From an optimization exercise on the open Yosys and OpenROAD flow, aimed at small area and a short achievable clock period; shortcuts taken in it are not production practice.
Where RTL was checked, it was by simulation tests only, not by an equivalence proof against the original.
Some runs may be left out. An edit can pass the tests and still lose a function that they never use.
For runs 2 to 4, only the layout was checked, not whether the RTL still works.
Power and IR drop assume default switching activity.

run_1/sizing.png
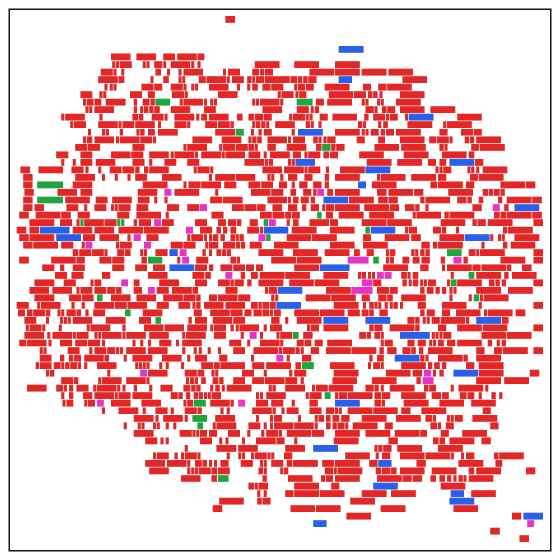
run_1/critical_path.png
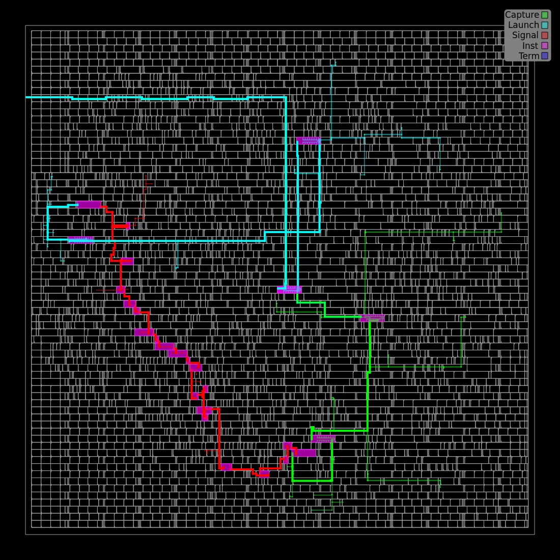
run_1/port_trees.png
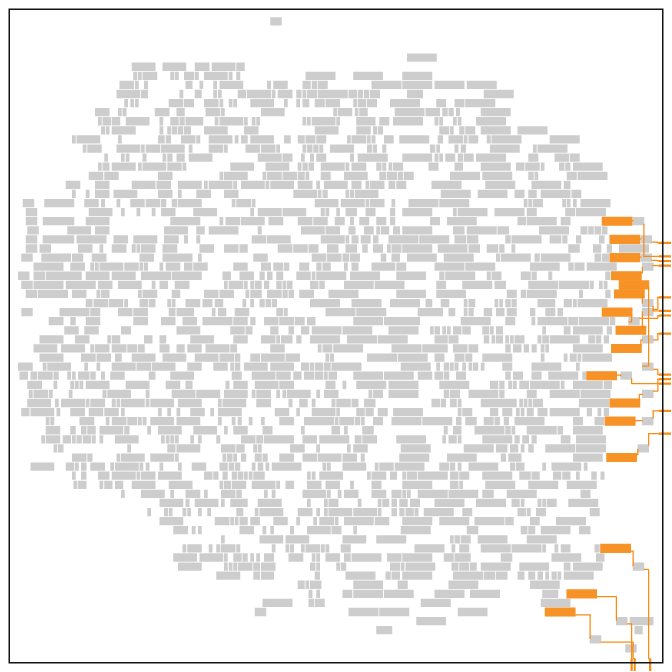
--- flow/config.mk ---
export PLATFORM = sky130hd
export DESIGN_NAME = sigmoid8_pla
export DESIGN_NICKNAME = sigmoid8_pla
export VERILOG_FILES = /design/flow/design.v
export SDC_FILE = /design/flow/constraint.sdc
export NUM_CORES = 4
export LEC_CHECK = 0
export CAP_MARGIN = 20
export CORE_MARGIN = 2
export CORE_UTILIZATION = 40
export SLEW_MARGIN = 20
--- flow/constraint.sdc ---
create_clock -name core_clock -period 5.5 [get_ports {clk}]
set_input_delay 1.1000 -clock core_clock [delete_from_list [all_inputs] [get_ports {clk}]]
set_output_delay 1.1000 -clock core_clock [all_outputs]
set_load 0.01 [all_outputs]
--- flow/design.v ---
module sigmoid8_pla #(
    parameter WIDTH = 16,
    parameter SLICES = 8,
    parameter FP = 12
) (
    input wire clk,
    input wire rst,
    input wire signed [WIDTH - 1:0] x,
    output wire [WIDTH - 1:0] y
);
    localparam signed [(WIDTH * (SLICES >> 1) - 1):0] SLOPES = {
        16'sd867,
        16'sd369,
        16'sd99,
        16'sd23
    };
    localparam signed [(WIDTH * SLICES - 1):0] INTERCEPTS = {
        16'sd3946,
        16'sd3603,
        16'sd2796,
        16'sd2048,
        16'sd2048,
        16'sd1300,
        16'sd493,
        16'sd150
    };
    localparam signed [(WIDTH * (SLICES + 1) - 1):0] BREAKPOINTS = {
        16'sd24576,
        16'sd18432,
        16'sd12288,
        16'sd6144,
        16'sd0,
        -16'sd6144,
        -16'sd12288,
        -16'sd18432,
        -16'sd24576
    };
    reg [SLICES:0] sel;  
    reg signed [(2 * WIDTH - 1):0] segmult [(SLICES >> 1) - 1:0];  
    reg [WIDTH - 1:0] segres [SLICES - 1:0];  
    reg [WIDTH - 1:0] mux;  
    integer i;
    always @(*) begin
        for (i = 0; i < SLICES + 1; i = i + 1) begin
            sel[i] = (x_reg > $signed(BREAKPOINTS[WIDTH * i +: WIDTH]));
        end
        for (i = 0; i < (SLICES >> 1); i = i + 1) begin
            segmult[i] = x_reg * $signed(SLOPES[WIDTH * i +: WIDTH]);
        end
        for (i = 0; i < (SLICES >> 1); i = i + 1) begin
            segres[i] = (segmult_reg[i] >> FP) + $signed(INTERCEPTS[WIDTH * i +: WIDTH]);
            segres[(SLICES - 1) - i] = (segmult_reg[i] >> FP) + $signed(INTERCEPTS[(WIDTH * SLICES - 1) - (WIDTH * i) -: WIDTH]);
        end
        mux = {WIDTH{1'b0}};
        if (sel_reg2 == {(SLICES+1){1'b0}}) begin
            mux = {WIDTH{1'b0}};
        end else if (sel_reg2 == {(SLICES+1){1'b1}}) begin
            mux = 16'd4096;
        end else begin
            for (i = 0; i < SLICES; i = i + 1) begin
                if (sel_reg2 == ((1 << (i + 1)) - 1)) begin
                    mux = segres_reg[i];
                end
            end
        end
    end
    reg signed [WIDTH - 1:0] x_reg;
    reg [SLICES:0] sel_reg1;
    reg signed [2 * WIDTH - 1:0] segmult_reg [(SLICES >> 1) - 1:0];
    reg [SLICES:0] sel_reg2;
    reg [WIDTH - 1:0] segres_reg [SLICES - 1:0];
    reg [WIDTH - 1:0] mux_reg;
    always @(posedge clk or posedge rst) begin
        if (rst) begin
            x_reg <= {WIDTH{1'b0}};
            sel_reg1 <= {(SLICES + 1){1'b0}};
            for (i = 0; i < (SLICES >> 1); i = i + 1) begin
                segmult_reg[i] <= {(WIDTH * 2){1'b0}};
            end
            sel_reg2 <= {(SLICES + 1){1'b0}};
            for (i = 0; i < SLICES; i = i + 1) begin
                segres_reg[i] <= {WIDTH{1'b0}};
            end
            mux_reg <= {WIDTH{1'b0}};
        end else begin
            x_reg <= x;
            sel_reg1 <= sel;
            for (i = 0; i < (SLICES >> 1); i = i + 1) begin
                segmult_reg[i] <= segmult[i];
            end
            sel_reg2 <= sel_reg1;
            for (i = 0; i < SLICES; i = i + 1) begin
                segres_reg[i] <= segres[i];
            end
            mux_reg <= mux;
        end
    end
    assign y = mux_reg;
endmodule
--- flow/run.sh ---
#!/bin/bash
# synth_recipe.tcl (not shown) runs the flow's synth.tcl, then flattens the netlist and writes it again
# the make line also repeats each setting of config.mk as NAME=value (left out here)
make -C /OpenROAD-flow-scripts/flow DESIGN_CONFIG=/design/flow/config.mk WORK_HOME=/design/flow/orfs CLKGATE_MAP_FILE= SYNTH_SCRIPT=/design/flow/synth_recipe.tcl finish
==> summary.txt, run 1 <==
- Worst slew margin: 44.5%
- CP max-delay cell: fa_1
- Die ar.: between 30000 and 40000 sq um
- Commonest non-fill, non-tap cells in the layout: inv_1 (259), dfrtp_1 (200), ha_1 (179), fa_1 (129), nor2_1 (73)
- Clock network area share: roughly 4.9%
- FF-to-FF Start: x_reg[4]$_DFF_PP0_
- CTS tree: done
- Row count: 70
- Multi-input gates: 873
- Invs w/o clock: 264
- Drt first pass iters: 5
- Syn Inst Count: 1366
- PostCTS Resize Cnt: 0
- Drt via density: 4.92
- CP Capture Point: segmult_reg[3][26]$_DFF_PP0_
- Fin crit share: roughly 94%
- Cell Int Power: approximately 5 mW
- Clk latency of the worst-skew pair: around 530 ps
- Clock Tree Buf Depth: 3
- CLK BUF: 31
- DR DRC count: 0
- Setup bufs post-CTS: 0
- Most frequent cell after synthesis: inv_1
- Post-route ant nets: 0
- Vias: between 9000 and 10000
- Cell taking the most area after synthesis: dfrtp_1
- CP Capture Type: flip-flop
- Routed len/inst: about 17 um
- Remaining Overflow, GRT: 0
- Layout cells sized above 1: 6.47%
- Global-route wire length before repair: between 50000 and 60000 um
- M1 GR Usage: between 20% and 30%
- Max Cap Viol: 0
- Placed inst area: about 16000 sq um
- Max-area cell class: multi-input combinational cells
- CP startpoint kind: flip-flop
- Setup slack, reg-to-reg: roughly 300 ps
- Routed wl met3: 1140 um
- Met1 wire length: 14700 um
- Horiz. Die Dim: ~200 um
- Register bit total from synthesis: between 200 and 250
- Initial antenna violation count: 0
- Critical path origin: x_reg[4]$_DFF_PP0_
- Pre-CTS WS: roughly 140 ps
- Total inserted antenna cells: 0
- Hold buffers post-CTS: 0
- Min-delay worst type: reg2reg
- Sequential share of cell area: 30.8%
- H-tree levels: 1
- Routed WL: 32600 um
- Share of the synthesized area in the top cell type: between 30% and 40%
- Max Slew Vio Count: 0
- Status: complete, no violations
- CTS Sinks: around 200
- Non-clock buffer share: 3.19%
- Post-DP HPWL: between 20000 and 30000 um
- Multi-input combinational cell area: between 8000 and 9000 sq um
- Hold_ws: around 350 ps
- Core Area: 36300 sq um
- Largest net degree at the start of global routing: 110
- Skew final: between 15 and 20 ps
- RePlAce Congestion: ~0.94
- Final hold viol count: 0
- Critical hold path startpoint: segmult_reg[3][22]$_DFF_PP0_
- Synth Flop Type: dfrtp_1
- Slowest stage delay, CP: a little over 500 ps
- M2 GR Usage: between 20% and 30%
- VDD IR-drop max: about 0.29 mV
- Register area share after synthesis: 34.6%
- Sequential cell area: about 5100 sq um
- FF-to-FF path depth: 19
- Mapped Avg Cell Area: between 10 and 15 sq um
- Final net count: between 1500 and 2000
- WHS Endpoint: segres_reg[4][10]$_DFF_PP0_
- Largest cells by area after synthesis: dfrtp_1 (35%), fa_1 (18%), ha_1 (15%)
- Psw: roughly 3.5 mW
- Multi-input combinational area share: about half
- Pwr Density: between 500 and 600 nW/um^2
- Sequential share of power: a little under a third
- Clock transition at the registers of the reported paths: 60 ps
- Crit Path Class: reg2reg
- Die height: 195 um
- WP data arrival: 5600 ps
- Actual slew at the worst max-slew pin: ~830 ps
- Switching share of power: a little over two fifths
- Cells after DPL: about 1900
- GRT Util Overall: 18.0%
- Leakage: roughly 8 nW
- Critical R2R Capture: segmult_reg[3][26]$_DFF_PP0_
- Number of unique standard cell types used by synthesis: 65
- Mapped cell area: about 15000 sq um
- Fillers: between 3000 and 4000
- FFs & Latches: roughly 200
- WL met2: 15500 um
Notes on sizing.png above:
[x6 and larger] blue | cells: 34 | share: 2.4% | most used: clkbuf_16
[x1 and smaller] red | cells: 1345 | share: 94% | most used: inv_1
[x3 and x4] magenta | cells: 30 | share: 2.1% | most used: buf_4
[x2] green | cells: 29 | share: 2.0% | most used: or2_2
Buffers, non-clock: 57
cell area after layout: 16400 sq um
PnR worst setup slack: 304 ps
Area Growth Syn to Fin: 12.3%

Notes on critical_path.png above:
minimum clock period: 5200 ps
final setup TNS: 0 ps
Finished Layout Cells: 1906
Final Util: 45.3%

Notes on port_trees.png above:
[y] orange | bits: 16 | direction: output | edge: 13 right, 3 bottom | end cells: 16 | wire: 213 um
I/O Buffers: 33
IO Count: 34

run 1: kinds of logic (layout without fill, tap and decap cells):
family / after synthesis / after routing / share of synthesized area [%]
AO/OA/AOI/OAI: 228 / 228 / 10.7
adder cells (fa/ha/maj): 309 / 309 / 33.1
multiplexers: 2 / 2 / 0.137
buffers and inverters: 291 / 363 / 7.72
other: 1 / 1 / 0.0257
XOR/XNOR: 101 / 101 / 6.05
flip-flops: 202 / 202 / 34.6
AND/OR/NAND/NOR: 232 / 232 / 7.66
run 1: critical path, delay by kind of cell, from the launching register on:
kind                     cells  cell delay, ps
AND/OR/NAND/NOR              4             870
XOR/XNOR                     2             350
flip-flops                   1             470
AO/OA/AOI/OAI                4             810
adder cells (fa/ha/maj)      6            2370
buffers and inverters        3             220
run 1: power by group through the flow:
stage	registers, mW	clock network, mW	logic, mW
2_1_floorplan	2.34	0	3.32
3_3_place_gp	2.59	0	4.14
3_5_place_dp	2.61	0	4.22
4_1_cts	2.58	1.65	4.25
5_1_grt	2.64	1.71	4.86
6_report	2.58	1.60	4.24
run_1/gates.png
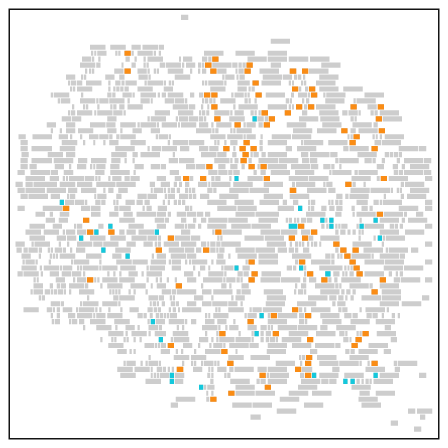

==> run 1 -> run 2 <==
==> flow/design.v (replaced) <==
module sigmoid8_pla #(
    parameter WIDTH = 16,
    parameter SLICES = 8,
    parameter FP = 12
) (
    input wire clk,
    input wire rst,
    input wire signed [WIDTH - 1:0] x,
    output wire [WIDTH - 1:0] y
);
    reg [15:0] x_reg;
    always @(posedge clk) x_reg <= x;
    wire [4:0]  q = x_reg[15:11];
    wire [10:0] r = x_reg[10:0];
    wire        z = ~|r;
    reg s23, s99, s369, s867;
    always @(*) begin
        s23 = 1'b0; s99 = 1'b0; s369 = 1'b0; s867 = 1'b0;
        case (q)
            5'd20, 5'd21, 5'd22, 5'd9, 5'd10, 5'd11: s23 = 1'b1;
            5'd23, 5'd24, 5'd25, 5'd6, 5'd7, 5'd8:   s99 = 1'b1;
            5'd26, 5'd27, 5'd28, 5'd3, 5'd4, 5'd5:   s369 = 1'b1;
            5'd29, 5'd30, 5'd31, 5'd0, 5'd1, 5'd2:   s867 = 1'b1;
            default: ;
        endcase
    end
    wire [20:0] p23  = r * 10'd23;
    wire [20:0] p99  = r * 10'd99;
    wire [20:0] p369 = r * 10'd369;
    wire [20:0] p867 = r * 10'd867;
    wire [20:0] prod = ({21{s23}} & p23) | ({21{s99}} & p99) |
                       ({21{s369}} & p369) | ({21{s867}} & p867);
    wire [20:0] psum = prod + {9'd0, q[0] & (s23 | s99 | s369 | s867), 11'd0};
    reg [8:0] p_reg;
    reg [4:0] q_reg;
    reg       z_reg;
    always @(posedge clk) begin
        p_reg <= psum[20:12];
        q_reg <= q;
        z_reg <= z;
    end
    reg [12:0] t;
    always @(*) begin
        case ({q_reg, z_reg})
            {5'd20,1'b0}: t = 13'd12;   {5'd20,1'b1}: t = 13'd0;
            {5'd21,1'b0}: t = 13'd23;   {5'd21,1'b1}: t = 13'd23;
            {5'd22,1'b0}: t = 13'd35;   {5'd22,1'b1}: t = 13'd35;
            {5'd23,1'b0}: t = 13'd47;   {5'd23,1'b1}: t = 13'd46;
            {5'd24,1'b0}: t = 13'd97;   {5'd24,1'b1}: t = 13'd97;
            {5'd25,1'b0}: t = 13'd146;  {5'd25,1'b1}: t = 13'd146;
            {5'd26,1'b0}: t = 13'd193;  {5'd26,1'b1}: t = 13'd196;
            {5'd27,1'b0}: t = 13'd377;  {5'd27,1'b1}: t = 13'd377;
            {5'd28,1'b0}: t = 13'd562;  {5'd28,1'b1}: t = 13'd562;
            {5'd29,1'b0}: t = 13'd747;  {5'd29,1'b1}: t = 13'd746;
            {5'd30,1'b0}: t = 13'd1181; {5'd30,1'b1}: t = 13'd1181;
            {5'd31,1'b0}: t = 13'd1614; {5'd31,1'b1}: t = 13'd1614;
            {5'd0,1'b0}:  t = 13'd2048; {5'd0,1'b1}:  t = 13'd2048;
            {5'd1,1'b0}:  t = 13'd2481; {5'd1,1'b1}:  t = 13'd2481;
            {5'd2,1'b0}:  t = 13'd2915; {5'd2,1'b1}:  t = 13'd2915;
            {5'd3,1'b0}:  t = 13'd3349; {5'd3,1'b1}:  t = 13'd3348;
            {5'd4,1'b0}:  t = 13'd3534; {5'd4,1'b1}:  t = 13'd3534;
            {5'd5,1'b0}:  t = 13'd3718; {5'd5,1'b1}:  t = 13'd3718;
            {5'd6,1'b0}:  t = 13'd3900; {5'd6,1'b1}:  t = 13'd3903;
            {5'd7,1'b0}:  t = 13'd3949; {5'd7,1'b1}:  t = 13'd3949;
            {5'd8,1'b0}:  t = 13'd3999; {5'd8,1'b1}:  t = 13'd3999;
            {5'd9,1'b0}:  t = 13'd4049; {5'd9,1'b1}:  t = 13'd4048;
            {5'd10,1'b0}: t = 13'd4061; {5'd10,1'b1}: t = 13'd4061;
            {5'd11,1'b0}: t = 13'd4072; {5'd11,1'b1}: t = 13'd4072;
            {5'd12,1'b1}: t = 13'd4084;
            {5'd12,1'b0}, {5'd13,1'b0}, {5'd13,1'b1}, {5'd14,1'b0},
            {5'd14,1'b1}, {5'd15,1'b0}, {5'd15,1'b1}: t = 13'd4096;
            default: t = 13'd0;
        endcase
    end
    reg [12:0] f_reg;
    always @(posedge clk) f_reg <= t + {4'd0, p_reg};
    reg [12:0] y_reg;
    always @(posedge clk or posedge rst) begin
        if (rst) y_reg <= 13'd0;
        else     y_reg <= f_reg;
    end
    assign y = {3'b000, y_reg};
endmodule
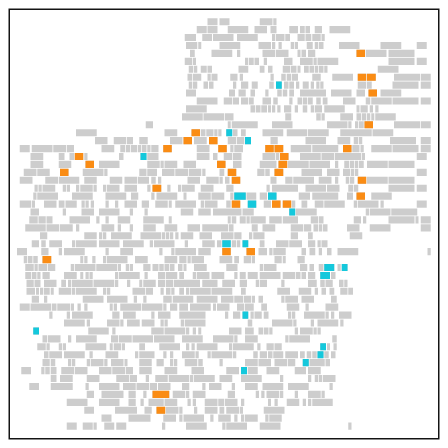
run_2/gates.png
[and/or cells] cyan | cells: 19 | most used: and3_1
[xor and xnor cells] orange | cells: 33 | most used: xnor2_1

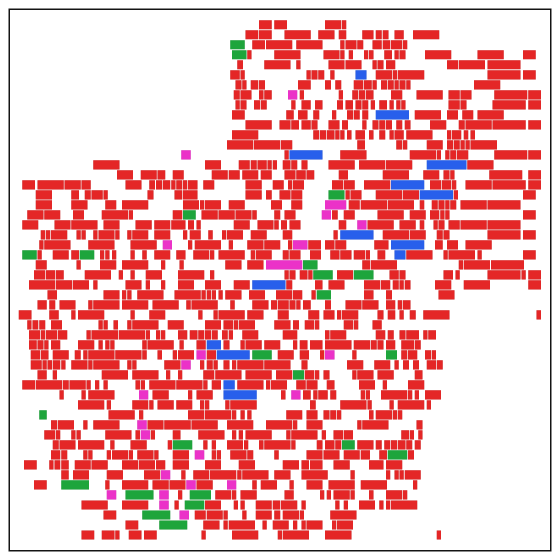
run_2/sizing.png
[x3 and x4] magenta | cells: 23 | share: 2.4% | most used: buf_4
[x1 and smaller] red | cells: 896 | share: 94% | most used: inv_1
[x6 and larger] blue | cells: 14 | share: 1.5% | most used: clkbuf_16
[x2] green | cells: 23 | share: 2.4% | most used: mux2_2

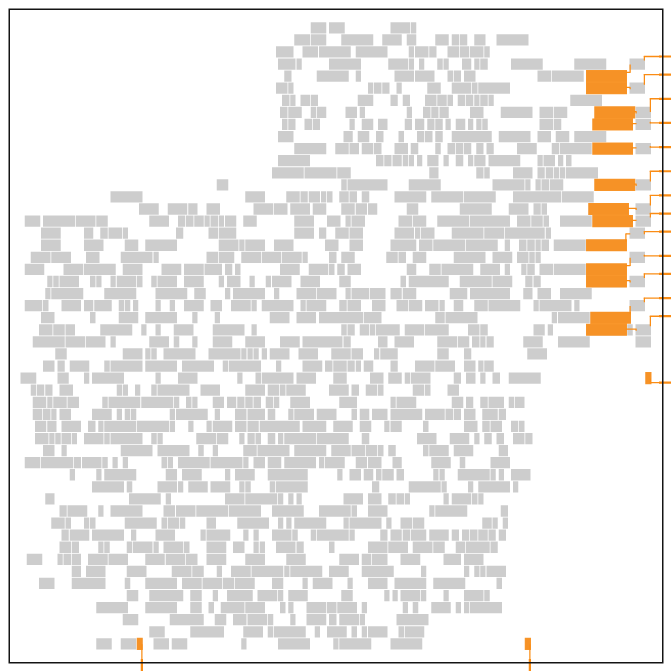
run_2/port_trees.png
[y] orange | bits: 16 | direction: output | edge: 14 right, 2 bottom | end cells: 16 | wire: 85.5 um
I/O Buffers: 30

==> summary.txt, run 2 <==
- Largest cells by area after synthesis: ha_1 (25%), fa_1 (17%), dfxtp_1 (13%)
- Largest net degree at the start of global routing: 27
- Register bit total from synthesis: 68
- PnR worst setup slack: 294 ps
- Vias: between 6000 and 7000
- Fin crit share: between 90% and 100%
- Skew final: 22.1 ps
- Clock Tree Buf Depth: 2
- CP startpoint kind: flip-flop
- CTS tree: done
- Commonest non-fill, non-tap cells in the layout: inv_1 (188), ha_1 (161), fa_1 (68), dfxtp_1 (51), a21oi_1 (48)
- Mapped cell area: approximately 8000 sq um
- FFs & Latches: just under 70
- Worst slew margin: about half
- Pwr Density: about 380 nW/um^2
- Main combinational cell family by area after synthesis: adder cells
- Sequential cell area: ~1400 sq um
- Area fraction in and, or, nand and nor cells after synthesis: about a tenth
- Syn Inst Count: between 900 and 1000
- Routed len/inst: between 15 and 20 um
- FF-to-FF Start: x_reg[2]$_DFF_P_
- Multi-input combinational cell area: about 6000 sq um
- Setup slack, reg-to-reg: approximately 290 ps
- Max Slew Vio Count: 0
- Multi-input combinational area share: between 60 and 70%
- Final net count: 1200
- Adder-Cell Fraction of Synth Area: between 40% and 50%
- Mux share of post-synthesis cell area: 1.33%
- Leakage: between 4 and 5 nW
- Remaining Overflow, GRT: 0
- Post-route ant nets: 0
- Post-synthesis compound-gate area fraction: between 10% and 20%
- Final Util: ~46%
- CLK BUF: 9
- Cells after DPL: 1210
- RePlAce Congestion: ~0.88
- Cell area after layout: slightly above 9000 sq um
- Global-route wire length before repair: 31000 um
- Fillers: between 1500 and 2000
- Critical hold path startpoint: f_reg[8]$_DFF_P_
- Critical R2R Capture: p_reg[8]$_DFF_P_
- Met1 wire length: just under 9000 um
- Number of unique standard cell types used by synthesis: roughly 70
- Horiz. Die Dim: 147 um
- Die ar.: 21600 sq um
- Multi-input gates: 635
- Post-DP HPWL: 15500 um
- M2 GR Usage: between 20% and 30%
- Final setup TNS: 0 ps
- Synth Area in XOR/XNOR: roughly 3.5%
- Minimum clock period: roughly 5200 ps
- Final hold viol count: 0
- Routed wl met3: 716 um
- Non-clock buffer share: 4.73%
- WL met2: between 8000 and 9000 um
- VDD IR-drop max: roughly 0.17 mV
- Area Growth Syn to Fin: 12.9%
- Max Cap Viol: 0
- Drt first pass iters: 4
- Finished Layout Cells: roughly 1200
- Status: complete, no violations
- CP Capture Type: flip-flop
- Clock network area share: between 3 and 4%
- Sequential share of cell area: approximately 16%
- Setup bufs post-CTS: 0
- Invs w/o clock: roughly 190
- Register area share after synthesis: 17.5%
- Actual slew at the worst max-slew pin: 769 ps
- Buffers, non-clock: 48
- Total inserted antenna cells: 0
- GRT Util Overall: between 10% and 20%
- Clk latency of the worst-skew pair: 350 ps
- Core Area: 20100 sq um
- Cell taking the most area after synthesis: ha_1
- Mapped Avg Cell Area: ~9.0 sq um
- Crit Path Class: reg2reg
[run 2: how the worst max path moves through the flow]
stage,startpoint,to,slack [ps]
after floorplan,x_reg[1]$_DFF_P_,p_reg[8]$_DFF_P_,380
after global placement,x_reg[1]$_DFF_P_,p_reg[8]$_DFF_P_,190
after detailed placement,x_reg[3]$_DFF_P_,p_reg[4]$_DFF_P_,140
after CTS,x_reg[1]$_DFF_P_,p_reg[8]$_DFF_P_,110
after global routing,x_reg[2]$_DFF_P_,p_reg[5]$_DFF_P_,40
final,x_reg[2]$_DFF_P_,p_reg[8]$_DFF_P_,290
[run 2: where the power goes]
group	internal, mW	leakage, nW	switching [mW]
registers	0.614	0.618	0.0533
logic	0.991	3.87	1.23
clock network	0.360	0.145	0.258
[run 2: repair_timing]
action                     CTS  global route
setup endpoints to repair    0             7
hold buffers                 0             0
resized for setup            0            13
[run 2: critical path: stages (launching register included)]
cell	delay [ps]
dfxtp_1	350
buf_4	150
inv_1	50
ha_2	400
inv_1	80
fa_1	490
fa_1	540
inv_1	50
fa_1	470
ha_1	310
ha_1	350
o21ai_0	170
o21bai_1	100
a21o_1	220
a221oi_2	270
mux2_2	360
and4_4	220
nor3_4	210
nand4_2	130
xor2_1	170
run_2/cts.png
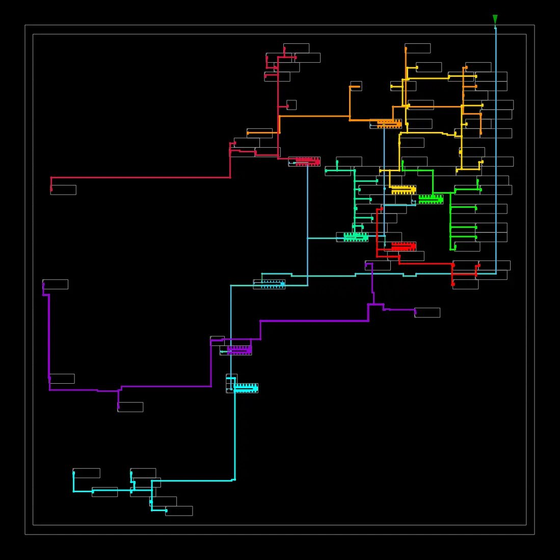

==> run 2 -> run 3 <==
--- a/flow/design.v
+++ b/flow/design.v
@@ -14,3 +14,12 @@
     wire [10:0] r = x_reg[10:0];
-    wire        z = ~|r;
+    reg [10:0] r_reg;
+    reg [12:1] r3_reg;
+    reg [4:0]  q_reg;
+    always @(posedge clk) begin
+        r_reg  <= r;
+        r3_reg <= ({1'b0, r, 1'b0} + {2'b0, r}) >> 1;
+        q_reg  <= q;
+    end
+    wire [12:0] r3 = {r3_reg, r_reg[0]};
+    wire z2 = ~|r_reg;
     reg s23, s99, s369, s867;
@@ -18,3 +27,3 @@
         s23 = 1'b0; s99 = 1'b0; s369 = 1'b0; s867 = 1'b0;
-        case (q)
+        case (q_reg)
             5'd20, 5'd21, 5'd22, 5'd9, 5'd10, 5'd11: s23 = 1'b1;
@@ -26,16 +35,22 @@
     end
-    wire [20:0] p23  = r * 10'd23;
-    wire [20:0] p99  = r * 10'd99;
-    wire [20:0] p369 = r * 10'd369;
-    wire [20:0] p867 = r * 10'd867;
-    wire [20:0] prod = ({21{s23}} & p23) | ({21{s99}} & p99) |
-                       ({21{s369}} & p369) | ({21{s867}} & p867);
-    wire [20:0] psum = prod + {9'd0, q[0] & (s23 | s99 | s369 | s867), 11'd0};
+    wire [20:0] ta = ({21{s23}}  & {5'd0, r3, 3'd0}) |
+                     ({21{s99}}  & {3'd0, r3, 5'd0}) |
+                     ({21{s369}} & {1'd0, r3, 7'd0}) |
+                     ({21{s867}} & {r3, 8'd0});
+    wire [20:0] tb = ({21{s23}}  & ~{10'd0, r_reg}) |
+                     ({21{s99}}  & {8'd0, r3}) |
+                     ({21{s369}} & ~{6'd0, r3, 2'd0}) |
+                     ({21{s867}} & {3'd0, r3, 5'd0});
+    wire [20:0] tc = ({21{s369}} & ~{8'd0, r3}) |
+                     ({21{s867}} & {8'd0, r3});
+    wire [1:0]  ones = {s369, s23};
+    wire [20:0] psum = ta + tb + tc + {19'd0, ones} +
+                       {9'd0, q_reg[0] & (s23 | s99 | s369 | s867), 11'd0};
     reg [8:0] p_reg;
-    reg [4:0] q_reg;
+    reg [4:0] q2_reg;
     reg       z_reg;
     always @(posedge clk) begin
-        p_reg <= psum[20:12];
-        q_reg <= q;
-        z_reg <= z;
+        p_reg  <= psum[20:12];
+        q2_reg <= q_reg;
+        z_reg  <= z2;
     end
@@ -43,3 +58,3 @@
     always @(*) begin
-        case ({q_reg, z_reg})
+        case ({q2_reg, z_reg})
             {5'd20,1'b0}: t = 13'd12;   {5'd20,1'b1}: t = 13'd0;
@@ -74,4 +89,2 @@
     end
-    reg [12:0] f_reg;
-    always @(posedge clk) f_reg <= t + {4'd0, p_reg};
     reg [12:0] y_reg;
@@ -79,3 +92,3 @@
         if (rst) y_reg <= 13'd0;
-        else     y_reg <= f_reg;
+        else     y_reg <= t + {4'd0, p_reg};
     end
--- a/flow/config.mk
+++ b/flow/config.mk
@@ -7,2 +7,3 @@
 export LEC_CHECK = 0
+export ABC_CLOCK_PERIOD_IN_PS = 2500
 export CAP_MARGIN = 20
@@ -10,2 +11,3 @@
 export CORE_UTILIZATION = 40
+export SETUP_SLACK_MARGIN = 3.0
 export SLEW_MARGIN = 20
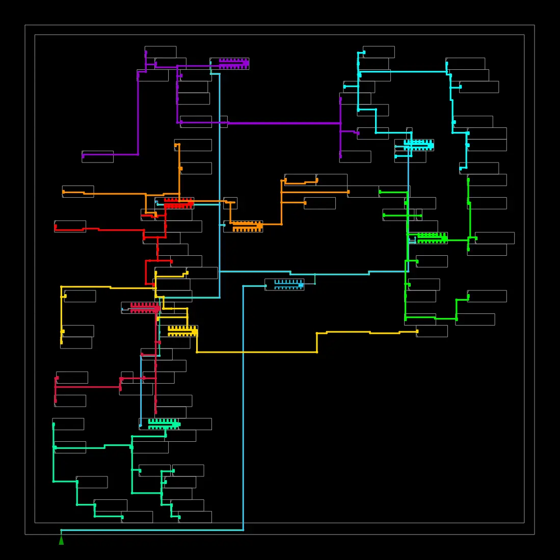
run_3/cts.png
FFs & Latches: 83
CTS Buf Count: 9
CTS Sinks: 83
Root Driver: clkbuf_16
H-tree levels: 3

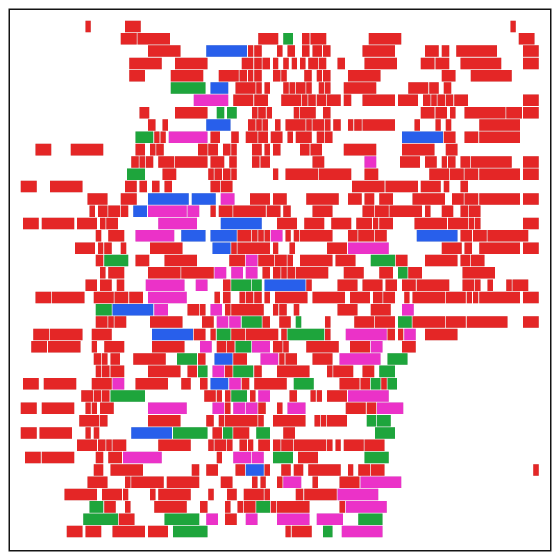
run_3/sizing.png
[x2] green | cells: 43 | share: 6.8% | most used: dfxtp_2
[x6 and larger] blue | cells: 19 | share: 3.0% | most used: clkbuf_16
[x1 and smaller] red | cells: 522 | share: 82% | most used: dfxtp_1
[x3 and x4] magenta | cells: 52 | share: 8.2% | most used: buf_4
PnR worst setup slack: 2190 ps
Buffers, non-clock: 61

==> summary.txt, run 3 <==
- Fin crit share: between 60% and 70%
- Critical Path RT: between 5000 and 6000 ps
- Clk latency of the worst-skew pair: 340 ps
- Die ar.: 14200 sq um
- Critical path origin: r3_reg[6]$_DFF_P_
- Setup bufs post-CTS: 20
- Vias: ~4300
- Area Growth Syn to Fin: 23.7%
- Minimum clock period: ~3300 ps
- Critical-path maximum fanout: 7
- Max FFs per register: 16
- Actual slew at the worst max-slew pin: ~760 ps
- Post-DP HPWL: about 8000 um
- Post-synth EDFFs: 0
- Sequential share of power: between 30% and 40%
- Cell area after layout: around 6600 sq um
- Clock transition at the registers of the reported paths: 60 ps
- CP Depth: 13
- Cells after DPL: 765
- Critical path's top delay family: adder cells
- Initial antenna violation count: 0
- Worst slew margin: 49.6%
- Layout cells sized above 1: 17.9%
- Commonest non-fill, non-tap cells in the layout: dfxtp_1 (56), ha_1 (55), nand2_1 (50), inv_1 (45)
- Core Area: 13100 sq um
- Hold_ws: roughly 350 ps
- Iter 0 DRT Violations: between 400 and 500
- Critical hold path startpoint: x_reg[0]$_DFF_P_
- CTS tree: done
- Sequential cell area: between 1500 and 2000 sq um
- Largest net degree at the start of global routing: 27
- FF-to-FF path depth: 13
- Logic pwr share: between 40% and 50%
- Pre-CTS WS: between 1500 and 2000 ps
- Mapped Avg Cell Area: 9.08 sq um
- Most frequent cell after synthesis: dfxtp_1
- Initial Util: between 40% and 50%
- CP Capture Point: p_reg[6]$_DFF_P_
- CP Capture Type: flip-flop
- Worst path cell trace: nand2_1, and3_1, fa_1, inv_2, fa_1, ha_4, nand4_1, o22ai_2, nor3_2, a21oi_2, a221oi_2, o21bai_1, xor2_1
- Clock Tree Buf Depth: 2
- Most used cell along the critical path: fa_1
- Ys async rst share: 15.7%
- Row count: 42
- IO Count: 34
- Slowest stage delay, CP: between 500 and 600 ps
- Multi-input combinational cell area: 3540 sq um
- Final setup TNS: 0 ps
- Fmax: approximately 300 MHz
- Max Slew Vio Count: 0
- Clock Power Share: ~23%
- CP Buf/Inv Count: 1
- Vias in the first global route: around 4100
- Share of the synthesized area in the top cell type: about a quarter
- Leakage: 2.90 nW
- Max Cap Viol: 0
- Cell depth of the worst hold path: 0
- Pwr Density: ~370 nW/um^2
- Die height: ~120 um
- VDD IR-drop max: approximately 0.16 mV
- FF-to-FF Start: r3_reg[6]$_DFF_P_
- Routed WL: around 12000 um
- Synth Flop Type: dfxtp_1
- Remaining Overflow, GRT: 0
- Finished Layout Cells: slightly above 800
- Final net count: roughly 730
- RePlAce Congestion: ~0.85
- Top post-synthesis cells by count: dfxtp_1 (70), ha_1 (64), nand2_1 (55)
- Cell taking the most area after synthesis: dfxtp_1
- Syn Inst Count: 585
- I/O Buffers: 30
- GRT Util Overall: 16.7%
- WP data arrival: roughly 3500 ps
- Commonest non-fill, non-tap cell in the layout: dfxtp_1
- CP max-delay cell: fa_1
- Hold buffers post-CTS: 0
- Status: complete, no violations
- Routed len/inst: ~14 um
- Critical R2R Capture: p_reg[6]$_DFF_P_
- Global-route wire length before repair: 19200 um
- WHS Endpoint: r_reg[0]$_DFF_P_
- Drt first pass iters: 5
- Skew final: between 10 and 15 ps
- Horiz. Die Dim: 119 um
- Setup slack, reg-to-reg: approximately 2200 ps
- Final Util: ~50%
- CP startpoint kind: flip-flop
- PostCTS Resize Cnt: 30
- Register bit total from synthesis: 83
- Largest cells by area after synthesis: dfxtp_1 (26%), ha_1 (15%), fa_1 (7.9%)
- Drt via density: about 5.3
- Psw: roughly 870 uW
- Placed inst area: 5760 sq um
- Number of unique standard cell types used by synthesis: 66
- Min-delay worst type: reg2reg
- DR DRC count: 0
- Power Total: 2.44 mW
- Mapped cell area: 5310 sq um
- Final hold viol count: 0
- Register area share after synthesis: 32.5%
- Post-route ant nets: 0
- Fillers: approximately 1200
- # setup viols final: 0
- Crit Path Class: reg2reg
- Switching share of power: 35.7%
- Cell Int Power: between 1.5 and 2 mW
- Total inserted antenna cells: 0
- YS warnings: 1
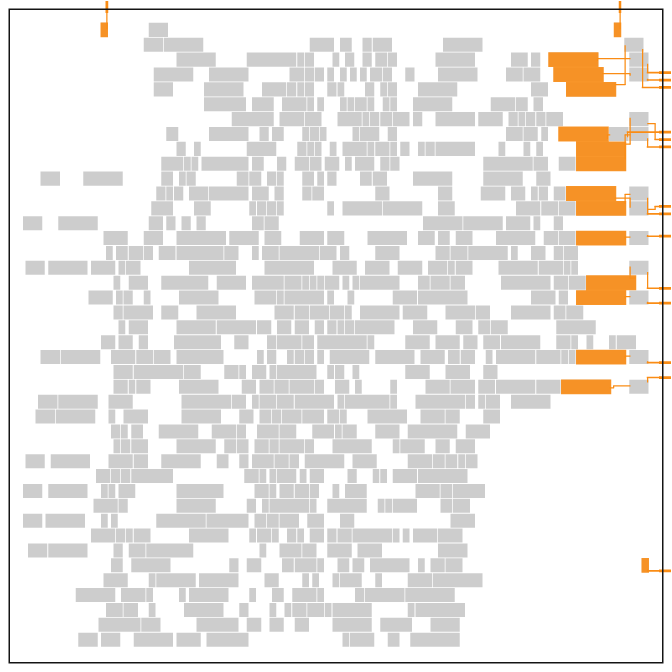
run_3/port_trees.png

-- run 3: layout make-up --
type                    count  area share [%]
clock buffers              11            3.54
clock inverters             5           0.590
inverters                  49            3.05
multi-input cells         427            53.9
flip-flops and latches     83            26.9
well taps                 176            3.35
repair buffers             61            8.74
-- run 3: power groups by stage --
stage / logic [mW] / clock network (mW) / registers, mW
2_1_floorplan: 0.688 / 0 / 0.812
3_3_place_gp: 0.893 / 0 / 0.837
3_5_place_dp: 0.906 / 0 / 0.838
4_1_cts: 0.978 / 0.573 / 0.820
5_1_grt: 1.18 / 0.605 / 0.842
6_report: 1.05 / 0.557 / 0.827
-- run 3: layer usage --
| metal | GRT usage [%] | share of wire [%] |
|---|---|---|
| met4 | 7.51 | 3.4 |
| met1 | 21.7 | 45 |
| met2 | 26.9 | 47 |
| met3 | 2.97 | 5.6 |
| met5 | 0 | 0 |
-- run 3: cells by family (layout without fill, tap and decap cells) --
kind of cell    count (synthesis)  count (layout)  synth area share, %
simple gates                  156             156                 13.9
compound gates                150             150                 19.1
fa+ha+maj                      85              85                 23.0
flops                          83              83                 32.5
buf+inv                        77             126                 5.84
xor+xnor                       27              27                 4.45
mux                             6               6                 1.18
other cells                     1               3               0.0706
run_3/critical_path.png
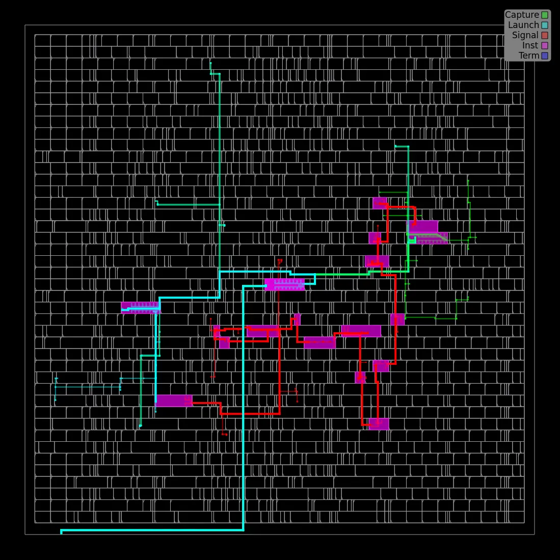

==> run 3 -> run 4 <==
--- a/flow/config.mk
+++ b/flow/config.mk
@@ -7,3 +7,3 @@
 export LEC_CHECK = 0
-export ABC_CLOCK_PERIOD_IN_PS = 2500
+export ABC_CLOCK_PERIOD_IN_PS = 2000
 export CAP_MARGIN = 20
@@ -11,3 +11,3 @@
 export CORE_UTILIZATION = 40
-export SETUP_SLACK_MARGIN = 3.0
+export SETUP_SLACK_MARGIN = 3.5
 export SLEW_MARGIN = 20
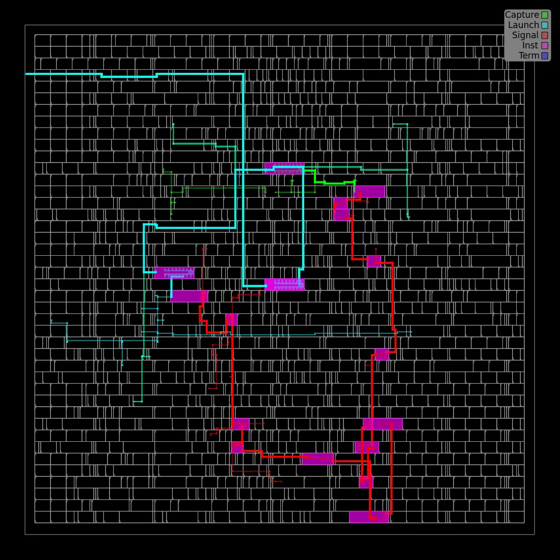
run_4/critical_path.png
minimum clock period: 3310 ps
Final Util: 51.2%
Finished Layout Cells: 816
PnR worst setup slack: 2190 ps

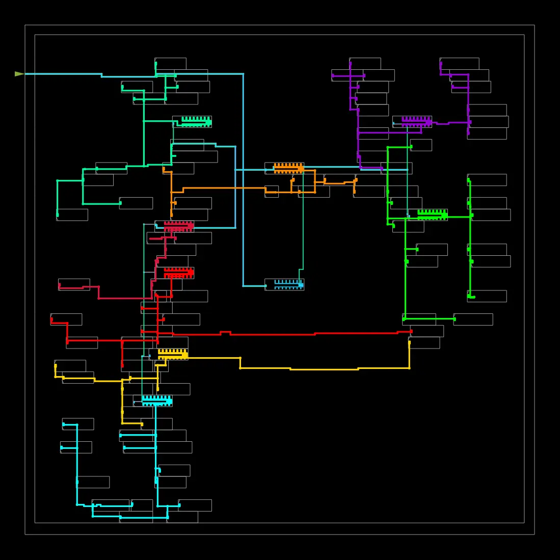
run_4/cts.png

==> summary.txt, run 4 <==
- WHS Endpoint: r_reg[0]$_DFF_P_
- H-tree levels: 3
- Power Total: ~2.6 mW
- Post-DP HPWL: approximately 8000 um
- DR top layer: met4
- Global-route wire length before repair: 19600 um
- Register area share after synthesis: 32.5%
- GRT Util Overall: about 17%
- FF-to-FF Start: ones[0]$_DFF_P_
- Root Driver: clkbuf_16
- M2 GR Usage: between 20 and 30%
- FFs & Latches: slightly above 80
- Multi-input gates: 427
- Min-delay worst type: reg2reg
- Status: complete, no violations
- Routed wl met3: roughly 620 um
- Setup slack, reg-to-reg: approximately 2200 ps
- Met3 Use GR: 4.21%
- Vias in the first global route: 4241
- Syn Inst Count: between 500 and 600
- CP Capture Type: flip-flop
- Largest net degree at the start of global routing: 27
- Drt first pass iters: 5
- Critical-path maximum fanout: 6
- WL met2: around 5700 um
- Horiz. Die Dim: 119 um
- DR DRC count: 0
- Fin crit share: between 60 and 70%
- CP Capture Point: p_reg[8]$_DFF_P_
- Routed len/inst: 14.6 um
- Cell taking the most area after synthesis: dfxtp_1
- WP data arrival: 3530 ps
- Critical R2R Capture: p_reg[8]$_DFF_P_
- Synth Flop Type: dfxtp_1
- VDD IR-drop max: approximately 0.15 mV
- CP startpoint kind: flip-flop
- Worst slew margin: between 40% and 50%
- Invs w/o clock: 50
- Max Slew Vio Count: 0
- Non-clock buffer share: roughly 7.9%
- Initial Util: between 40% and 50%
- Initial antenna violation count: 0
- Mapped Avg Cell Area: about 9.1 sq um
- Row count: 42
- Post-route ant nets: 0
- Slowest stage delay, CP: around 490 ps
- Final net count: 738
- Buffers, non-clock: 64
- Max-area cell class: multi-input combinational cells
- Mapped cell area: between 5000 and 6000 sq um
- Commonest non-fill, non-tap cells in the layout: ha_1 (52), dfxtp_1 (51), nand2_1 (49), inv_1 (43), nor2_1 (33)
- Core Area: around 13000 sq um
- Clock transition at the registers of the reported paths: around 70 ps
- CP max-delay cell: fa_1
- Met1 wire length: 5430 um
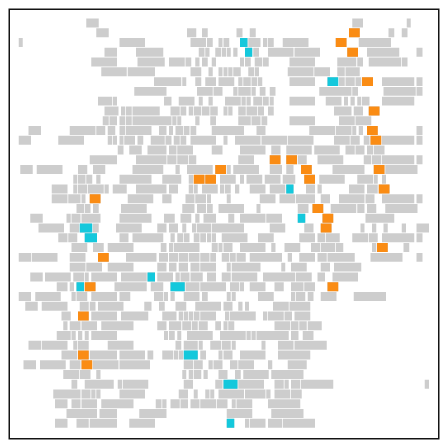
run_4/gates.png
[and/or cells] cyan | cells: 13
[xor and xnor cells] orange | cells: 27 | most used: xnor2_1
multi-input combinational area share: 54.7%
commonest non-fill, non-tap cell in the layout: ha_1

## run 4: kinds of logic (layout without fill, tap and decap cells)
| group | Yosys count | in the layout | synth area share [%] |
|---|---|---|---|
| AO/OA/AOI/OAI | 150 | 150 | 19.1 |
| XOR/XNOR | 27 | 27 | 4.45 |
| adder cells (fa/ha/maj) | 85 | 85 | 23.0 |
| buffers and inverters | 77 | 130 | 5.84 |
| flip-flops | 83 | 83 | 32.5 |
| multiplexers | 6 | 6 | 1.18 |
| other | 1 | 3 | 0.0706 |
| AND/OR/NAND/NOR | 156 | 156 | 13.9 |
## run 4: what timing repair did
item                       in CTS  in global routing
setup buffers                  24                 10
gates cloned                    1                  0
hold buffers                    0                  0
pin swaps                      28                 34
setup endpoints to repair      36                 26
resized for setup             109                 53
## run 4: worst max-delay path, delay by kind of cell (launching register included)
family                   cells  cell delay [ps]
AO/OA/AOI/OAI                6             1350
XOR/XNOR                     1              120
adder cells (fa/ha/maj)      3              920
buffers and inverters        2              390
flip-flops                   1              410
## run 4: power breakdown
part           switching, mW  total (mW)  internal (mW)
sequential            0.0961       0.827          0.731
clock                  0.253       0.636          0.383
combinational          0.558        1.10          0.537
run_4/sizing.png
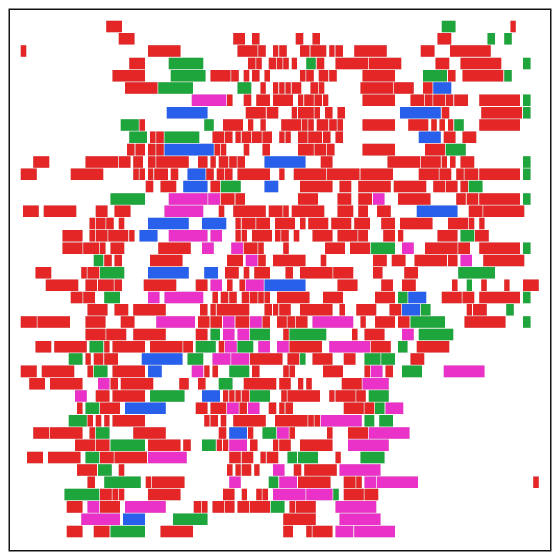

==> run 4 -> run 5 <==
==> flow/design.v (replaced) <==
module sigmoid8_pla #(
    parameter WIDTH = 16,
    parameter SLICES = 8,
    parameter FP = 12
) (
    input wire clk,
    input wire rst,
    input wire signed [WIDTH - 1:0] x,
    output wire [WIDTH - 1:0] y
);
    localparam [64*13-1:0] TTAB = {13'd1181, 13'd1181, 13'd1181, 13'd1181, 13'd313, 13'd314, 13'd542, 13'd542, 13'd173, 13'd173, 13'd176, 13'd173, 13'd97, 13'd97, 13'd97, 13'd97, 13'd8189, 13'd8190, 13'd34, 13'd34, 13'd11, 13'd11, 13'd8191, 13'd11, 13'd0, 13'd0, 13'd0, 13'd0, 13'd0, 13'd0, 13'd0, 13'd0, 13'd4096, 13'd4096, 13'd4096, 13'd4096, 13'd4096, 13'd4096, 13'd4084, 13'd4096, 13'd4060, 13'd4060, 13'd4060, 13'd4060, 13'd4036, 13'd4037, 13'd3999, 13'd3999, 13'd3900, 13'd3900, 13'd3903, 13'd3900, 13'd3514, 13'd3514, 13'd3514, 13'd3514, 13'd3144, 13'd3145, 13'd2915, 13'd2915, 13'd2048, 13'd2048, 13'd2048, 13'd2048};
    reg [15:0] x_reg;
    always @(posedge clk) x_reg <= x;
    reg [11:0] r_reg;
    reg [13:1] r3_reg;
    reg [4:0]  q_reg;
    reg        z_reg;
    always @(posedge clk) begin
        r_reg  <= x_reg[11:0];
        r3_reg <= ({1'b0, x_reg[11:0], 1'b0} + {2'b0, x_reg[11:0]}) >> 1;
        q_reg  <= x_reg[15:11];
        z_reg  <= ~|x_reg[10:0];
    end
    wire [13:0] r3 = {r3_reg, r_reg[0]};
    reg s23, s99, s369, s867;
    always @(*) begin
        s23 = 1'b0; s99 = 1'b0; s369 = 1'b0; s867 = 1'b0;
        case (q_reg)
            5'd20, 5'd21, 5'd22, 5'd9, 5'd10, 5'd11: s23 = 1'b1;
            5'd23, 5'd24, 5'd25, 5'd6, 5'd7, 5'd8: s99 = 1'b1;
            5'd26, 5'd27, 5'd28, 5'd3, 5'd4, 5'd5: s369 = 1'b1;
            5'd29, 5'd30, 5'd31, 5'd0, 5'd1, 5'd2: s867 = 1'b1;
            default: ;
        endcase
    end
    wire [12:0] tt = TTAB[{q_reg, z_reg}*13 +: 13];
    wire [22:0] ta = ({23{s23}}  & {6'd0, r3, 3'd0}) |
                     ({23{s99}}  & {4'd0, r3, 5'd0}) |
                     ({23{s369}} & {2'd0, r3, 7'd0}) |
                     ({23{s867}} & {1'd0, r3, 8'd0}) |
                     {20'd0, s369, 1'b0, s23 | s369};
    wire [22:0] tb = ({23{s23}}  & {11'd0, ~r_reg}) |
                     ({23{s99}}  & {9'd0, r3}) |
                     ({23{s369}} & {7'd0, ~r3, 2'd0}) |
                     ({23{s867}} & {4'd0, r3, 5'd0});
    wire [22:0] tc = ({23{s369}} & {9'd0, ~r3}) |
                     ({23{s867}} & {9'd0, r3});
    wire [24:0] s1 = {2'b0, ta ^ tb ^ tc};
    wire [24:0] c1 = {1'b0, (ta & tb) | (ta & tc) | (tb & tc), 1'b0};
    wire [8:0] lo = {1'b0, s1[7:0]} + {1'b0, c1[7:0]};
    wire [16:0] u1 = s1[24:8];
    wire [16:0] u2 = c1[24:8];
    wire [16:0] u3 = {tt, {(4){1'b0}}};
    wire [16:0] us = u1 ^ u2 ^ u3;
    wire [16:0] uc = {(u1[15:0] & u2[15:0]) | (u1[15:0] & u3[15:0]) | (u2[15:0] & u3[15:0]), 1'b0};
    reg [16:0] hs_reg;
    reg [16:1] hc_reg;
    reg         lc_reg;
    always @(posedge clk) begin
        hs_reg <= us;
        hc_reg <= uc[16:1];
        lc_reg <= lo[8];
    end
    wire [16:0] ysum = hs_reg + {hc_reg, 1'b0} + {{(16){1'b0}}, lc_reg};
    reg [12:0] y_reg;
    always @(posedge clk or posedge rst) begin
        if (rst) y_reg <= 13'd0;
        else     y_reg <= ysum[16:4];
    end
    assign y = {3'b000, y_reg};
endmodule
--- a/flow/config.mk
+++ b/flow/config.mk
@@ -7,3 +7,2 @@
 export LEC_CHECK = 0
-export ABC_CLOCK_PERIOD_IN_PS = 2000
 export CAP_MARGIN = 20
@@ -11,3 +10,3 @@
 export CORE_UTILIZATION = 40
-export SETUP_SLACK_MARGIN = 3.5
+export SETUP_SLACK_MARGIN = 3.3
 export SLEW_MARGIN = 20
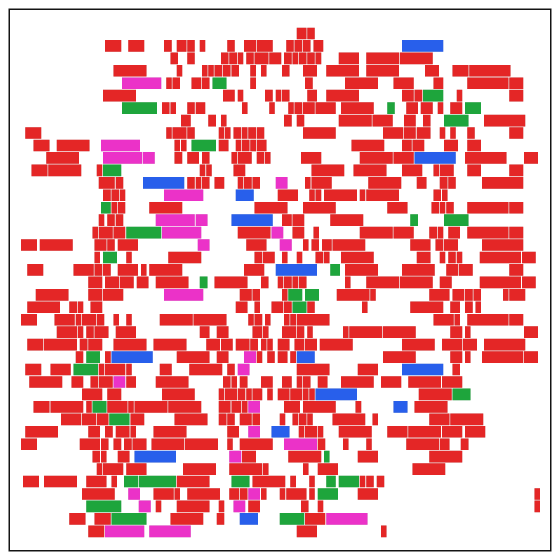
run_5/sizing.png
[x3 and x4] magenta | cells: 27 | share: 4.5% | most used: buf_4
[x1 and smaller] red | cells: 527 | share: 88% | most used: dfxtp_1
[x6 and larger] blue | cells: 14 | share: 2.3% | most used: clkbuf_16
[x2] green | cells: 33 | share: 5.5%
PnR worst setup slack: 3190 ps
Area Growth Syn to Fin: 18.0%
Buffers, non-clock: 45
cell area after layout: 6130 sq um

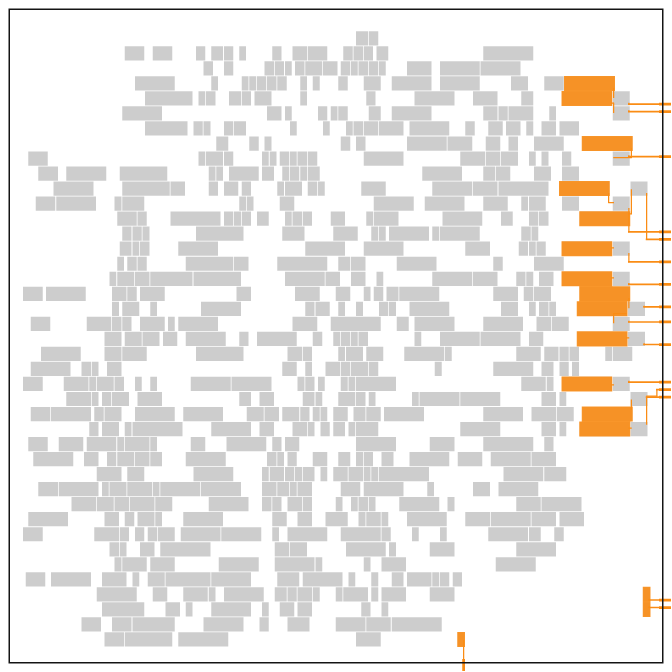
run_5/port_trees.png
[y] orange | bits: 16 | direction: output | edge: 15 right, 1 bottom | end cells: 16 | wire: 108 um

==> summary.txt, run 5 <==
- Die height: approximately 120 um
- Skew final: 8.05 ps
- Cell taking the most area after synthesis: dfxtp_1
- Worst slew margin: between 60% and 70%
- Post-DP HPWL: about 8000 um
- Most used cell along the critical path: a211oi_2
- WP data arrival: about 2600 ps
- Max-area cell class: multi-input combinational cells
- WHS Endpoint: r_reg[3]$_DFF_P_
- Initial Util: just over 40%
- Final setup TNS: 0 ps
- Sequential share of cell area: roughly a third
- Non-clock buffer share: about 6.5%
- GRT Util Overall: between 10% and 20%
- Logic pwr share: a little under a third
- Layout cells sized above 1: 12.3%
- Routed WL: 11200 um
- H-tree levels: 3
- CP Capture Type: flip-flop
- VDD IR-drop max: 0.155 mV
- Critical hold path startpoint: x_reg[3]$_DFF_P_
- Clock transition at the registers of the reported paths: ~70 ps
- CP max-delay cell: fa_1
- Initial antenna violation count: 0
- Fillers: roughly 1200
- # setup viols final: 0
- Pre-CTS WS: between 2000 and 2500 ps
- Cell depth of the worst hold path: 0
- Multi-input combinational cell area: slightly above 3000 sq um
- Worst path cell trace: clkinvlp_4, buf_6, o221a_2, fa_1, inv_1, ha_1, nor2_1, a211oi_2, a211oi_2, o21ai_1
- Core Area: roughly 13000 sq um
- Critical R2R Capture: lc_reg$_DFF_P_
- Vias: around 4000
- Setup slack, reg-to-reg: about 3200 ps
- Sequential share of power: 42.1%
- M2 GR Usage: between 20 and 30%
- Cells after DPL: around 740
- Final hold viol count: 0
- Mapped cell area: 5200 sq um
- CLK BUF: 9
- Clock Power Share: between 20% and 30%
- Max FFs per register: 17
- Post-route ant nets: 0
- Max Slew Vio Count: 0
- Number of unique standard cell types used by synthesis: roughly 60
- Critical path's top delay family: adder cells
- Crit Path Class: reg2reg
- Remaining Overflow, GRT: 0
- FF-to-FF Start: s369$_DFF_P_
- Vias in the first global route: between 3000 and 4000
- Largest cells by area after synthesis: dfxtp_1 (32%), ha_1 (12%), fa_1 (8.1%)
- Clk. pwr: 589 uW
- N_taps: 172
- Row count: 41
- Busiest grt layer: met2
- Largest net degree at the start of global routing: 30
- Invs w/o clock: 44
- Multi-input gates: approximately 400
- Drt first pass iters: 5
- Sequential cell area: about 2000 sq um
- Clock Tree Buf Depth: 2
- Post-synth EDFFs: 0
- Hold_ws: between 300 and 400 ps
- M1 GR Usage: a little under a quarter
- Horiz. Die Dim: around 120 um
- RePlAce Congestion: 0.862
- Critical Path RT: about 5700 ps
- CP startpoint kind: flip-flop
- Switching share of power: 33.3%
- Commonest non-fill, non-tap cells in the layout: dfxtp_1 (70), ha_1 (48), nand2_1 (47), inv_1 (41), a21oi_1 (40)
- Iter 0 DRT Violations: between 500 and 600
- Most frequent cell after synthesis: dfxtp_1
- Register bit total from synthesis: 95
- Total inserted antenna cells: 0
- Status: complete, no violations
- Sequential cell power: about 920 uW
- Met3 Use GR: under 10%
- Clk latency of the worst-skew pair: about 350 ps
- Global-route wire length before repair: ~19000 um
- Psw: roughly 730 uW
- Synth Flop Type: dfxtp_1
- Cell Int Power: roughly 1.5 mW
- I/O Buffers: 30
- YS warnings: 1
- Root Driver: clkbuf_16
- Pwr Density: between 300 and 400 nW/um^2
- Min-delay worst type: reg2reg
- Combinational logic power: 680 uW
- CTS tree: done
- Commonest non-fill, non-tap cell in the layout: dfxtp_1
- CP Buf/Inv Count: 3
- Fin crit share: around 42%
- Critical path origin: s369$_DFF_P_
- Routed len/inst: 14.5 um
- Top post-synthesis cells by count: dfxtp_1 (82), ha_1 (50), nand2_1 (48)
- DR DRC count: 0
- IO Count: 34
- Minimum clock period: ~2300 ps
- Slowest stage delay, CP: 470 ps
- Ys async rst share: between 10% and 20%
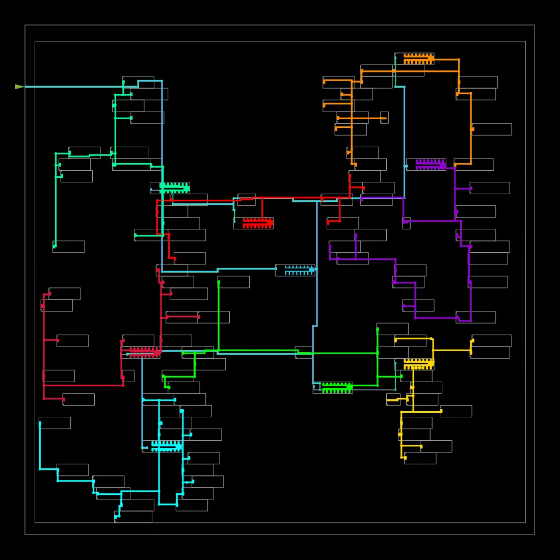
run_5/cts.png
FFs & Latches: 95
CTS Sinks: 95

[run 5: cell count changes in the layout (fill, tap and decap cells not counted), moves of 8 or more]
cell           delta
buf_4            -14
dlygate4sd2_1    +13
a21oi_1          +11
ha_4             -10
dfxtp_2           -8
buf_2            -13
dfxtp_1          +19
xnor2_1          -13
o21ai_0          +17
[run 5: layer usage]
layer / vias up / share of wire [%]
li1: 2053 / -
met1: 1917 / 48
met2: 116 / 45
met3: 13 / 5.1
met4: 0 / 1.5
met5: - / 0
[run 5: cells by family (layout without fill, tap and decap cells)]
| kind of cell | count (synthesis) | count (layout) | synth area share [%] |
|---|---|---|---|
| simple gates | 144 | 144 | 12.9 |
| fa+ha+maj | 71 | 71 | 20.1 |
| flops | 95 | 95 | 37.8 |
| xor+xnor | 15 | 15 | 2.53 |
| mux | 3 | 3 | 0.602 |
| buf+inv | 74 | 105 | 5.56 |
| compound gates | 165 | 165 | 20.4 |
| other cells | 1 | 3 | 0.0721 |
[run 5: repair_timing]
action / 4_1_cts / 5_1_grt
gates resized for setup: 34 / 30
setup buffers: 9 / 6
pin swaps: 7 / 12
endpoints found under the setup margin: 39 / 13
run_5/critical_path.png
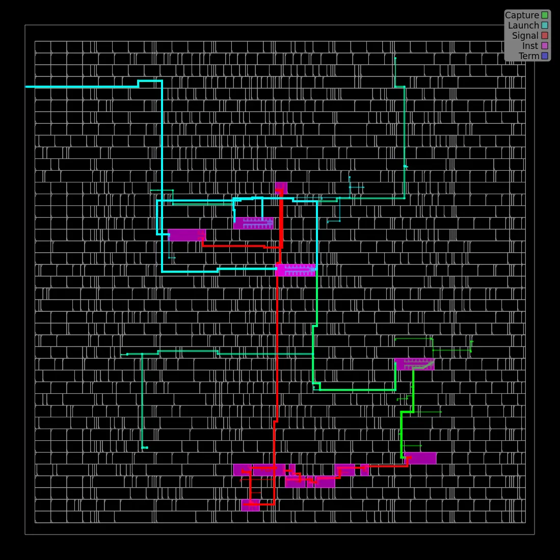

==> run 5 -> run 6 <==
--- a/flow/config.mk
+++ b/flow/config.mk
@@ -9,3 +9,5 @@
 export CORE_MARGIN = 2
-export CORE_UTILIZATION = 40
+export CORE_UTILIZATION = 65
+export CTS_BUF_LIST = sky130_fd_sc_hd__clkbuf_8
+export CTS_CLUSTER_SIZE = 30
 export SETUP_SLACK_MARGIN = 3.3
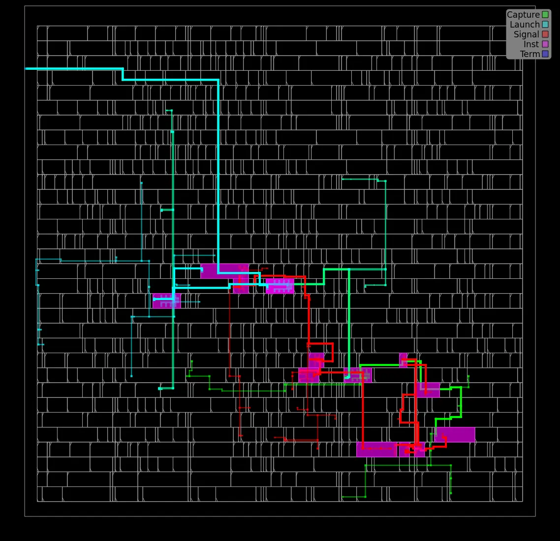
run_6/critical_path.png
Final Util: 77.6%
PnR worst setup slack: 3200 ps
minimum clock period: 2300 ps
Finished Layout Cells: 704

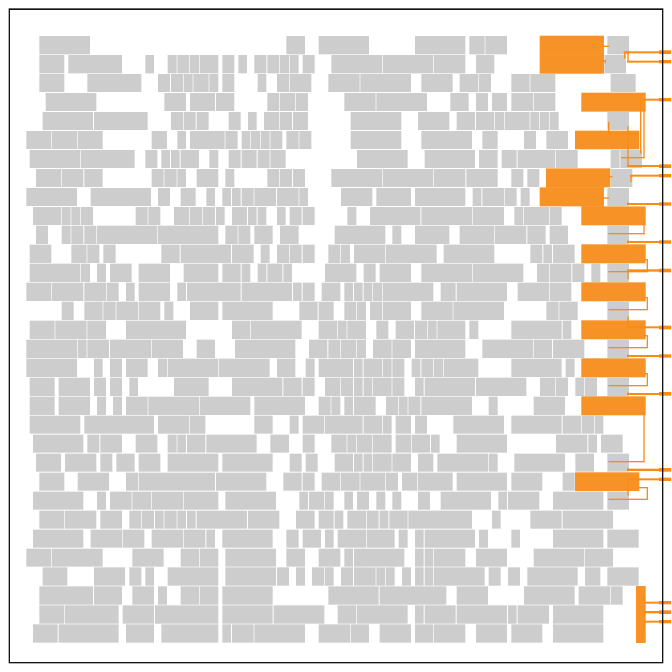
run_6/port_trees.png
[y] orange | bits: 16 | direction: output | edge: right | end cells: 16 | wire: 165 um

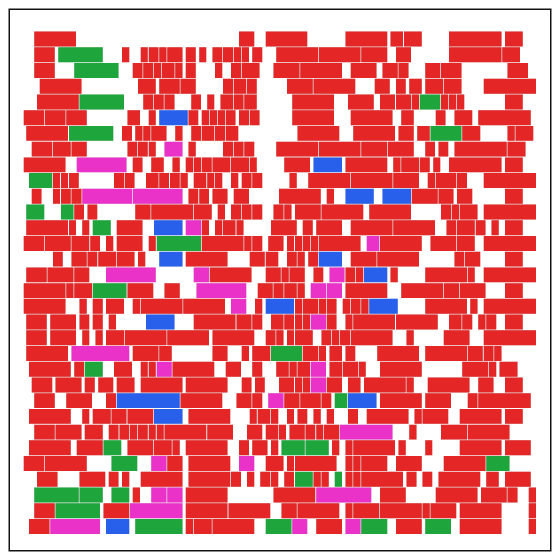
run_6/sizing.png
cell area after layout: 6000 sq um
Area Growth Syn to Fin: 15.4%
Buffers, non-clock: 46

==> summary.txt, run 6 <==
- Status: complete, no violations
- CP startpoint kind: flip-flop
- Vias: 4241
- Core Area: around 7700 sq um
- Largest cells by area after synthesis: dfxtp_1 (32%), ha_1 (12%), fa_1 (8.1%)
- Most frequent cell after synthesis: dfxtp_1
- Global-route wire length before repair: roughly 18000 um
- Adder-Cell Fraction of Synth Area: between 20% and 30%
- Clock network area share: under 10%
- Max-area cell class: multi-input combinational cells
- Routed wl met3: about 770 um
- Routed len/inst: 15.7 um
- N_taps: between 100 and 150
- Iter 0 DRT Violations: about 740
- Vias in the first global route: 3887
- Register bit total from synthesis: between 90 and 100
- PostCTS Resize Cnt: 31
- GRT Util Overall: around a quarter
- Clock transition at the registers of the reported paths: 100 ps
- Horiz. Die Dim: approximately 93 um
- Clock Tree Buf Depth: 2
- Setup bufs post-CTS: 8
- Sequential cell area: about 2000 sq um
- Leakage: about 2.7 nW
- Commonest non-fill, non-tap cells in the layout: dfxtp_1 (69), nand2_1 (48), ha_1 (48), inv_1 (41), o21ai_0 (40)
- Pwr Density: between 300 and 400 nW/um^2
- Final hold viol count: 0
- Post-synthesis compound-gate area fraction: a little over 20%
- Final setup TNS: 0 ps
- Cells after DPL: roughly 670
- Actual slew at the worst max-slew pin: slightly above 500 ps
- Drt via density: ~6
- Worst path cell trace: buf_4, buf_4, a222oi_1, fa_1, inv_1, ha_1, a21oi_1, o21ai_1
- I/O Buffers: 30
- Slowest stage delay, CP: approximately 500 ps
- Post-DP HPWL: approximately 7700 um
- CP Depth: 8
- Worst slew margin: 66.0%
- Area fraction in and, or, nand and nor cells after synthesis: approximately 13%
- Root Driver: clkbuf_8
- Final net count: around 700
- CP max-delay cell: fa_1
- CTS tree: done
- DR DRC count: 0
- Pre-CTS WS: approximately 2500 ps
- Initial Util: 67.3%
- DR top layer: met4
- Power Total: ~2.1 mW
- Critical Path RT: 5760 ps
- CTS Buf Count: 9
- Post-route ant nets: 0
- Cell taking the most area after synthesis: dfxtp_1
- Fmax: between 400 and 500 MHz
- Met1 wire length: 5010 um
- Routed WL: 11100 um
- Die height: 93.4 um
- Total inserted antenna cells: 0
- Multi-input combinational cell area: just over 3000 sq um
- WL met2: 5100 um
- Critical-path maximum fanout: 9
- Die ar.: approximately 8700 sq um
- Layout cells sized above 1: between 10% and 20%
- IO Count: 34
- Sequential share of cell area: between 30% and 40%
- Hold_ws: about 400 ps
- Mapped Avg Cell Area: 9.15 sq um
- Clk latency of the worst-skew pair: between 300 and 400 ps
- Synth Flop Type: dfxtp_1
- WP data arrival: approximately 2600 ps
- Drt first pass iters: 6
- Crit Path Class: reg2reg
- Min-delay worst type: reg2reg
- Max Slew Vio Count: 0
- # setup viols final: 0
- Fin crit share: 41.8%
- Share of the synthesized area in the top cell type: between 30% and 40%
- Setup slack, reg-to-reg: approximately 3200 ps
- CLK BUF: 10
- CP Buf/Inv Count: 3
- Mapped cell area: just over 5000 sq um
- Remaining Overflow, GRT: 0
- Number of unique standard cell types used by synthesis: slightly below 60
- Multi-input gates: 401
- Post-synth EDFFs: 0
- Multi-input combinational area share: approximately half
- Ys async rst share: 13.7%
[run 6: changes by cell type in the layout (fill, tap and decap cells not counted), sizes merged]
cell / before / now
buf: 14 / 16
clkinv: 2 / 1
bufinv: 0 / 1
clkinvlp: 4 / 3
[run 6: report_power, final]
part | internal, mW | leakage [nW] | switching [mW]
Clock | 0.230 | 0.107 | 0.263
Sequential | 0.832 | 0.845 | 0.0910
Combinational | 0.315 | 1.75 | 0.367
[run 6: routing by layer]
layer | track usage (%) | vias up
met5 | 0 | -
met4 | 7.97 | 0
met3 | 3.46 | 21
met2 | 41.0 | 207
met1 | 36.1 | 1963
li1 | - | 2050
[run 6: final timing paths]
path | endpoint | start
setup / recovery | lc_reg$_DFF_P_ | s23$_DFF_P_
max in group asynchronous | y_reg[3]$_DFF_PP0_ | rst
min in group asynchronous | y_reg[0]$_DFF_PP0_ | rst
hold reg to reg | r_reg[3]$_DFF_P_ | x_reg[3]$_DFF_P_
setup reg to reg | lc_reg$_DFF_P_ | s23$_DFF_P_
hold / removal | r_reg[3]$_DFF_P_ | x_reg[3]$_DFF_P_
run_6/gates.png
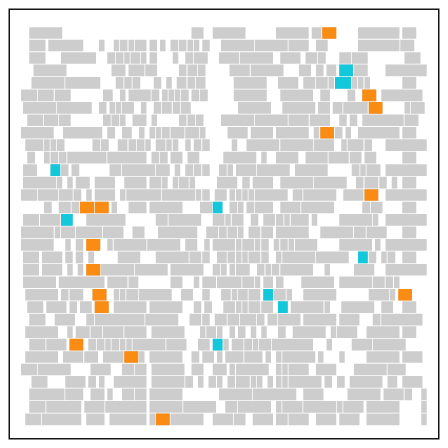

==> run 6 -> run 7 <==
==> flow/flow/run.sh (new file) <==
#!/bin/bash
# Own layout flow: the standard ORFS flow (standard.sh, unchanged synthesis),
# with a plain buffer on every port instead of the delay cells buffer_ports
# picks by default, and a clock tree with fewer, smaller buffers.
set -euo pipefail
export BUFFER_PORTS_ARGS="-buffer_cell ${OWN_PORT_BUF:-sky130_fd_sc_hd__buf_2}"
export CTS_ARGS="-sink_clustering_enable -repair_clock_nets -sink_clustering_size ${OWN_CTS_SIZE:-30} -sink_clustering_max_diameter ${OWN_CTS_DIAM:-80} -buf_list ${OWN_CTS_BUF:-sky130_fd_sc_hd__clkbuf_8} -dont_use_dummy_load"
bash standard.sh > standard_flow.log 2>&1
==> flow/standard.sh (new file) <==
#!/bin/bash
# synth_recipe.tcl (not shown) runs the flow's synth.tcl, then flattens the netlist and writes it again
# the make line also repeats each setting of config.mk as NAME=value (left out here)
make -C /OpenROAD-flow-scripts/flow DESIGN_CONFIG=/design/flow/config.mk WORK_HOME=/design/flow/orfs CLKGATE_MAP_FILE= SYNTH_SCRIPT=/design/flow/synth_recipe.tcl "${@:-finish}"
--- a/flow/config.mk
+++ b/flow/config.mk
@@ -10,4 +10,2 @@
 export CORE_UTILIZATION = 65
-export CTS_BUF_LIST = sky130_fd_sc_hd__clkbuf_8
-export CTS_CLUSTER_SIZE = 30
 export SETUP_SLACK_MARGIN = 3.3
removed: flow/run.sh
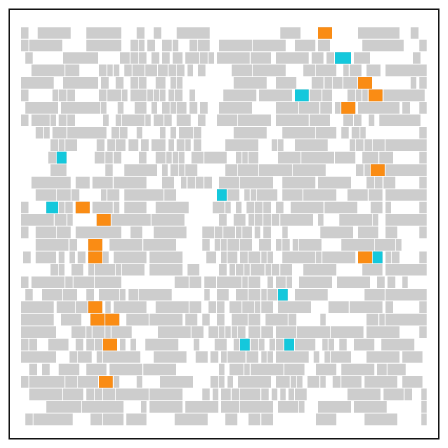
run_7/gates.png
commonest non-fill, non-tap cell in the layout: dfxtp_1
Finished Layout Cells: 697
multi-input combinational area share: 52.9%

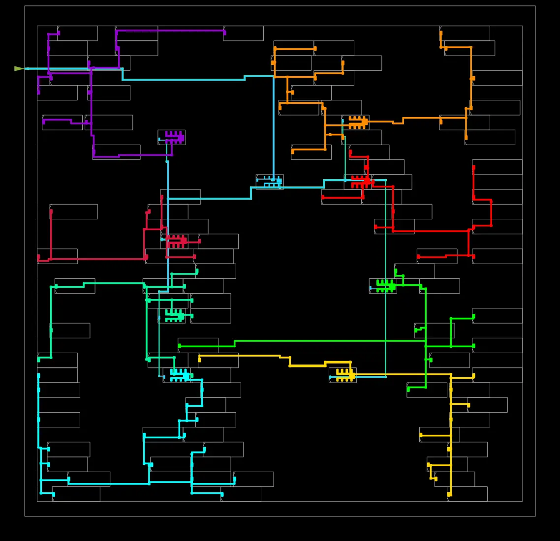
run_7/cts.png
Root Driver: clkbuf_8

==> summary.txt, run 7 <==
- Post-route ant nets: 0
- WP data arrival: approximately 2500 ps
- Top pwr grp: registers
- CTS Buf Count: 9
- YS warnings: 1
- Worst slew margin: approximately three fifths
- Sequential cell power: approximately 900 uW
- Clock Power Share: a little under a fifth
- CP Capture Type: flip-flop
- # setup viols final: 0
- Drt first pass iters: 6
- Max FFs per register: 17
- Mapped cell area: about 5200 sq um
- Die ar.: a little under 9000 sq um
- Ys async rst share: 13.7%
- GRT Util Overall: approximately a quarter
- Total inserted antenna cells: 0
- Remaining Overflow, GRT: 0
- Leakage: around 2.6 nW
- Critical-path maximum fanout: 3
- Worst path cell trace: ha_4, fa_2, a211oi_2, o21bai_2, a2111oi_4, o41ai_2, a21oi_2, xor2_1
- FF-to-FF path depth: 8
- Fin crit share: around 40%
- Cell Int Power: 1.27 mW
- Initial antenna violation count: 0
- Clock Tree Buf Depth: 2
- Min-delay worst type: reg2reg
- CTS tree: done
- Horiz. Die Dim: 93.4 um
- Die height: around 93 um
- Setup slack, reg-to-reg: between 3000 and 4000 ps
- CTS Sinks: 95
- Register bit total from synthesis: 95
- IO Count: 34
- Pwr Density: around 340 nW/um^2
- Critical path's top delay family: compound AO/OA/AOI/OAI gates
- Post-DP HPWL: between 7000 and 8000 um
- Critical path origin: x_reg[1]$_DFF_P_
- Critical hold path startpoint: x_reg[7]$_DFF_P_
- CP Depth: 8
- Max Cap Viol: 0
- Status: complete, no violations
- Largest cells by area after synthesis: dfxtp_1 (32%), ha_1 (12%), fa_1 (8.1%)
- Actual slew at the worst max-slew pin: ~570 ps
- Global-route wire length before repair: around 18000 um
- Register area share after synthesis: approximately 38%
- Skew final: roughly 36 ps
- Syn Inst Count: roughly 570
- Clock transition at the registers of the reported paths: 100 ps
- Combinational logic power: around 660 uW
- Vias in the first global route: 3809
- CP Buf/Inv Count: 0
- Most frequent cell after synthesis: dfxtp_1
- Top post-synthesis cells by count: dfxtp_1 (82), ha_1 (50), nand2_1 (48)
- Cells after DPL: between 600 and 700
- Synth Flop Type: dfxtp_1
- Final hold viol count: 0
- Final net count: around 700
- Initial Util: 67.3%
- Hold buffers post-CTS: 0
- RePlAce Congestion: 0.946
- Row count: 32
- Cell area after layout: 5720 sq um
- CP startpoint kind: flip-flop
- Logic pwr share: about a third
- VDD IR-drop max: 0.194 mV
- Psw: roughly 660 uW
- Iter 0 DRT Violations: roughly 530
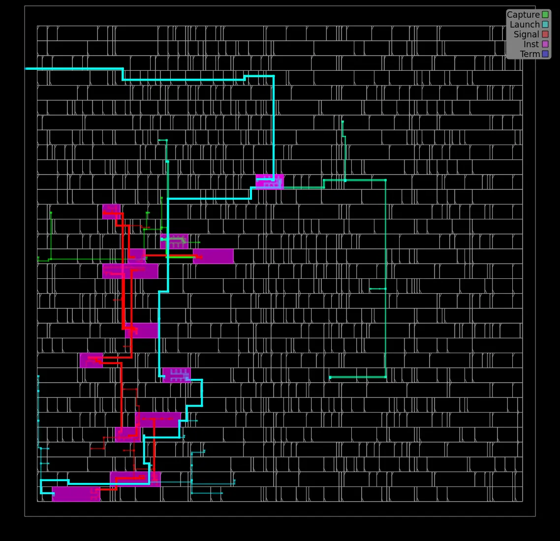
run_7/critical_path.png
minimum clock period: 2230 ps
Final Util: 74.0%
PnR worst setup slack: 3270 ps

## run 7: logic make-up (layout without fill, tap and decap cells)
kind of cell             count (synthesis)  count (layout)  share of synthesized area (%)
other                                    1               3                         0.0721
buffers and inverters                   74              99                           5.56
adder cells (fa/ha/maj)                 71              71                           20.1
AO/OA/AOI/OAI                          165             165                           20.4
AND/OR/NAND/NOR                        144             144                           12.9
flip-flops                              95              95                           37.8
multiplexers                             3               3                          0.602
XOR/XNOR                                15              15                           2.53
## run 7: per-layer routing
metal | part of all wire (%) | vias to the layer above | global-route usage (%)
li1 | - | 2041 | -
met1 | 45 | 1926 | 35.4
met2 | 46 | 225 | 42.1
met3 | 6.9 | 29 | 3.30
met4 | 1.7 | 0 | 6.99
met5 | 0 | - | 0
## run 7: layout make-up
cell class / instances / area [sq um]
inverter: 44 / 173
clock buffer: 9 / 124
timing repair buffer: 46 / 270
fill: 592 / 2010
multi-input combinational: 401 / 3030
tap: 102 / 128
sequential: 95 / 2000
## run 7: repair_timing
item	4_1_cts	5_1_grt
pin swaps	7	0
buffers inserted	6	10
gates resized for setup	21	17
setup endpoints to repair	20	15
run_7/sizing.png
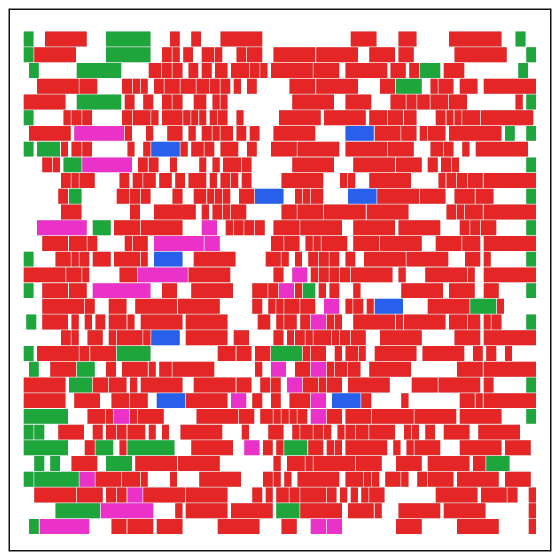

==> run 7 -> run 8 <==
--- a/flow/design.v
+++ b/flow/design.v
@@ -10,7 +10,11 @@
 );
-    localparam [64*13-1:0] TTAB = {13'd1181, 13'd1181, 13'd1181, 13'd1181, 13'd313, 13'd314, 13'd542, 13'd542, 13'd173, 13'd173, 13'd176, 13'd173, 13'd97, 13'd97, 13'd97, 13'd97, 13'd8189, 13'd8190, 13'd34, 13'd34, 13'd11, 13'd11, 13'd8191, 13'd11, 13'd0, 13'd0, 13'd0, 13'd0, 13'd0, 13'd0, 13'd0, 13'd0, 13'd4096, 13'd4096, 13'd4096, 13'd4096, 13'd4096, 13'd4096, 13'd4084, 13'd4096, 13'd4060, 13'd4060, 13'd4060, 13'd4060, 13'd4036, 13'd4037, 13'd3999, 13'd3999, 13'd3900, 13'd3900, 13'd3903, 13'd3900, 13'd3514, 13'd3514, 13'd3514, 13'd3514, 13'd3144, 13'd3145, 13'd2915, 13'd2915, 13'd2048, 13'd2048, 13'd2048, 13'd2048};
+    localparam [64*13-1:0] TTAB = {13'd1181, 13'd1181, 13'd1181, 13'd1181, 13'd313, 13'd314, 13'd546, 13'd546, 13'd177, 13'd177, 13'd180, 13'd177, 13'd97, 13'd97, 13'd97, 13'd97, 13'd8189, 13'd8190, 13'd34, 13'd34, 13'd11, 13'd11, 13'd8191, 13'd11, 13'd0, 13'd0, 13'd0, 13'd0, 13'd0, 13'd0, 13'd0, 13'd0, 13'd4096, 13'd4096, 13'd4096, 13'd4096, 13'd4096, 13'd4096, 13'd4084, 13'd4096, 13'd4060, 13'd4060, 13'd4060, 13'd4060, 13'd4036, 13'd4037, 13'd3999, 13'd3999, 13'd3900, 13'd3900, 13'd3903, 13'd3900, 13'd3518, 13'd3518, 13'd3518, 13'd3518, 13'd3148, 13'd3149, 13'd2915, 13'd2915, 13'd2048, 13'd2048, 13'd2048, 13'd2048};
     reg [15:0] x_reg;
     always @(posedge clk) x_reg <= x;
+    wire [9:0] r3lo = {1'b0, x_reg[8:0]} + {1'b0, x_reg[7:0], 1'b0};
+    wire [4:0] r3hi = {2'b0, x_reg[11:9]} + {1'b0, x_reg[11:8]};
     reg [11:0] r_reg;
-    reg [13:1] r3_reg;
+    reg [8:1] r3l_reg;
+    reg [13:9] r3h_reg;
+    reg        r3c_reg;
     reg [4:0]  q_reg;
@@ -18,8 +22,10 @@
     always @(posedge clk) begin
-        r_reg  <= x_reg[11:0];
-        r3_reg <= ({1'b0, x_reg[11:0], 1'b0} + {2'b0, x_reg[11:0]}) >> 1;
-        q_reg  <= x_reg[15:11];
-        z_reg  <= ~|x_reg[10:0];
+        r_reg   <= x_reg[11:0];
+        r3l_reg <= r3lo[8:1];
+        r3h_reg <= r3hi;
+        r3c_reg <= r3lo[9];
+        q_reg   <= x_reg[15:11];
+        z_reg   <= ~|x_reg[10:0];
     end
-    wire [13:0] r3 = {r3_reg, r_reg[0]};
+    wire [13:0] r3 = {r3h_reg + {{(4){1'b0}}, r3c_reg}, r3l_reg, r_reg[0]};
     reg s23, s99, s369, s867;
@@ -36,2 +42,3 @@
     wire [12:0] tt = TTAB[{q_reg, z_reg}*13 +: 13];
+    wire [11:0] nr = ~r_reg;
     wire [22:0] ta = ({23{s23}}  & {6'd0, r3, 3'd0}) |
@@ -40,9 +47,8 @@
                      ({23{s867}} & {1'd0, r3, 8'd0}) |
-                     {20'd0, s369, 1'b0, s23 | s369};
-    wire [22:0] tb = ({23{s23}}  & {11'd0, ~r_reg}) |
-                     ({23{s99}}  & {9'd0, r3}) |
-                     ({23{s369}} & {7'd0, ~r3, 2'd0}) |
+                     {18'd0, s369, 3'b0, s23};
+    wire [22:0] tb = ({23{s23}}  & {11'd0, nr}) |
+                     ({23{s369}} & {7'd0, nr, 4'd0}) |
                      ({23{s867}} & {4'd0, r3, 5'd0});
-    wire [22:0] tc = ({23{s369}} & {9'd0, ~r3}) |
-                     ({23{s867}} & {9'd0, r3});
+    wire [22:0] tc = ({23{s99 | s867}} & {9'd0, r3}) |
+                     ({23{s369}} & {11'd0, r_reg});
     wire [24:0] s1 = {2'b0, ta ^ tb ^ tc};
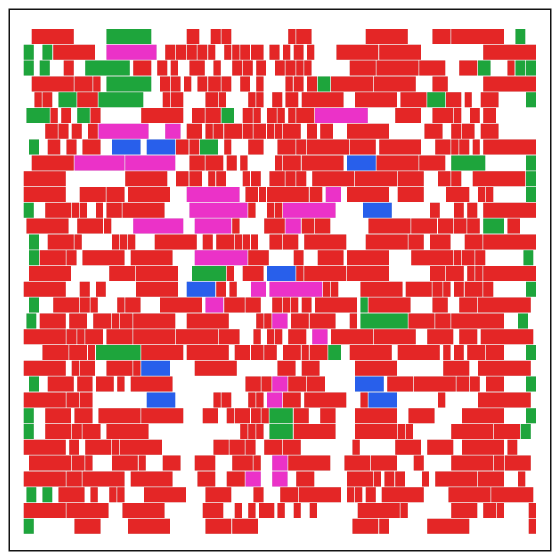
run_8/sizing.png
[x6 and larger] blue | cells: 10 | share: 1.8% | most used: clkbuf_8
[x2] green | cells: 51 | share: 9.1% | most used: buf_2
[x3 and x4] magenta | cells: 24 | share: 4.3% | most used: buf_4
[x1 and smaller] red | cells: 473 | share: 85% | most used: dfxtp_1
Area Growth Syn to Fin: 10.0%
cell area after layout: 5660 sq um
PnR worst setup slack: 3290 ps
Buffers, non-clock: 41

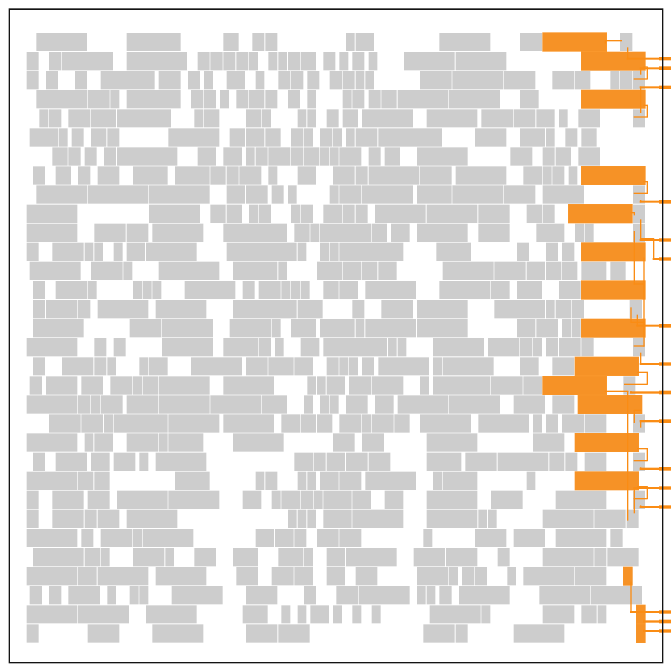
run_8/port_trees.png

==> summary.txt, run 8 <==
- Finished Layout Cells: 660
- Most frequent cell after synthesis: dfxtp_1
- Ys async rst share: a little over an eighth
- CTS tree: done
- Placed inst area: about 5300 sq um
- Drt via density: ~5.9
- Largest cells by area after synthesis: dfxtp_1 (32%), ha_1 (13%), fa_1 (8.2%)
- Register area share after synthesis: between 30% and 40%
- Sequential share of power: 47.9%
- Pwr Density: around 340 nW/um^2
- M1 GR Usage: 32.4%
- Critical-path maximum fanout: 3
- Remaining Overflow, GRT: 0
- Layout cells sized above 1: 15.2%
- M2 GR Usage: between 30% and 40%
- Die ar.: around 8600 sq um
- CTS Sinks: 96
- RePlAce Congestion: 0.930
- CP max-delay cell: fa_1
- Cell taking the most area after synthesis: dfxtp_1
- WP data arrival: roughly 2500 ps
- Clock transition at the registers of the reported paths: 80 ps
- Register bit total from synthesis: 96
- Vias in the first global route: approximately 3500
- Psw: 648 uW
- DR top layer: met4
- Mapped Avg Cell Area: 9.65 sq um
- CTS Buf Count: 9
- Final setup TNS: 0 ps
- Number of unique standard cell types used by synthesis: 56
- CP startpoint kind: flip-flop
- Commonest non-fill, non-tap cell in the layout: dfxtp_1
- Critical hold path startpoint: x_reg[0]$_DFF_P_
- Post-route ant nets: 0
- Max FFs per register: 17
- Global-route wire length before repair: roughly 16000 um
- Drt first pass iters: 5
- Share of the synthesized area in the top cell type: 32.3%
- Pre-CTS WS: 2700 ps
- Post-synth EDFFs: 0
- FF-to-FF Start: r3c_reg$_DFF_P_
- CP Capture Type: flip-flop
- Initial antenna violation count: 0
- CP Capture Point: hs_reg[5]$_DFF_P_
- Final net count: around 650
- Critical R2R Capture: hs_reg[5]$_DFF_P_
- Status: complete, no violations
- Vias: around 3900
- Final hold viol count: 0
- Critical path origin: r3c_reg$_DFF_P_
- Busiest grt layer: met2
- Row count: 32
- Setup bufs post-CTS: 3
- YS warnings: 1
- Skew final: roughly 26 ps
- Cell Int Power: around 1.3 mW
- Power Total: 1.94 mW
- Max Slew Vio Count: 0
- Cell depth of the worst hold path: 0
- Iter 0 DRT Violations: between 400 and 500
- Setup slack, reg-to-reg: between 3000 and 4000 ps
- Fmax: between 400 and 500 MHz
- Clk latency of the worst-skew pair: roughly 350 ps
- Actual slew at the worst max-slew pin: 604 ps
- Initial Util: between 60% and 70%
- Synth Flop Type: dfxtp_1
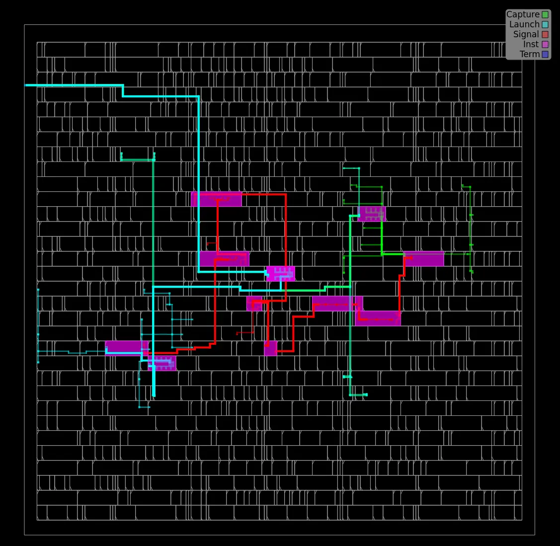
run_8/critical_path.png
Final Util: 73.6%
minimum clock period: 2210 ps

-- run 8: layout make-up --
| cell class | count | area (sq um) | share of cell area, % |
|---|---|---|---|
| multi-input cells | 378 | 3030 | 53.5 |
| flip-flops and latches | 96 | 2010 | 35.5 |
| repair buffers | 41 | 239 | 4.22 |
| inverters | 34 | 131 | 2.32 |
| well taps | 102 | 128 | 2.25 |
| clock buffers | 9 | 124 | 2.19 |
-- run 8: kinds of logic after synthesis --
family | synth area share (%)
other cells | 0.0729
xor+xnor | 3.92
fa+ha+maj | 21.1
compound gates | 18.6
buf+inv | 4.84
simple gates | 12.7
flops | 38.6
mux | 0.219
-- run 8: power by group through the flow --
stage	sequential [mW]	clock [mW]	combinational (mW)
floorplan	0.927	0	0.465
global placement	0.942	0	0.599
detailed placement	0.944	0	0.624
CTS	0.933	0.353	0.643
global route	0.948	0.383	0.758
finish	0.931	0.345	0.665
-- run 8: worst max-delay path, delay by kind of cell, from the launching register on --
family / cells / cell delay [ps]
AOI/OAI and AO/OA: 1 / 60
adders and majority gates: 4 / 1520
buffers and inverters: 1 / 40
DFF: 1 / 340
and+or+nand+nor: 1 / 190
run_8/ff_map.png
Bar = 20 um.
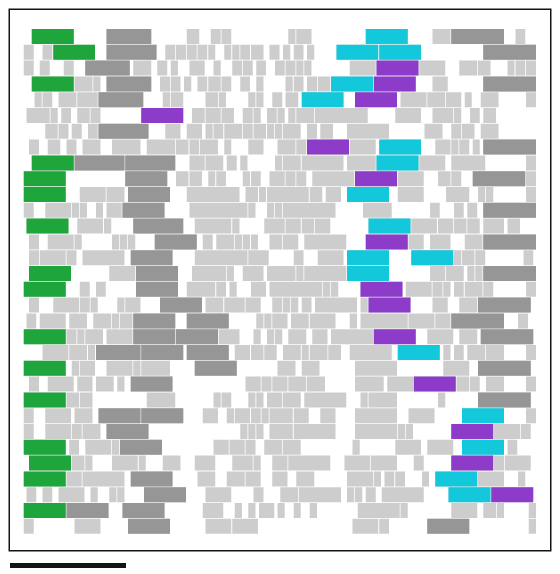

==> run 8 -> run 9 <==
--- a/flow/config.mk
+++ b/flow/config.mk
@@ -7,2 +7,3 @@
 export LEC_CHECK = 0
+export ABC_AREA = 1
 export CAP_MARGIN = 20
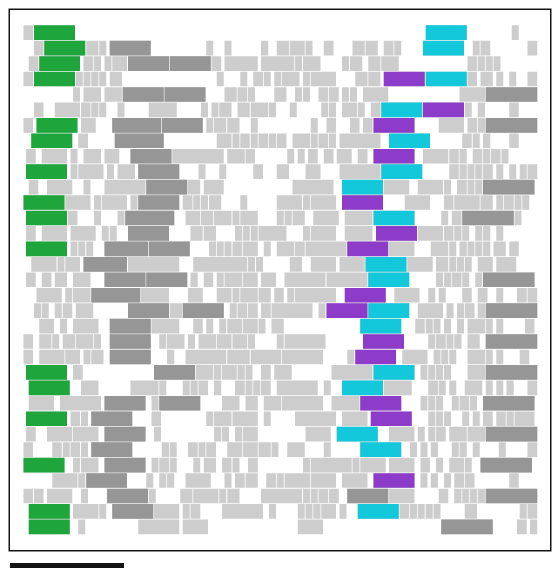
run_9/ff_map.png
Bar = 20 um.
[x_reg] green | placed flops: 16
[hc_reg] purple | placed flops: 14
[hs_reg] cyan | placed flops: 17
not coloured: 49

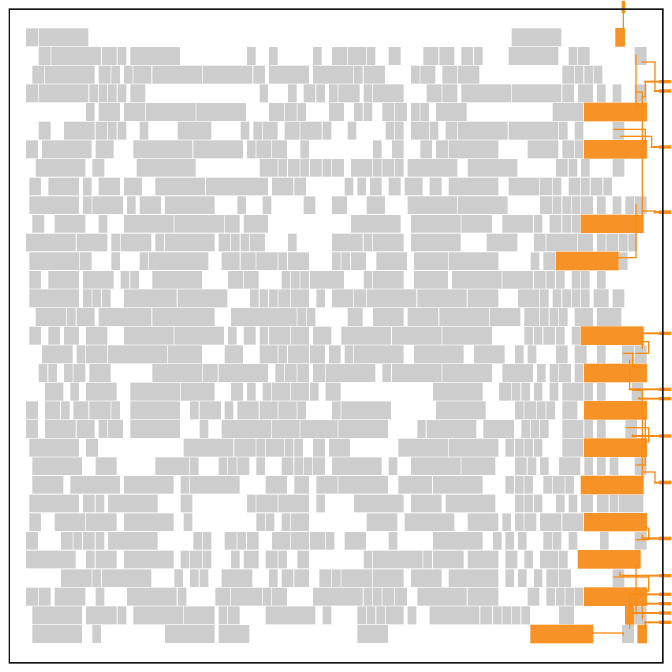
run_9/port_trees.png
[y] orange | bits: 16 | direction: output | edge: 15 right, 1 top | end cells: 16 | wire: 187 um

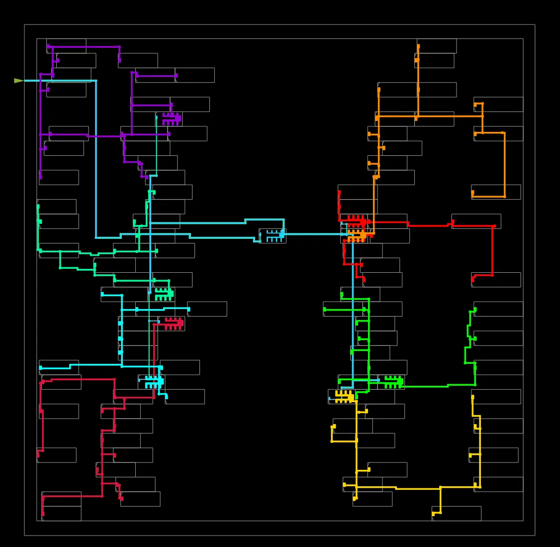
run_9/cts.png
CTS Sinks: 96
FFs & Latches: 96

==> summary.txt, run 9 <==
- Post-route ant nets: 0
- Row count: 33
- Initial Util: between 60 and 70%
- Min-delay worst type: reg2reg
- Final setup TNS: 0 ps
- Area Growth Syn to Fin: 8.83%
- Syn Inst Count: 640
- VDD IR-drop max: about 0.16 mV
- CP startpoint kind: flip-flop
- Share of the synthesized area in the top cell type: 30.8%
- Slowest stage delay, CP: roughly 560 ps
- Largest net degree at the start of global routing: 20
- PostCTS Resize Cnt: 14
- Drt via density: ~5.7
- Commonest non-fill, non-tap cell in the layout: nand2_1
- Most used cell along the critical path: fa_1
- Critical R2R Capture: hs_reg[5]$_DFF_P_
- Number of unique standard cell types used by synthesis: 48
- Routed WL: roughly 11000 um
- Layout cells sized above 1: between 10 and 15%
- Largest cells by area after synthesis: dfxtp_1 (31%), ha_1 (12%), nand2_1 (10%)
- Horiz. Die Dim: 95.1 um
- Commonest non-fill, non-tap cells in the layout: nand2_1 (142), inv_1 (79), dfxtp_1 (77), ha_1 (51), nor2_1 (32)
- Total inserted antenna cells: 0
- Clock Tree Buf Depth: 2
- Fin crit share: 38.7%
- Mapped cell area: about 5400 sq um
- Actual slew at the worst max-slew pin: approximately 570 ps
- Die ar.: between 9000 and 10000 sq um
- Initial antenna violation count: 0
- WL met2: 5720 um
- Finished Layout Cells: 779
- FF-to-FF path depth: 6
- Iter 0 DRT Violations: roughly 310
- Remaining Overflow, GRT: 0
- Register area share after synthesis: 36.8%
- Mux share of post-synthesis cell area: 0%
- DR DRC count: 0
- CP Capture Point: hs_reg[5]$_DFF_P_
- Critical-path maximum fanout: 11
- Clock transition at the registers of the reported paths: roughly 90 ps
- YS warnings: 1
- # setup viols final: 0
- Minimum clock period: about 2100 ps
- WP data arrival: between 2000 and 2500 ps
- PnR worst setup slack: 3370 ps
- RePlAce Congestion: between 0.9 and 1
- Top post-synthesis cells by count: nand2_1 (146), dfxtp_1 (83), inv_1 (83)
- Routed len/inst: ~15 um
- Cell taking the most area after synthesis: dfxtp_1
- CTS Buf Count: 9
- Vias in the first global route: around 4300
- Skew final: 26.2 ps
- Global-route wire length before repair: between 15000 and 20000 um
- FF-to-FF Start: s99$_DFF_P_
- Max FFs per register: 17
- IO Count: 34
- Routed wl met3: roughly 560 um
- Root Driver: clkbuf_8
- GRT Util Overall: a little over a quarter
- DR top layer: met4
- Fmax: between 400 and 500 MHz
- Cell depth of the worst hold path: 0
- H-tree levels: 3
- I/O Buffers: 30
- Mapped Avg Cell Area: 8.43 sq um
- Pwr Density: approximately 350 nW/um^2
- Hold buffers post-CTS: 0
- Post-synth EDFFs: 0
- Met1 wire length: approximately 4900 um
- CP max-delay cell: fa_1
- Crit Path Class: reg2reg
- Final net count: roughly 770
- Critical hold path startpoint: x_reg[0]$_DFF_P_
- Register bit total from synthesis: 96
- Ys async rst share: between 10% and 20%
- Worst slew margin: between 60% and 70%
- Max Cap Viol: 0
- Adder-Cell Fraction of Synth Area: about 20%
- Setup slack, reg-to-reg: roughly 3400 ps
- Most frequent cell after synthesis: nand2_1
- Critical Path RT: about 5700 ps
- Leakage: between 2 and 3 nW
- Synth Flop Type: dfxtp_1
- Critical path origin: s99$_DFF_P_
- Power Total: 2.06 mW
- Core Area: between 8000 and 9000 sq um
- Post-synthesis compound-gate area fraction: between 10 and 15%
- Die height: 95.1 um
- Vias: between 4000 and 5000
- Fillers: 636
- Area fraction in and, or, nand and nor cells after synthesis: 18.7%
- CP Capture Type: flip-flop
- Main combinational cell family by area after synthesis: adder cells
- Pre-CTS WS: between 2000 and 3000 ps
- Worst path cell trace: inv_1, o21ai_1, a221oi_4, fa_1, inv_2, fa_1
- Max Slew Vio Count: 0
- Synth Area in XOR/XNOR: 2.27%
- Cells after DPL: between 700 and 800
- WHS Endpoint: r_reg[0]$_DFF_P_
- Status: complete, no violations
- Setup bufs post-CTS: 3
- CTS tree: done
- Final hold viol count: 0
- Clk latency of the worst-skew pair: about 350 ps
run 9: layout make-up:
type | instances | area (sq um) | area share [%]
inverters | 88 | 339 | 5.77
flip-flops and latches | 96 | 2000 | 34.1
repair buffers | 39 | 218 | 3.71
well taps | 105 | 131 | 2.24
repair inverters | 1 | 5.00 | 0.0852
clock buffers | 9 | 124 | 2.11
multi-input cells | 441 | 3050 | 52.0
run 9: per-stage QoR:
stage / util (%) / instance area, sq um / hold slack [ps]
5_1_grt: 72.2 / 5870 / 388
2_1_floorplan: - / 5410 / 355
4_1_cts: 70.9 / 5770 / 382
3_3_place_gp: 68.6 / 5580 / 364
6_report: 72.2 / 5870 / 381
3_5_place_dp: 68.6 / 5580 / 370
run 9: metal layers:
metal  vias up  GRT usage, %
li1       2188             -
met3        35          4.19
met5         -             0
met1      2029          31.4
met4         0          10.1
met2       168          48.1
run 9: critical path, delay by kind of cell (launching register included):
family	cells	cell delay [ps]
flops	1	460
compound gates	2	320
buf+inv	2	190
fa+ha+maj	2	1020
run 9: where the power goes:
group          switching (mW)  internal (mW)
Clock                   0.198          0.147
Combinational           0.495          0.302
Sequential             0.0818          0.841
Total                   0.774           1.29
run_9/gates.png
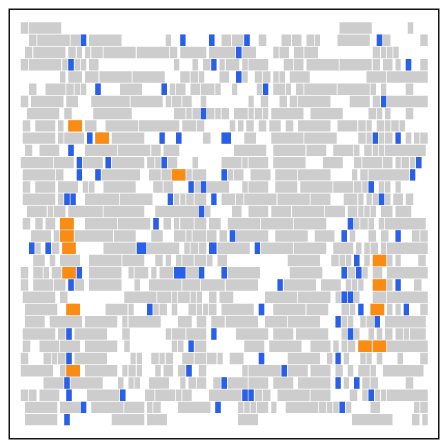

==> run 9 -> run 10 <==
--- a/flow/config.mk
+++ b/flow/config.mk
@@ -7,3 +7,2 @@
 export LEC_CHECK = 0
-export ABC_AREA = 1
 export CAP_MARGIN = 20
@@ -11,2 +10,3 @@
 export CORE_UTILIZATION = 65
+export PLACE_DENSITY = 0.8
 export SETUP_SLACK_MARGIN = 3.3
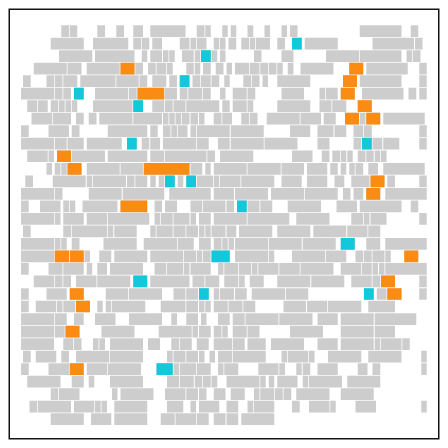
run_10/gates.png
[and/or cells] cyan | cells: 16 | most used: and2_1
[xor and xnor cells] orange | cells: 23 | most used: xnor2_1

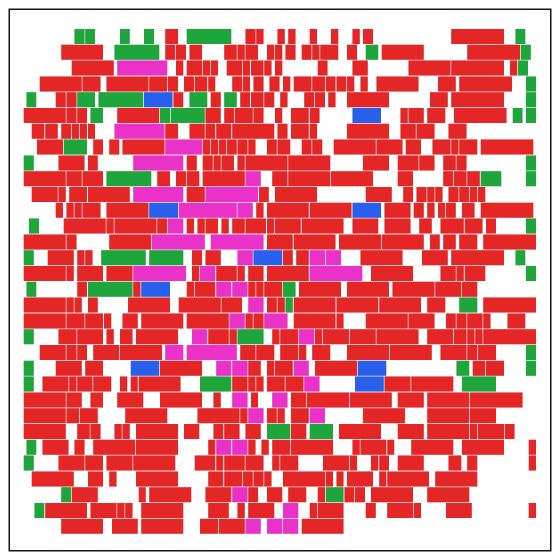
run_10/sizing.png
[x2] green | cells: 56 | share: 9.8% | most used: buf_2
[x1 and smaller] red | cells: 467 | share: 81% | most used: dfxtp_1
[x6 and larger] blue | cells: 9 | share: 1.6% | most used: clkbuf_8
[x3 and x4] magenta | cells: 42 | share: 7.3% | most used: buf_4

==> summary.txt, run 10 <==
- Area Growth Syn to Fin: 12.8%
- Routed len/inst: 16.3 um
- RePlAce Congestion: slightly below 1
- Initial Util: 66.9%
- CP Buf/Inv Count: 3
- Ys async rst share: 13.5%
- WP data arrival: about 2400 ps
- Final hold viol count: 0
- Routed wl met3: 766 um
- M2 GR Usage: 41.4%
- H-tree levels: 3
- Most used cell along the critical path: fa_1
- Met1 wire length: roughly 4600 um
- Minimum clock period: ~2200 ps
- Leakage: between 2 and 3 nW
- Multi-input gates: 378
- Post-synth EDFFs: 0
- Crit Path Class: reg2reg
- WL met2: 5380 um
- Most frequent cell after synthesis: dfxtp_1
- Die ar.: 8640 sq um
- Met3 Use GR: roughly 4.6%
- Pwr Density: ~340 nW/um^2
- VDD IR-drop max: around 0.17 mV
- PnR worst setup slack: roughly 3300 ps
- Syn Inst Count: between 500 and 600
- Row count: 32
- Critical Path RT: 5710 ps
- Max Cap Viol: 0
- FF-to-FF Start: s369$_DFF_P_
- Mapped Avg Cell Area: 9.65 sq um
- Drt first pass iters: 8
- Vias in the first global route: between 3000 and 4000
- Core Area: between 7000 and 8000 sq um
- Finished Layout Cells: 676
- Iter 0 DRT Violations: between 600 and 700
- Buffers, non-clock: 57
- Adder-Cell Fraction of Synth Area: about a fifth
- Final net count: ~670
- # setup viols final: 0
- I/O Buffers: 30
- Routed WL: 11000 um
- Register bit total from synthesis: 96
- Status: complete, no violations
- Post-route ant nets: 0
- Number of unique standard cell types used by synthesis: 56
- CP Capture Type: flip-flop
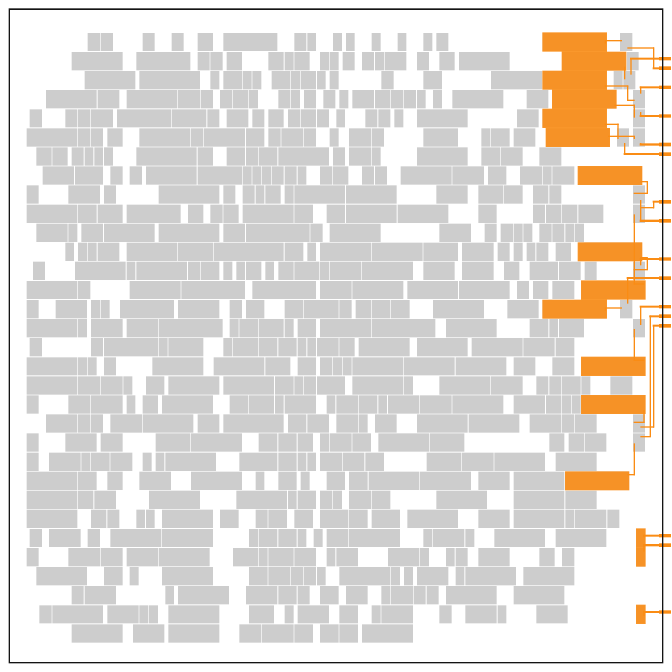
run_10/port_trees.png
[y] orange | bits: 16 | direction: output | edge: right | end cells: 16 | wire: 158 um

==> run 10: worst paths after layout <==
check,endpoint,slack [ps],cells past startpoint
setup / recovery,hs_reg[5]$_DFF_P_,3260,6
hold / removal,r_reg[0]$_DFF_P_,380,0
setup reg to reg,hs_reg[5]$_DFF_P_,3260,6
hold reg to reg,r_reg[0]$_DFF_P_,380,0
max in group asynchronous,y_reg[9]$_DFF_PP0_,4410,2
min in group asynchronous,y_reg[2]$_DFF_PP0_,760,2
==> run 10: power by group <==
| group | total, mW | switching, mW | leakage [nW] | internal [mW] |
|---|---|---|---|---|
| logic | 0.691 | 0.370 | 1.84 | 0.322 |
| registers | 0.932 | 0.0931 | 0.855 | 0.839 |
| clock network | 0.341 | 0.194 | 0.0647 | 0.147 |
==> run 10: worst register-to-register path: stages, from the launching register on <==
cell and delay, ps:
dfxtp_4 480, clkinvlp_4 240, buf_4 200, a2bb2oi_1 150, fa_1 530, inv_2 40, fa_1 470
==> run 10: timing repair <==
item                                    4_1_cts  5_1_grt
endpoints found under the setup margin       20       17
resized for setup                            25       13
pin swaps                                     8       14
buffers inserted                             11       16
cloned                                        0        0
run_10/critical_path.png
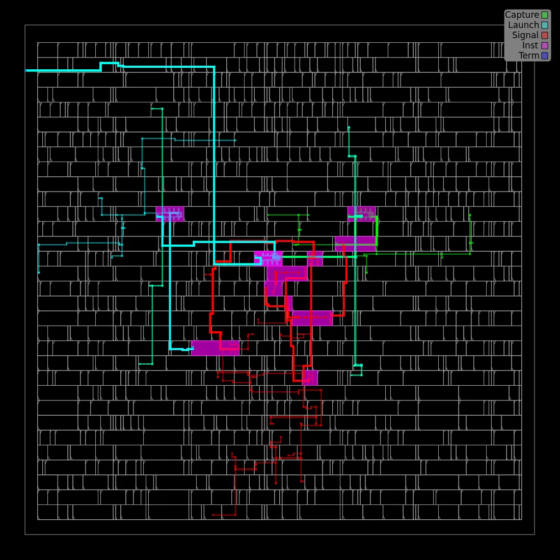

==> run 10 -> run 11 <==
--- a/flow/config.mk
+++ b/flow/config.mk
@@ -9,4 +9,3 @@
 export CORE_MARGIN = 2
-export CORE_UTILIZATION = 65
-export PLACE_DENSITY = 0.8
+export CORE_UTILIZATION = 58
 export SETUP_SLACK_MARGIN = 3.3
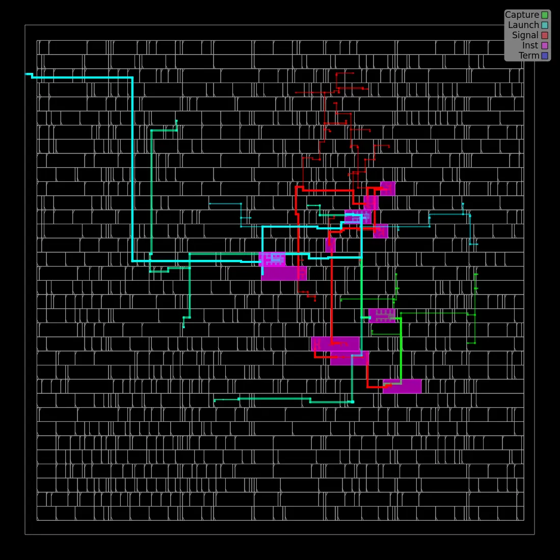
run_11/critical_path.png
Finished Layout Cells: 670
minimum clock period: 2150 ps

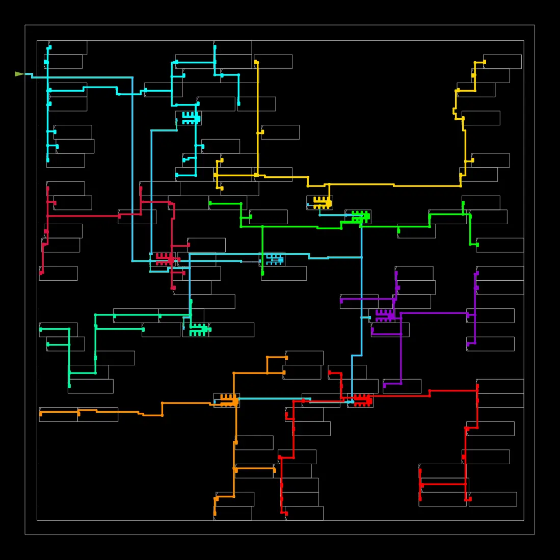
run_11/cts.png

==> summary.txt, run 11 <==
- Status: complete, no violations
- Mapped Avg Cell Area: 9.65 sq um
- Commonest non-fill, non-tap cell in the layout: dfxtp_1
- Crit Path Class: reg2reg
- Vias: between 3000 and 4000
- Core Area: just under 9000 sq um
- IO Count: 34
- Initial Util: approximately three fifths
- Post-synthesis compound-gate area fraction: 18.6%
- H-tree levels: 3
- Die height: about 100 um
- Row count: 34
- Pre-CTS WS: about 2700 ps
- YS warnings: 1
- Slowest stage delay, CP: approximately 460 ps
- Drt first pass iters: 7
- Ys async rst share: a little over an eighth
- # setup viols final: 0
- Final hold viol count: 0
- Max FFs per register: 17
- Post-DP HPWL: ~7400 um
- Fin crit share: 39.0%
- Leakage: 2.70 nW
- CP max-delay cell: dfxtp_4
- Synth Flop Type: dfxtp_1
- Register bit total from synthesis: between 90 and 100
- Pwr Density: ~340 nW/um^2
- CP Buf/Inv Count: 3
- CP Capture Type: flip-flop
- PostCTS Resize Cnt: 17
- RePlAce Congestion: between 0.8 and 0.9
- Vias in the first global route: about 3500
- Total inserted antenna cells: 0
- Critical Path RT: approximately 5700 ps
- Synth Area in XOR/XNOR: a little under 4%
- Horiz. Die Dim: 98.2 um
- Critical path origin: s369$_DFF_P_
- Mux share of post-synthesis cell area: less than 1%
- Drt via density: 5.76
- Root Driver: clkbuf_8
- Cells after DPL: between 600 and 700
- Cell taking the most area after synthesis: dfxtp_1
- Post-route ant nets: 0
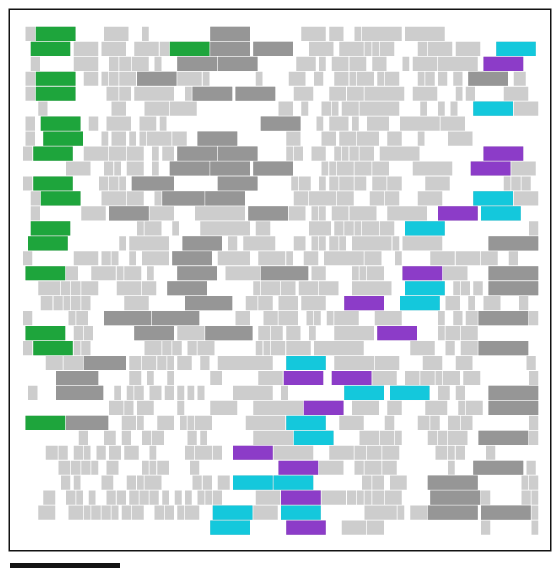
run_11/ff_map.png
Bar = 20 um.
[x_reg] green | placed flops: 16
[hc_reg] purple | placed flops: 14
[hs_reg] cyan | placed flops: 17
not coloured: 49

## run 11: cell counts after synthesis
No cell type changed its count.
## run 11: metal layers
metal,GRT usage [%],wire [um],up-vias
li1,-,-,1919
met1,32.2,4900,1750
met2,31.5,4480,172
met3,3.72,712,20
met4,5.48,151,0
met5,0,0,-
## run 11: final cells by class
cell class | count | area (sq um)
clock buffer | 9 | 124
fill | 715 | 2980
inverter | 34 | 135
multi-input combinational | 379 | 3040
sequential | 96 | 2020
tap | 108 | 135
timing repair buffer | 44 | 255
## run 11: power by group
group	switching (mW)	internal, mW
Sequential	0.0934	0.838
Clock	0.206	0.147
Combinational	0.347	0.308
Total	0.647	1.29
## run 11: worst paths after layout
kind                                  endpoint  slack (ps)  cells after the start
hold reg to reg               r_reg[8]$_DFF_P_         380                      0
min in group asynchronous  y_reg[10]$_DFF_PP0_         720                      2
hold / removal                r_reg[8]$_DFF_P_         380                      0
max in group asynchronous   y_reg[1]$_DFF_PP0_        4450                      2
setup / recovery             hs_reg[7]$_DFF_P_        3350                      6
setup reg to reg             hs_reg[7]$_DFF_P_        3350                      6
run_11/sizing.png
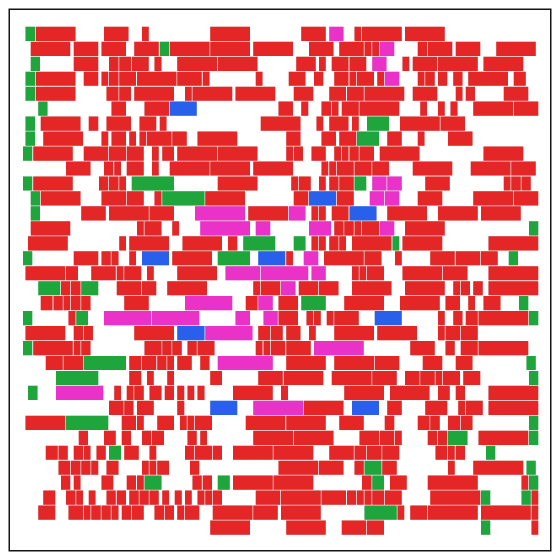

==> run 11 -> run 12 <==
--- a/flow/config.mk
+++ b/flow/config.mk
@@ -9,3 +9,3 @@
 export CORE_MARGIN = 2
-export CORE_UTILIZATION = 58
+export CORE_UTILIZATION = 70
 export SETUP_SLACK_MARGIN = 3.3
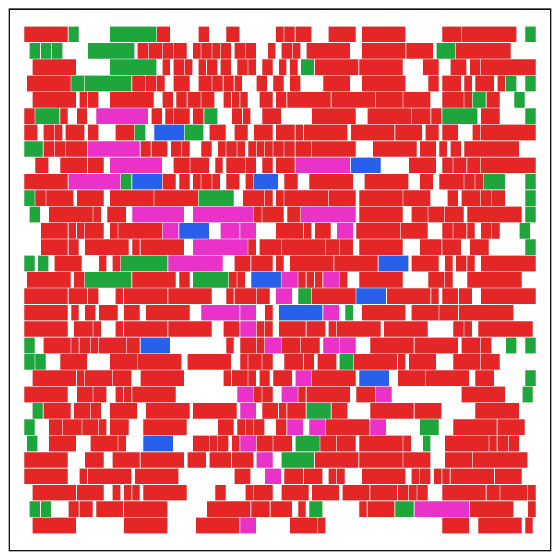
run_12/sizing.png
PnR worst setup slack: 3270 ps
cell area after layout: 5820 sq um
Area Growth Syn to Fin: 13.2%
Buffers, non-clock: 57

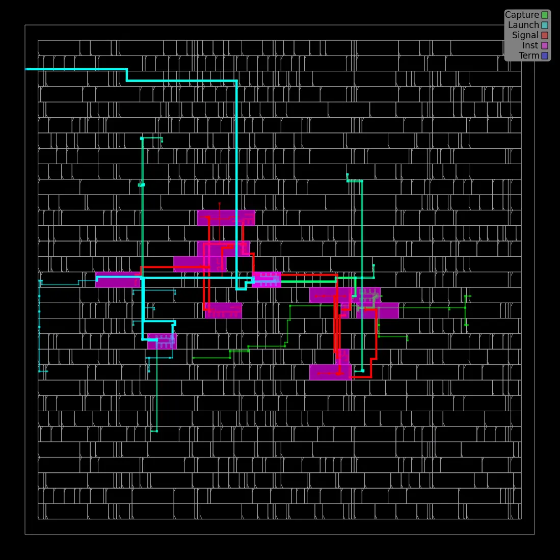
run_12/critical_path.png
Final Util: 81.1%
Finished Layout Cells: 674
minimum clock period: 2230 ps

==> summary.txt, run 12 <==
- Met3 Use GR: under 10%
- Clock transition at the registers of the reported paths: ~80 ps
- Actual slew at the worst max-slew pin: between 500 and 600 ps
- Post-synthesis compound-gate area fraction: between 10% and 20%
- Crit Path Class: reg2reg
- Status: complete, no violations
- Clock Tree Buf Depth: 2
- Hold buffers post-CTS: 0
- Psw: around 660 uW
- VDD IR-drop max: between 0.15 and 0.2 mV
- Multi-input gates: ~380
- Number of unique standard cell types used by synthesis: 56
- Non-clock buffer share: 6.36%
- Main combinational cell family by area after synthesis: adder cells
- Max FFs per register: 17
- Adder-Cell Fraction of Synth Area: 21.1%
- Synth Flop Type: dfxtp_1
- Final setup TNS: 0 ps
- Vias in the first global route: around 3800
- Initial antenna violation count: 0
- Max-area cell class: multi-input combinational cells
- Total inserted antenna cells: 0
- Register area share after synthesis: around 39%
- Hold_ws: 382 ps
- Commonest non-fill, non-tap cells in the layout: dfxtp_1 (72), nand2_1 (51), ha_1 (48), a21oi_1 (34), buf_2 (32)
- CP Buf/Inv Count: 1
- Register bit total from synthesis: 96
- Pwr Density: roughly 340 nW/um^2
- CTS Buf Count: 9
- Setup bufs post-CTS: 7
- H-tree levels: 3
- Multi-input combinational cell area: roughly 3000 sq um
- Cells after DPL: 637
- Min-delay worst type: reg2reg
- Invs w/o clock: 34
- Placed inst area: about 5300 sq um
- Most frequent cell after synthesis: dfxtp_1
- Fillers: around 450
- M2 GR Usage: a little over two fifths
- Logic pwr share: 35.3%
- M1 GR Usage: approximately a third
- Layout cells sized above 1: a little under a fifth
- CTS Sinks: 96
- YS warnings: 1
- CLK BUF: 9
- PostCTS Resize Cnt: 18
- Ys async rst share: a little over an eighth
- Setup slack, reg-to-reg: between 3000 and 4000 ps
- Critical Path RT: approximately 5700 ps
- RePlAce Congestion: 0.920
- Routed len/inst: ~16 um
- CP max-delay cell: fa_1
- Clock Power Share: 17.5%
- Area fraction in and, or, nand and nor cells after synthesis: ~13%
- Fmax: 448 MHz
- Final net count: approximately 670
- Drt via density: 6.02
- Vias: 4060
- Sequential share of power: 47.2%
- WL met2: 5110 um
- Row count: 31
- DR top layer: met4
- Global-route wire length before repair: ~17000 um
- Post-DP HPWL: roughly 7400 um
- IO Count: 34
- Final hold viol count: 0
- Routed WL: 10800 um
- Die height: 89.7 um
- # setup viols final: 0
- Post-synth EDFFs: 0
- Mux share of post-synthesis cell area: less than 1%
- Synth Area in XOR/XNOR: under 10%
- Initial Util: between 70% and 80%
- Drt first pass iters: 6
- Largest cells by area after synthesis: dfxtp_1 (32%), ha_1 (13%), fa_1 (8.2%)
- Remaining Overflow, GRT: 0
- Core Area: just over 7000 sq um
- N_taps: 99
- DR DRC count: 0
- Root Driver: clkbuf_8
- Skew final: 25.1 ps
- Cell taking the most area after synthesis: dfxtp_1
- Pre-CTS WS: about 2700 ps
- Max Cap Viol: 0
- Routed wl met3: 782 um
- Max Slew Vio Count: 0
- Busiest grt layer: met2
- Fin crit share: around two fifths
- Sequential share of cell area: between 30% and 40%
- GRT Util Overall: about a quarter
- Switching share of power: 33.5%
- Share of the synthesized area in the top cell type: 32.3%
- Commonest non-fill, non-tap cell in the layout: dfxtp_1
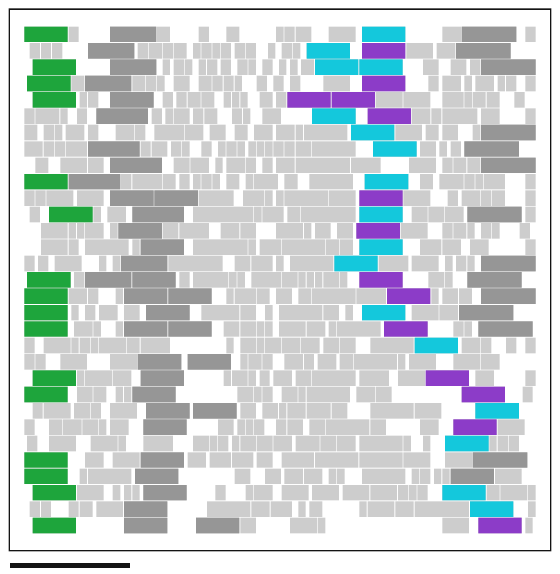
run_12/ff_map.png
Bar = 20 um.
[hc_reg] purple | placed flops: 14
[x_reg] green | placed flops: 16
[hs_reg] cyan | placed flops: 17
sequential cell power: 930 uW
sequential cell area: 2010 sq um

run 12: cell types whose count changed in the layout (fill, tap and decap cells not counted), moves of 2 or more:
cell,before,now
a21oi_1,36,34
buf_2,30,32
a21oi_2,0,2
buf_4,13,21
run 12: worst paths after layout:
| kind | start | end | cells past startpoint |
|---|---|---|---|
| max in group asynchronous | rst | y_reg[1]$_DFF_PP0_ | 2 |
| hold / removal | x_reg[0]$_DFF_P_ | r_reg[0]$_DFF_P_ | 0 |
| min in group asynchronous | rst | y_reg[12]$_DFF_PP0_ | 2 |
| hold reg to reg | x_reg[0]$_DFF_P_ | r_reg[0]$_DFF_P_ | 0 |
| setup reg to reg | r3c_reg$_DFF_P_ | hs_reg[5]$_DFF_P_ | 8 |
| setup / recovery | r3c_reg$_DFF_P_ | hs_reg[5]$_DFF_P_ | 8 |
run 12: power by group through the flow:
stage          logic (mW)  clock network [mW]  registers [mW]
2_1_floorplan       0.465                   0           0.927
3_3_place_gp        0.594                   0           0.941
3_5_place_dp        0.623                   0           0.944
4_1_cts             0.644               0.353           0.932
5_1_grt             0.778               0.379           0.945
6_report            0.696               0.345           0.930
run_12/cts.png
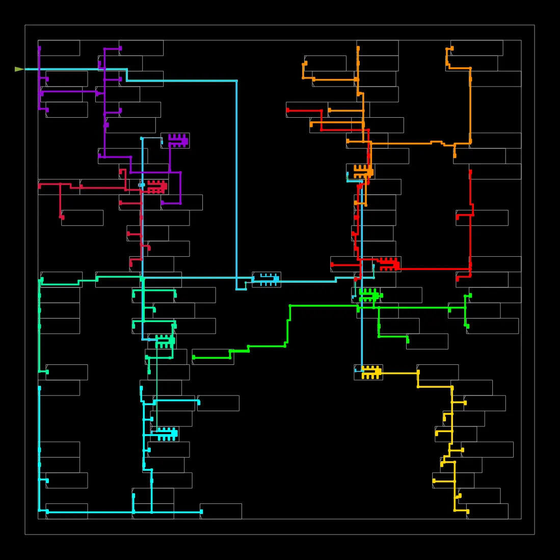

==> run 12 -> run 13 <==
--- a/flow/config.mk
+++ b/flow/config.mk
@@ -9,3 +9,3 @@
 export CORE_MARGIN = 2
-export CORE_UTILIZATION = 70
+export CORE_UTILIZATION = 45
 export SETUP_SLACK_MARGIN = 3.3
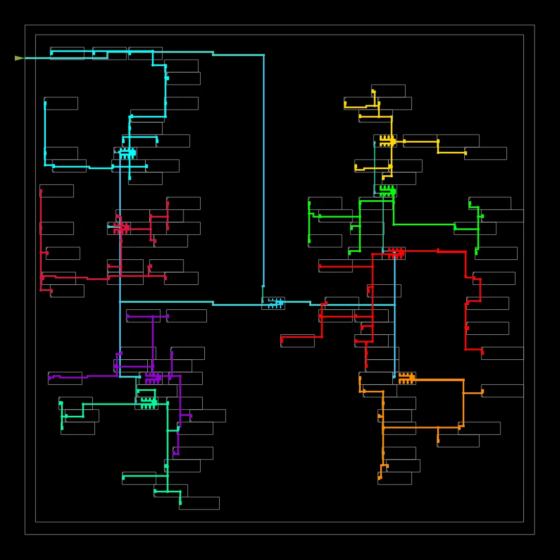
run_13/cts.png

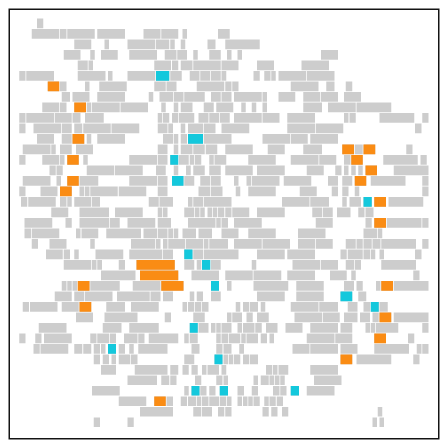
run_13/gates.png
[and/or cells] cyan | cells: 16 | most used: and2_1
[xor and xnor cells] orange | cells: 23 | most used: xnor2_1

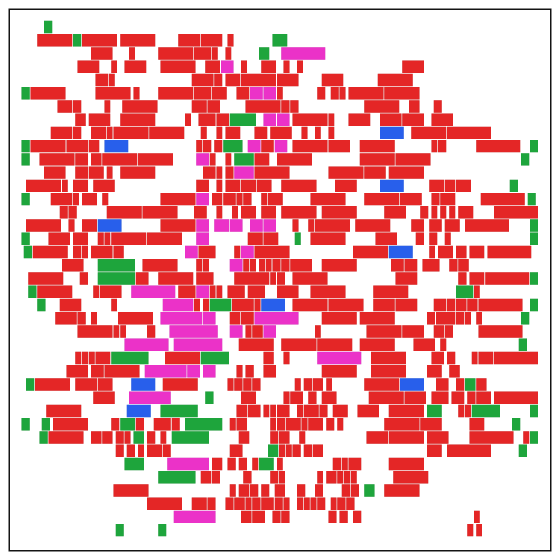
run_13/sizing.png
[x1 and smaller] red | cells: 466 | share: 82% | most used: dfxtp_1
[x6 and larger] blue | cells: 9 | share: 1.6% | most used: clkbuf_8
[x2] green | cells: 56 | share: 9.8% | most used: buf_2
[x3 and x4] magenta | cells: 38 | share: 6.7% | most used: buf_4

==> summary.txt, run 13 <==
- Status: complete, no violations
- I/O Buffers: 30
- Finished Layout Cells: between 700 and 800
- CP startpoint kind: flip-flop
- Root Driver: clkbuf_8
- Drt via density: between 5 and 6
- Top pwr grp: registers
- Multi-input combinational area share: a little over half
- Vias: just under 4000
- Final setup TNS: 0 ps
- CLK BUF: 9
- Placed inst area: about 5400 sq um
- Max Cap Viol: 0
- Most frequent cell after synthesis: dfxtp_1
- Clock network area share: between 2 and 2.5%
- Number of unique standard cell types used by synthesis: 56
- Pre-CTS WS: about 2700 ps
- Worst slew margin: 64.3%
- PostCTS Resize Cnt: 16
- Fmax: between 400 and 500 MHz
- Slowest stage delay, CP: 440 ps
- Clock Power Share: about 18%
- Critical hold path startpoint: x_reg[0]$_DFF_P_
- RePlAce Congestion: 0.930
- Psw: around 650 uW
- FFs & Latches: 96
- WP data arrival: 2450 ps
- CP Depth: 7
- Sequential share of cell area: about 35%
- Minimum clock period: 2210 ps
- Fillers: 1011
- Cells after DPL: slightly below 700
- Actual slew at the worst max-slew pin: 535 ps
- Buffers, non-clock: a little over 50
- Pwr Density: approximately 330 nW/um^2
- CP Buf/Inv Count: 1
- Critical-path maximum fanout: 5
- DR top layer: met4
- Crit Path Class: reg2reg
- Total inserted antenna cells: 0
- IO Count: 34
- Multi-input gates: roughly 380
- Largest cells by area after synthesis: dfxtp_1 (32%), ha_1 (13%), fa_1 (8.2%)
- Hold_ws: between 300 and 400 ps
- Commonest non-fill, non-tap cells in the layout: dfxtp_1 (71), nand2_1 (52), ha_1 (48), a21oi_1 (35)
- Sequential cell power: around 930 uW
- Mapped Avg Cell Area: just under 10 sq um
- WL met2: around 4900 um
- # setup viols final: 0
- Routed WL: roughly 10000 um
- Critical Path RT: 5740 ps
- Final Util: just over 50%
- Clk latency of the worst-skew pair: between 300 and 400 ps
- GRT Util Overall: 16.5%
- Drt first pass iters: 7
- Cell depth of the worst hold path: 0
- CP Capture Type: flip-flop
- Critical R2R Capture: hs_reg[10]$_DFF_P_
- Max Slew Vio Count: 0
- Max FFs per register: 17
- Final hold viol count: 0
- Ys async rst share: around 14%
- Power Total: between 1.5 and 2 mW
- Worst path cell trace: ha_4, ha_4, xor2_4, a222oi_1, inv_1, ha_4, fa_1
- Area Growth Syn to Fin: 13.3%
- DR DRC count: 0
- Mapped cell area: 5140 sq um
- Die ar.: 12300 sq um
- FF-to-FF path depth: 7
- Logic pwr share: around a third
- WHS Endpoint: r_reg[0]$_DFF_P_
- Post-synth EDFFs: 0
- Skew final: about 20 ps
- Remaining Overflow, GRT: 0
- CP max-delay cell: fa_1
- Fin crit share: 40.3%
- Clock Tree Buf Depth: 2
- Routed wl met3: 644 um
- Invs w/o clock: 35
- Most used cell along the critical path: ha_4
- Post-DP HPWL: 7380 um
- Register area share after synthesis: 38.6%
-- run 13: cell counts after synthesis --
No cell type changed its count.
-- run 13: metal layers --
metal / up-vias / track usage [%]
met5: - / 0
met1: 1797 / 22.9
met3: 13 / 2.79
met4: 0 / 6.08
met2: 157 / 26.2
li1: 1933 / -
-- run 13: worst max path at each step --
stage,from,endpoint
after floorplan,s867$_DFF_P_,lc_reg$_DFF_P_
after global placement,s369$_DFF_P_,lc_reg$_DFF_P_
after detailed placement,s369$_DFF_P_,lc_reg$_DFF_P_
after CTS,s867$_DFF_P_,lc_reg$_DFF_P_
after global routing,r3h_reg[9]$_DFF_P_,hs_reg[10]$_DFF_P_
final,r3h_reg[9]$_DFF_P_,hs_reg[10]$_DFF_P_
-- run 13: cell families (layout without fill, tap and decap cells) --
family / count (synthesis) / after routing / share of synthesized area [%]
flops: 96 / 96 / 38.6
mux: 1 / 1 / 0.219
compound gates: 139 / 139 / 18.6
buf+inv: 61 / 95 / 4.84
other cells: 1 / 3 / 0.0729
xor+xnor: 23 / 23 / 3.92
simple gates: 138 / 138 / 12.7
fa+ha+maj: 74 / 74 / 21.1

==> afterwards: timing with drivers on the ports <==
No port has a modelled driver above. Below, the same layouts with a new extraction and two added sets of constraints.
Step 1: set_driving_cell puts a clkbuf_16 on clk and a buf_2 on each other input, an assumption about the parent block.
Step 2 adds t to the input delays and takes it off the output delays; t is the mean of the earliest and latest rising clock arrival at the registers after step 1. Input paths then give back, and output paths get back, about the clock's delay inside the block.
Slacks: ideal ports / drivers / drivers and shift; pairs: ideal ports / drivers.
run | t (ns) | setup WS [ns] | hold slack, ns | latest minus earliest clock arrival (ns) | worst register clock-pin slew, ns
run 1 | 0.571 | 0.304 / 0.304 / 0.304 | 0.347 / 0.347 / 0.347 | 0.017 / 0.017 | 0.07 / 0.07
run 2 | 0.384 | 0.294 / 0.294 / 0.294 | 0.326 / 0.326 / 0.326 | 0.023 / 0.022 | 0.08 / 0.08
run 3 | 0.378 | 2.185 / 2.185 / 2.185 | 0.351 / 0.351 / 0.351 | 0.010 / 0.011 | 0.07 / 0.07
run 4 | 0.372 | 2.185 / 2.185 / 2.185 | 0.376 / 0.376 / 0.376 | 0.012 / 0.012 | 0.07 / 0.07
run 5 | 0.387 | 3.185 / 3.185 / 3.185 | 0.392 / 0.392 / 0.392 | 0.008 / 0.009 | 0.07 / 0.07
run 6 | 0.390 | 3.199 / 3.199 / 3.199 | 0.404 / 0.404 / 0.404 | 0.010 / 0.011 | 0.10 / 0.10
run 7 | 0.368 | 3.267 / 3.267 / 3.267 | 0.402 / 0.402 / 0.402 | 0.036 / 0.036 | 0.10 / 0.10
run 8 | 0.368 | 3.288 / 3.288 / 3.288 | 0.381 / 0.381 / 0.381 | 0.026 / 0.026 | 0.09 / 0.09
run 9 | 0.365 | 3.371 / 3.371 / 3.371 | 0.381 / 0.381 / 0.381 | 0.026 / 0.027 | 0.09 / 0.09
run 10 | 0.366 | 3.264 / 3.264 / 3.264 | 0.378 / 0.378 / 0.378 | 0.025 / 0.025 | 0.09 / 0.09
run 11 | 0.380 | 3.354 / 3.354 / 3.354 | 0.378 / 0.378 / 0.378 | 0.028 / 0.029 | 0.10 / 0.10
run 12 | 0.370 | 3.267 / 3.267 / 3.267 | 0.382 / 0.382 / 0.382 | 0.025 / 0.025 | 0.09 / 0.09
run 13 | 0.379 | 3.286 / 3.286 / 3.286 | 0.377 / 0.377 / 0.377 | 0.020 / 0.020 | 0.09 / 0.09
After both steps every run listed still meets setup and hold.
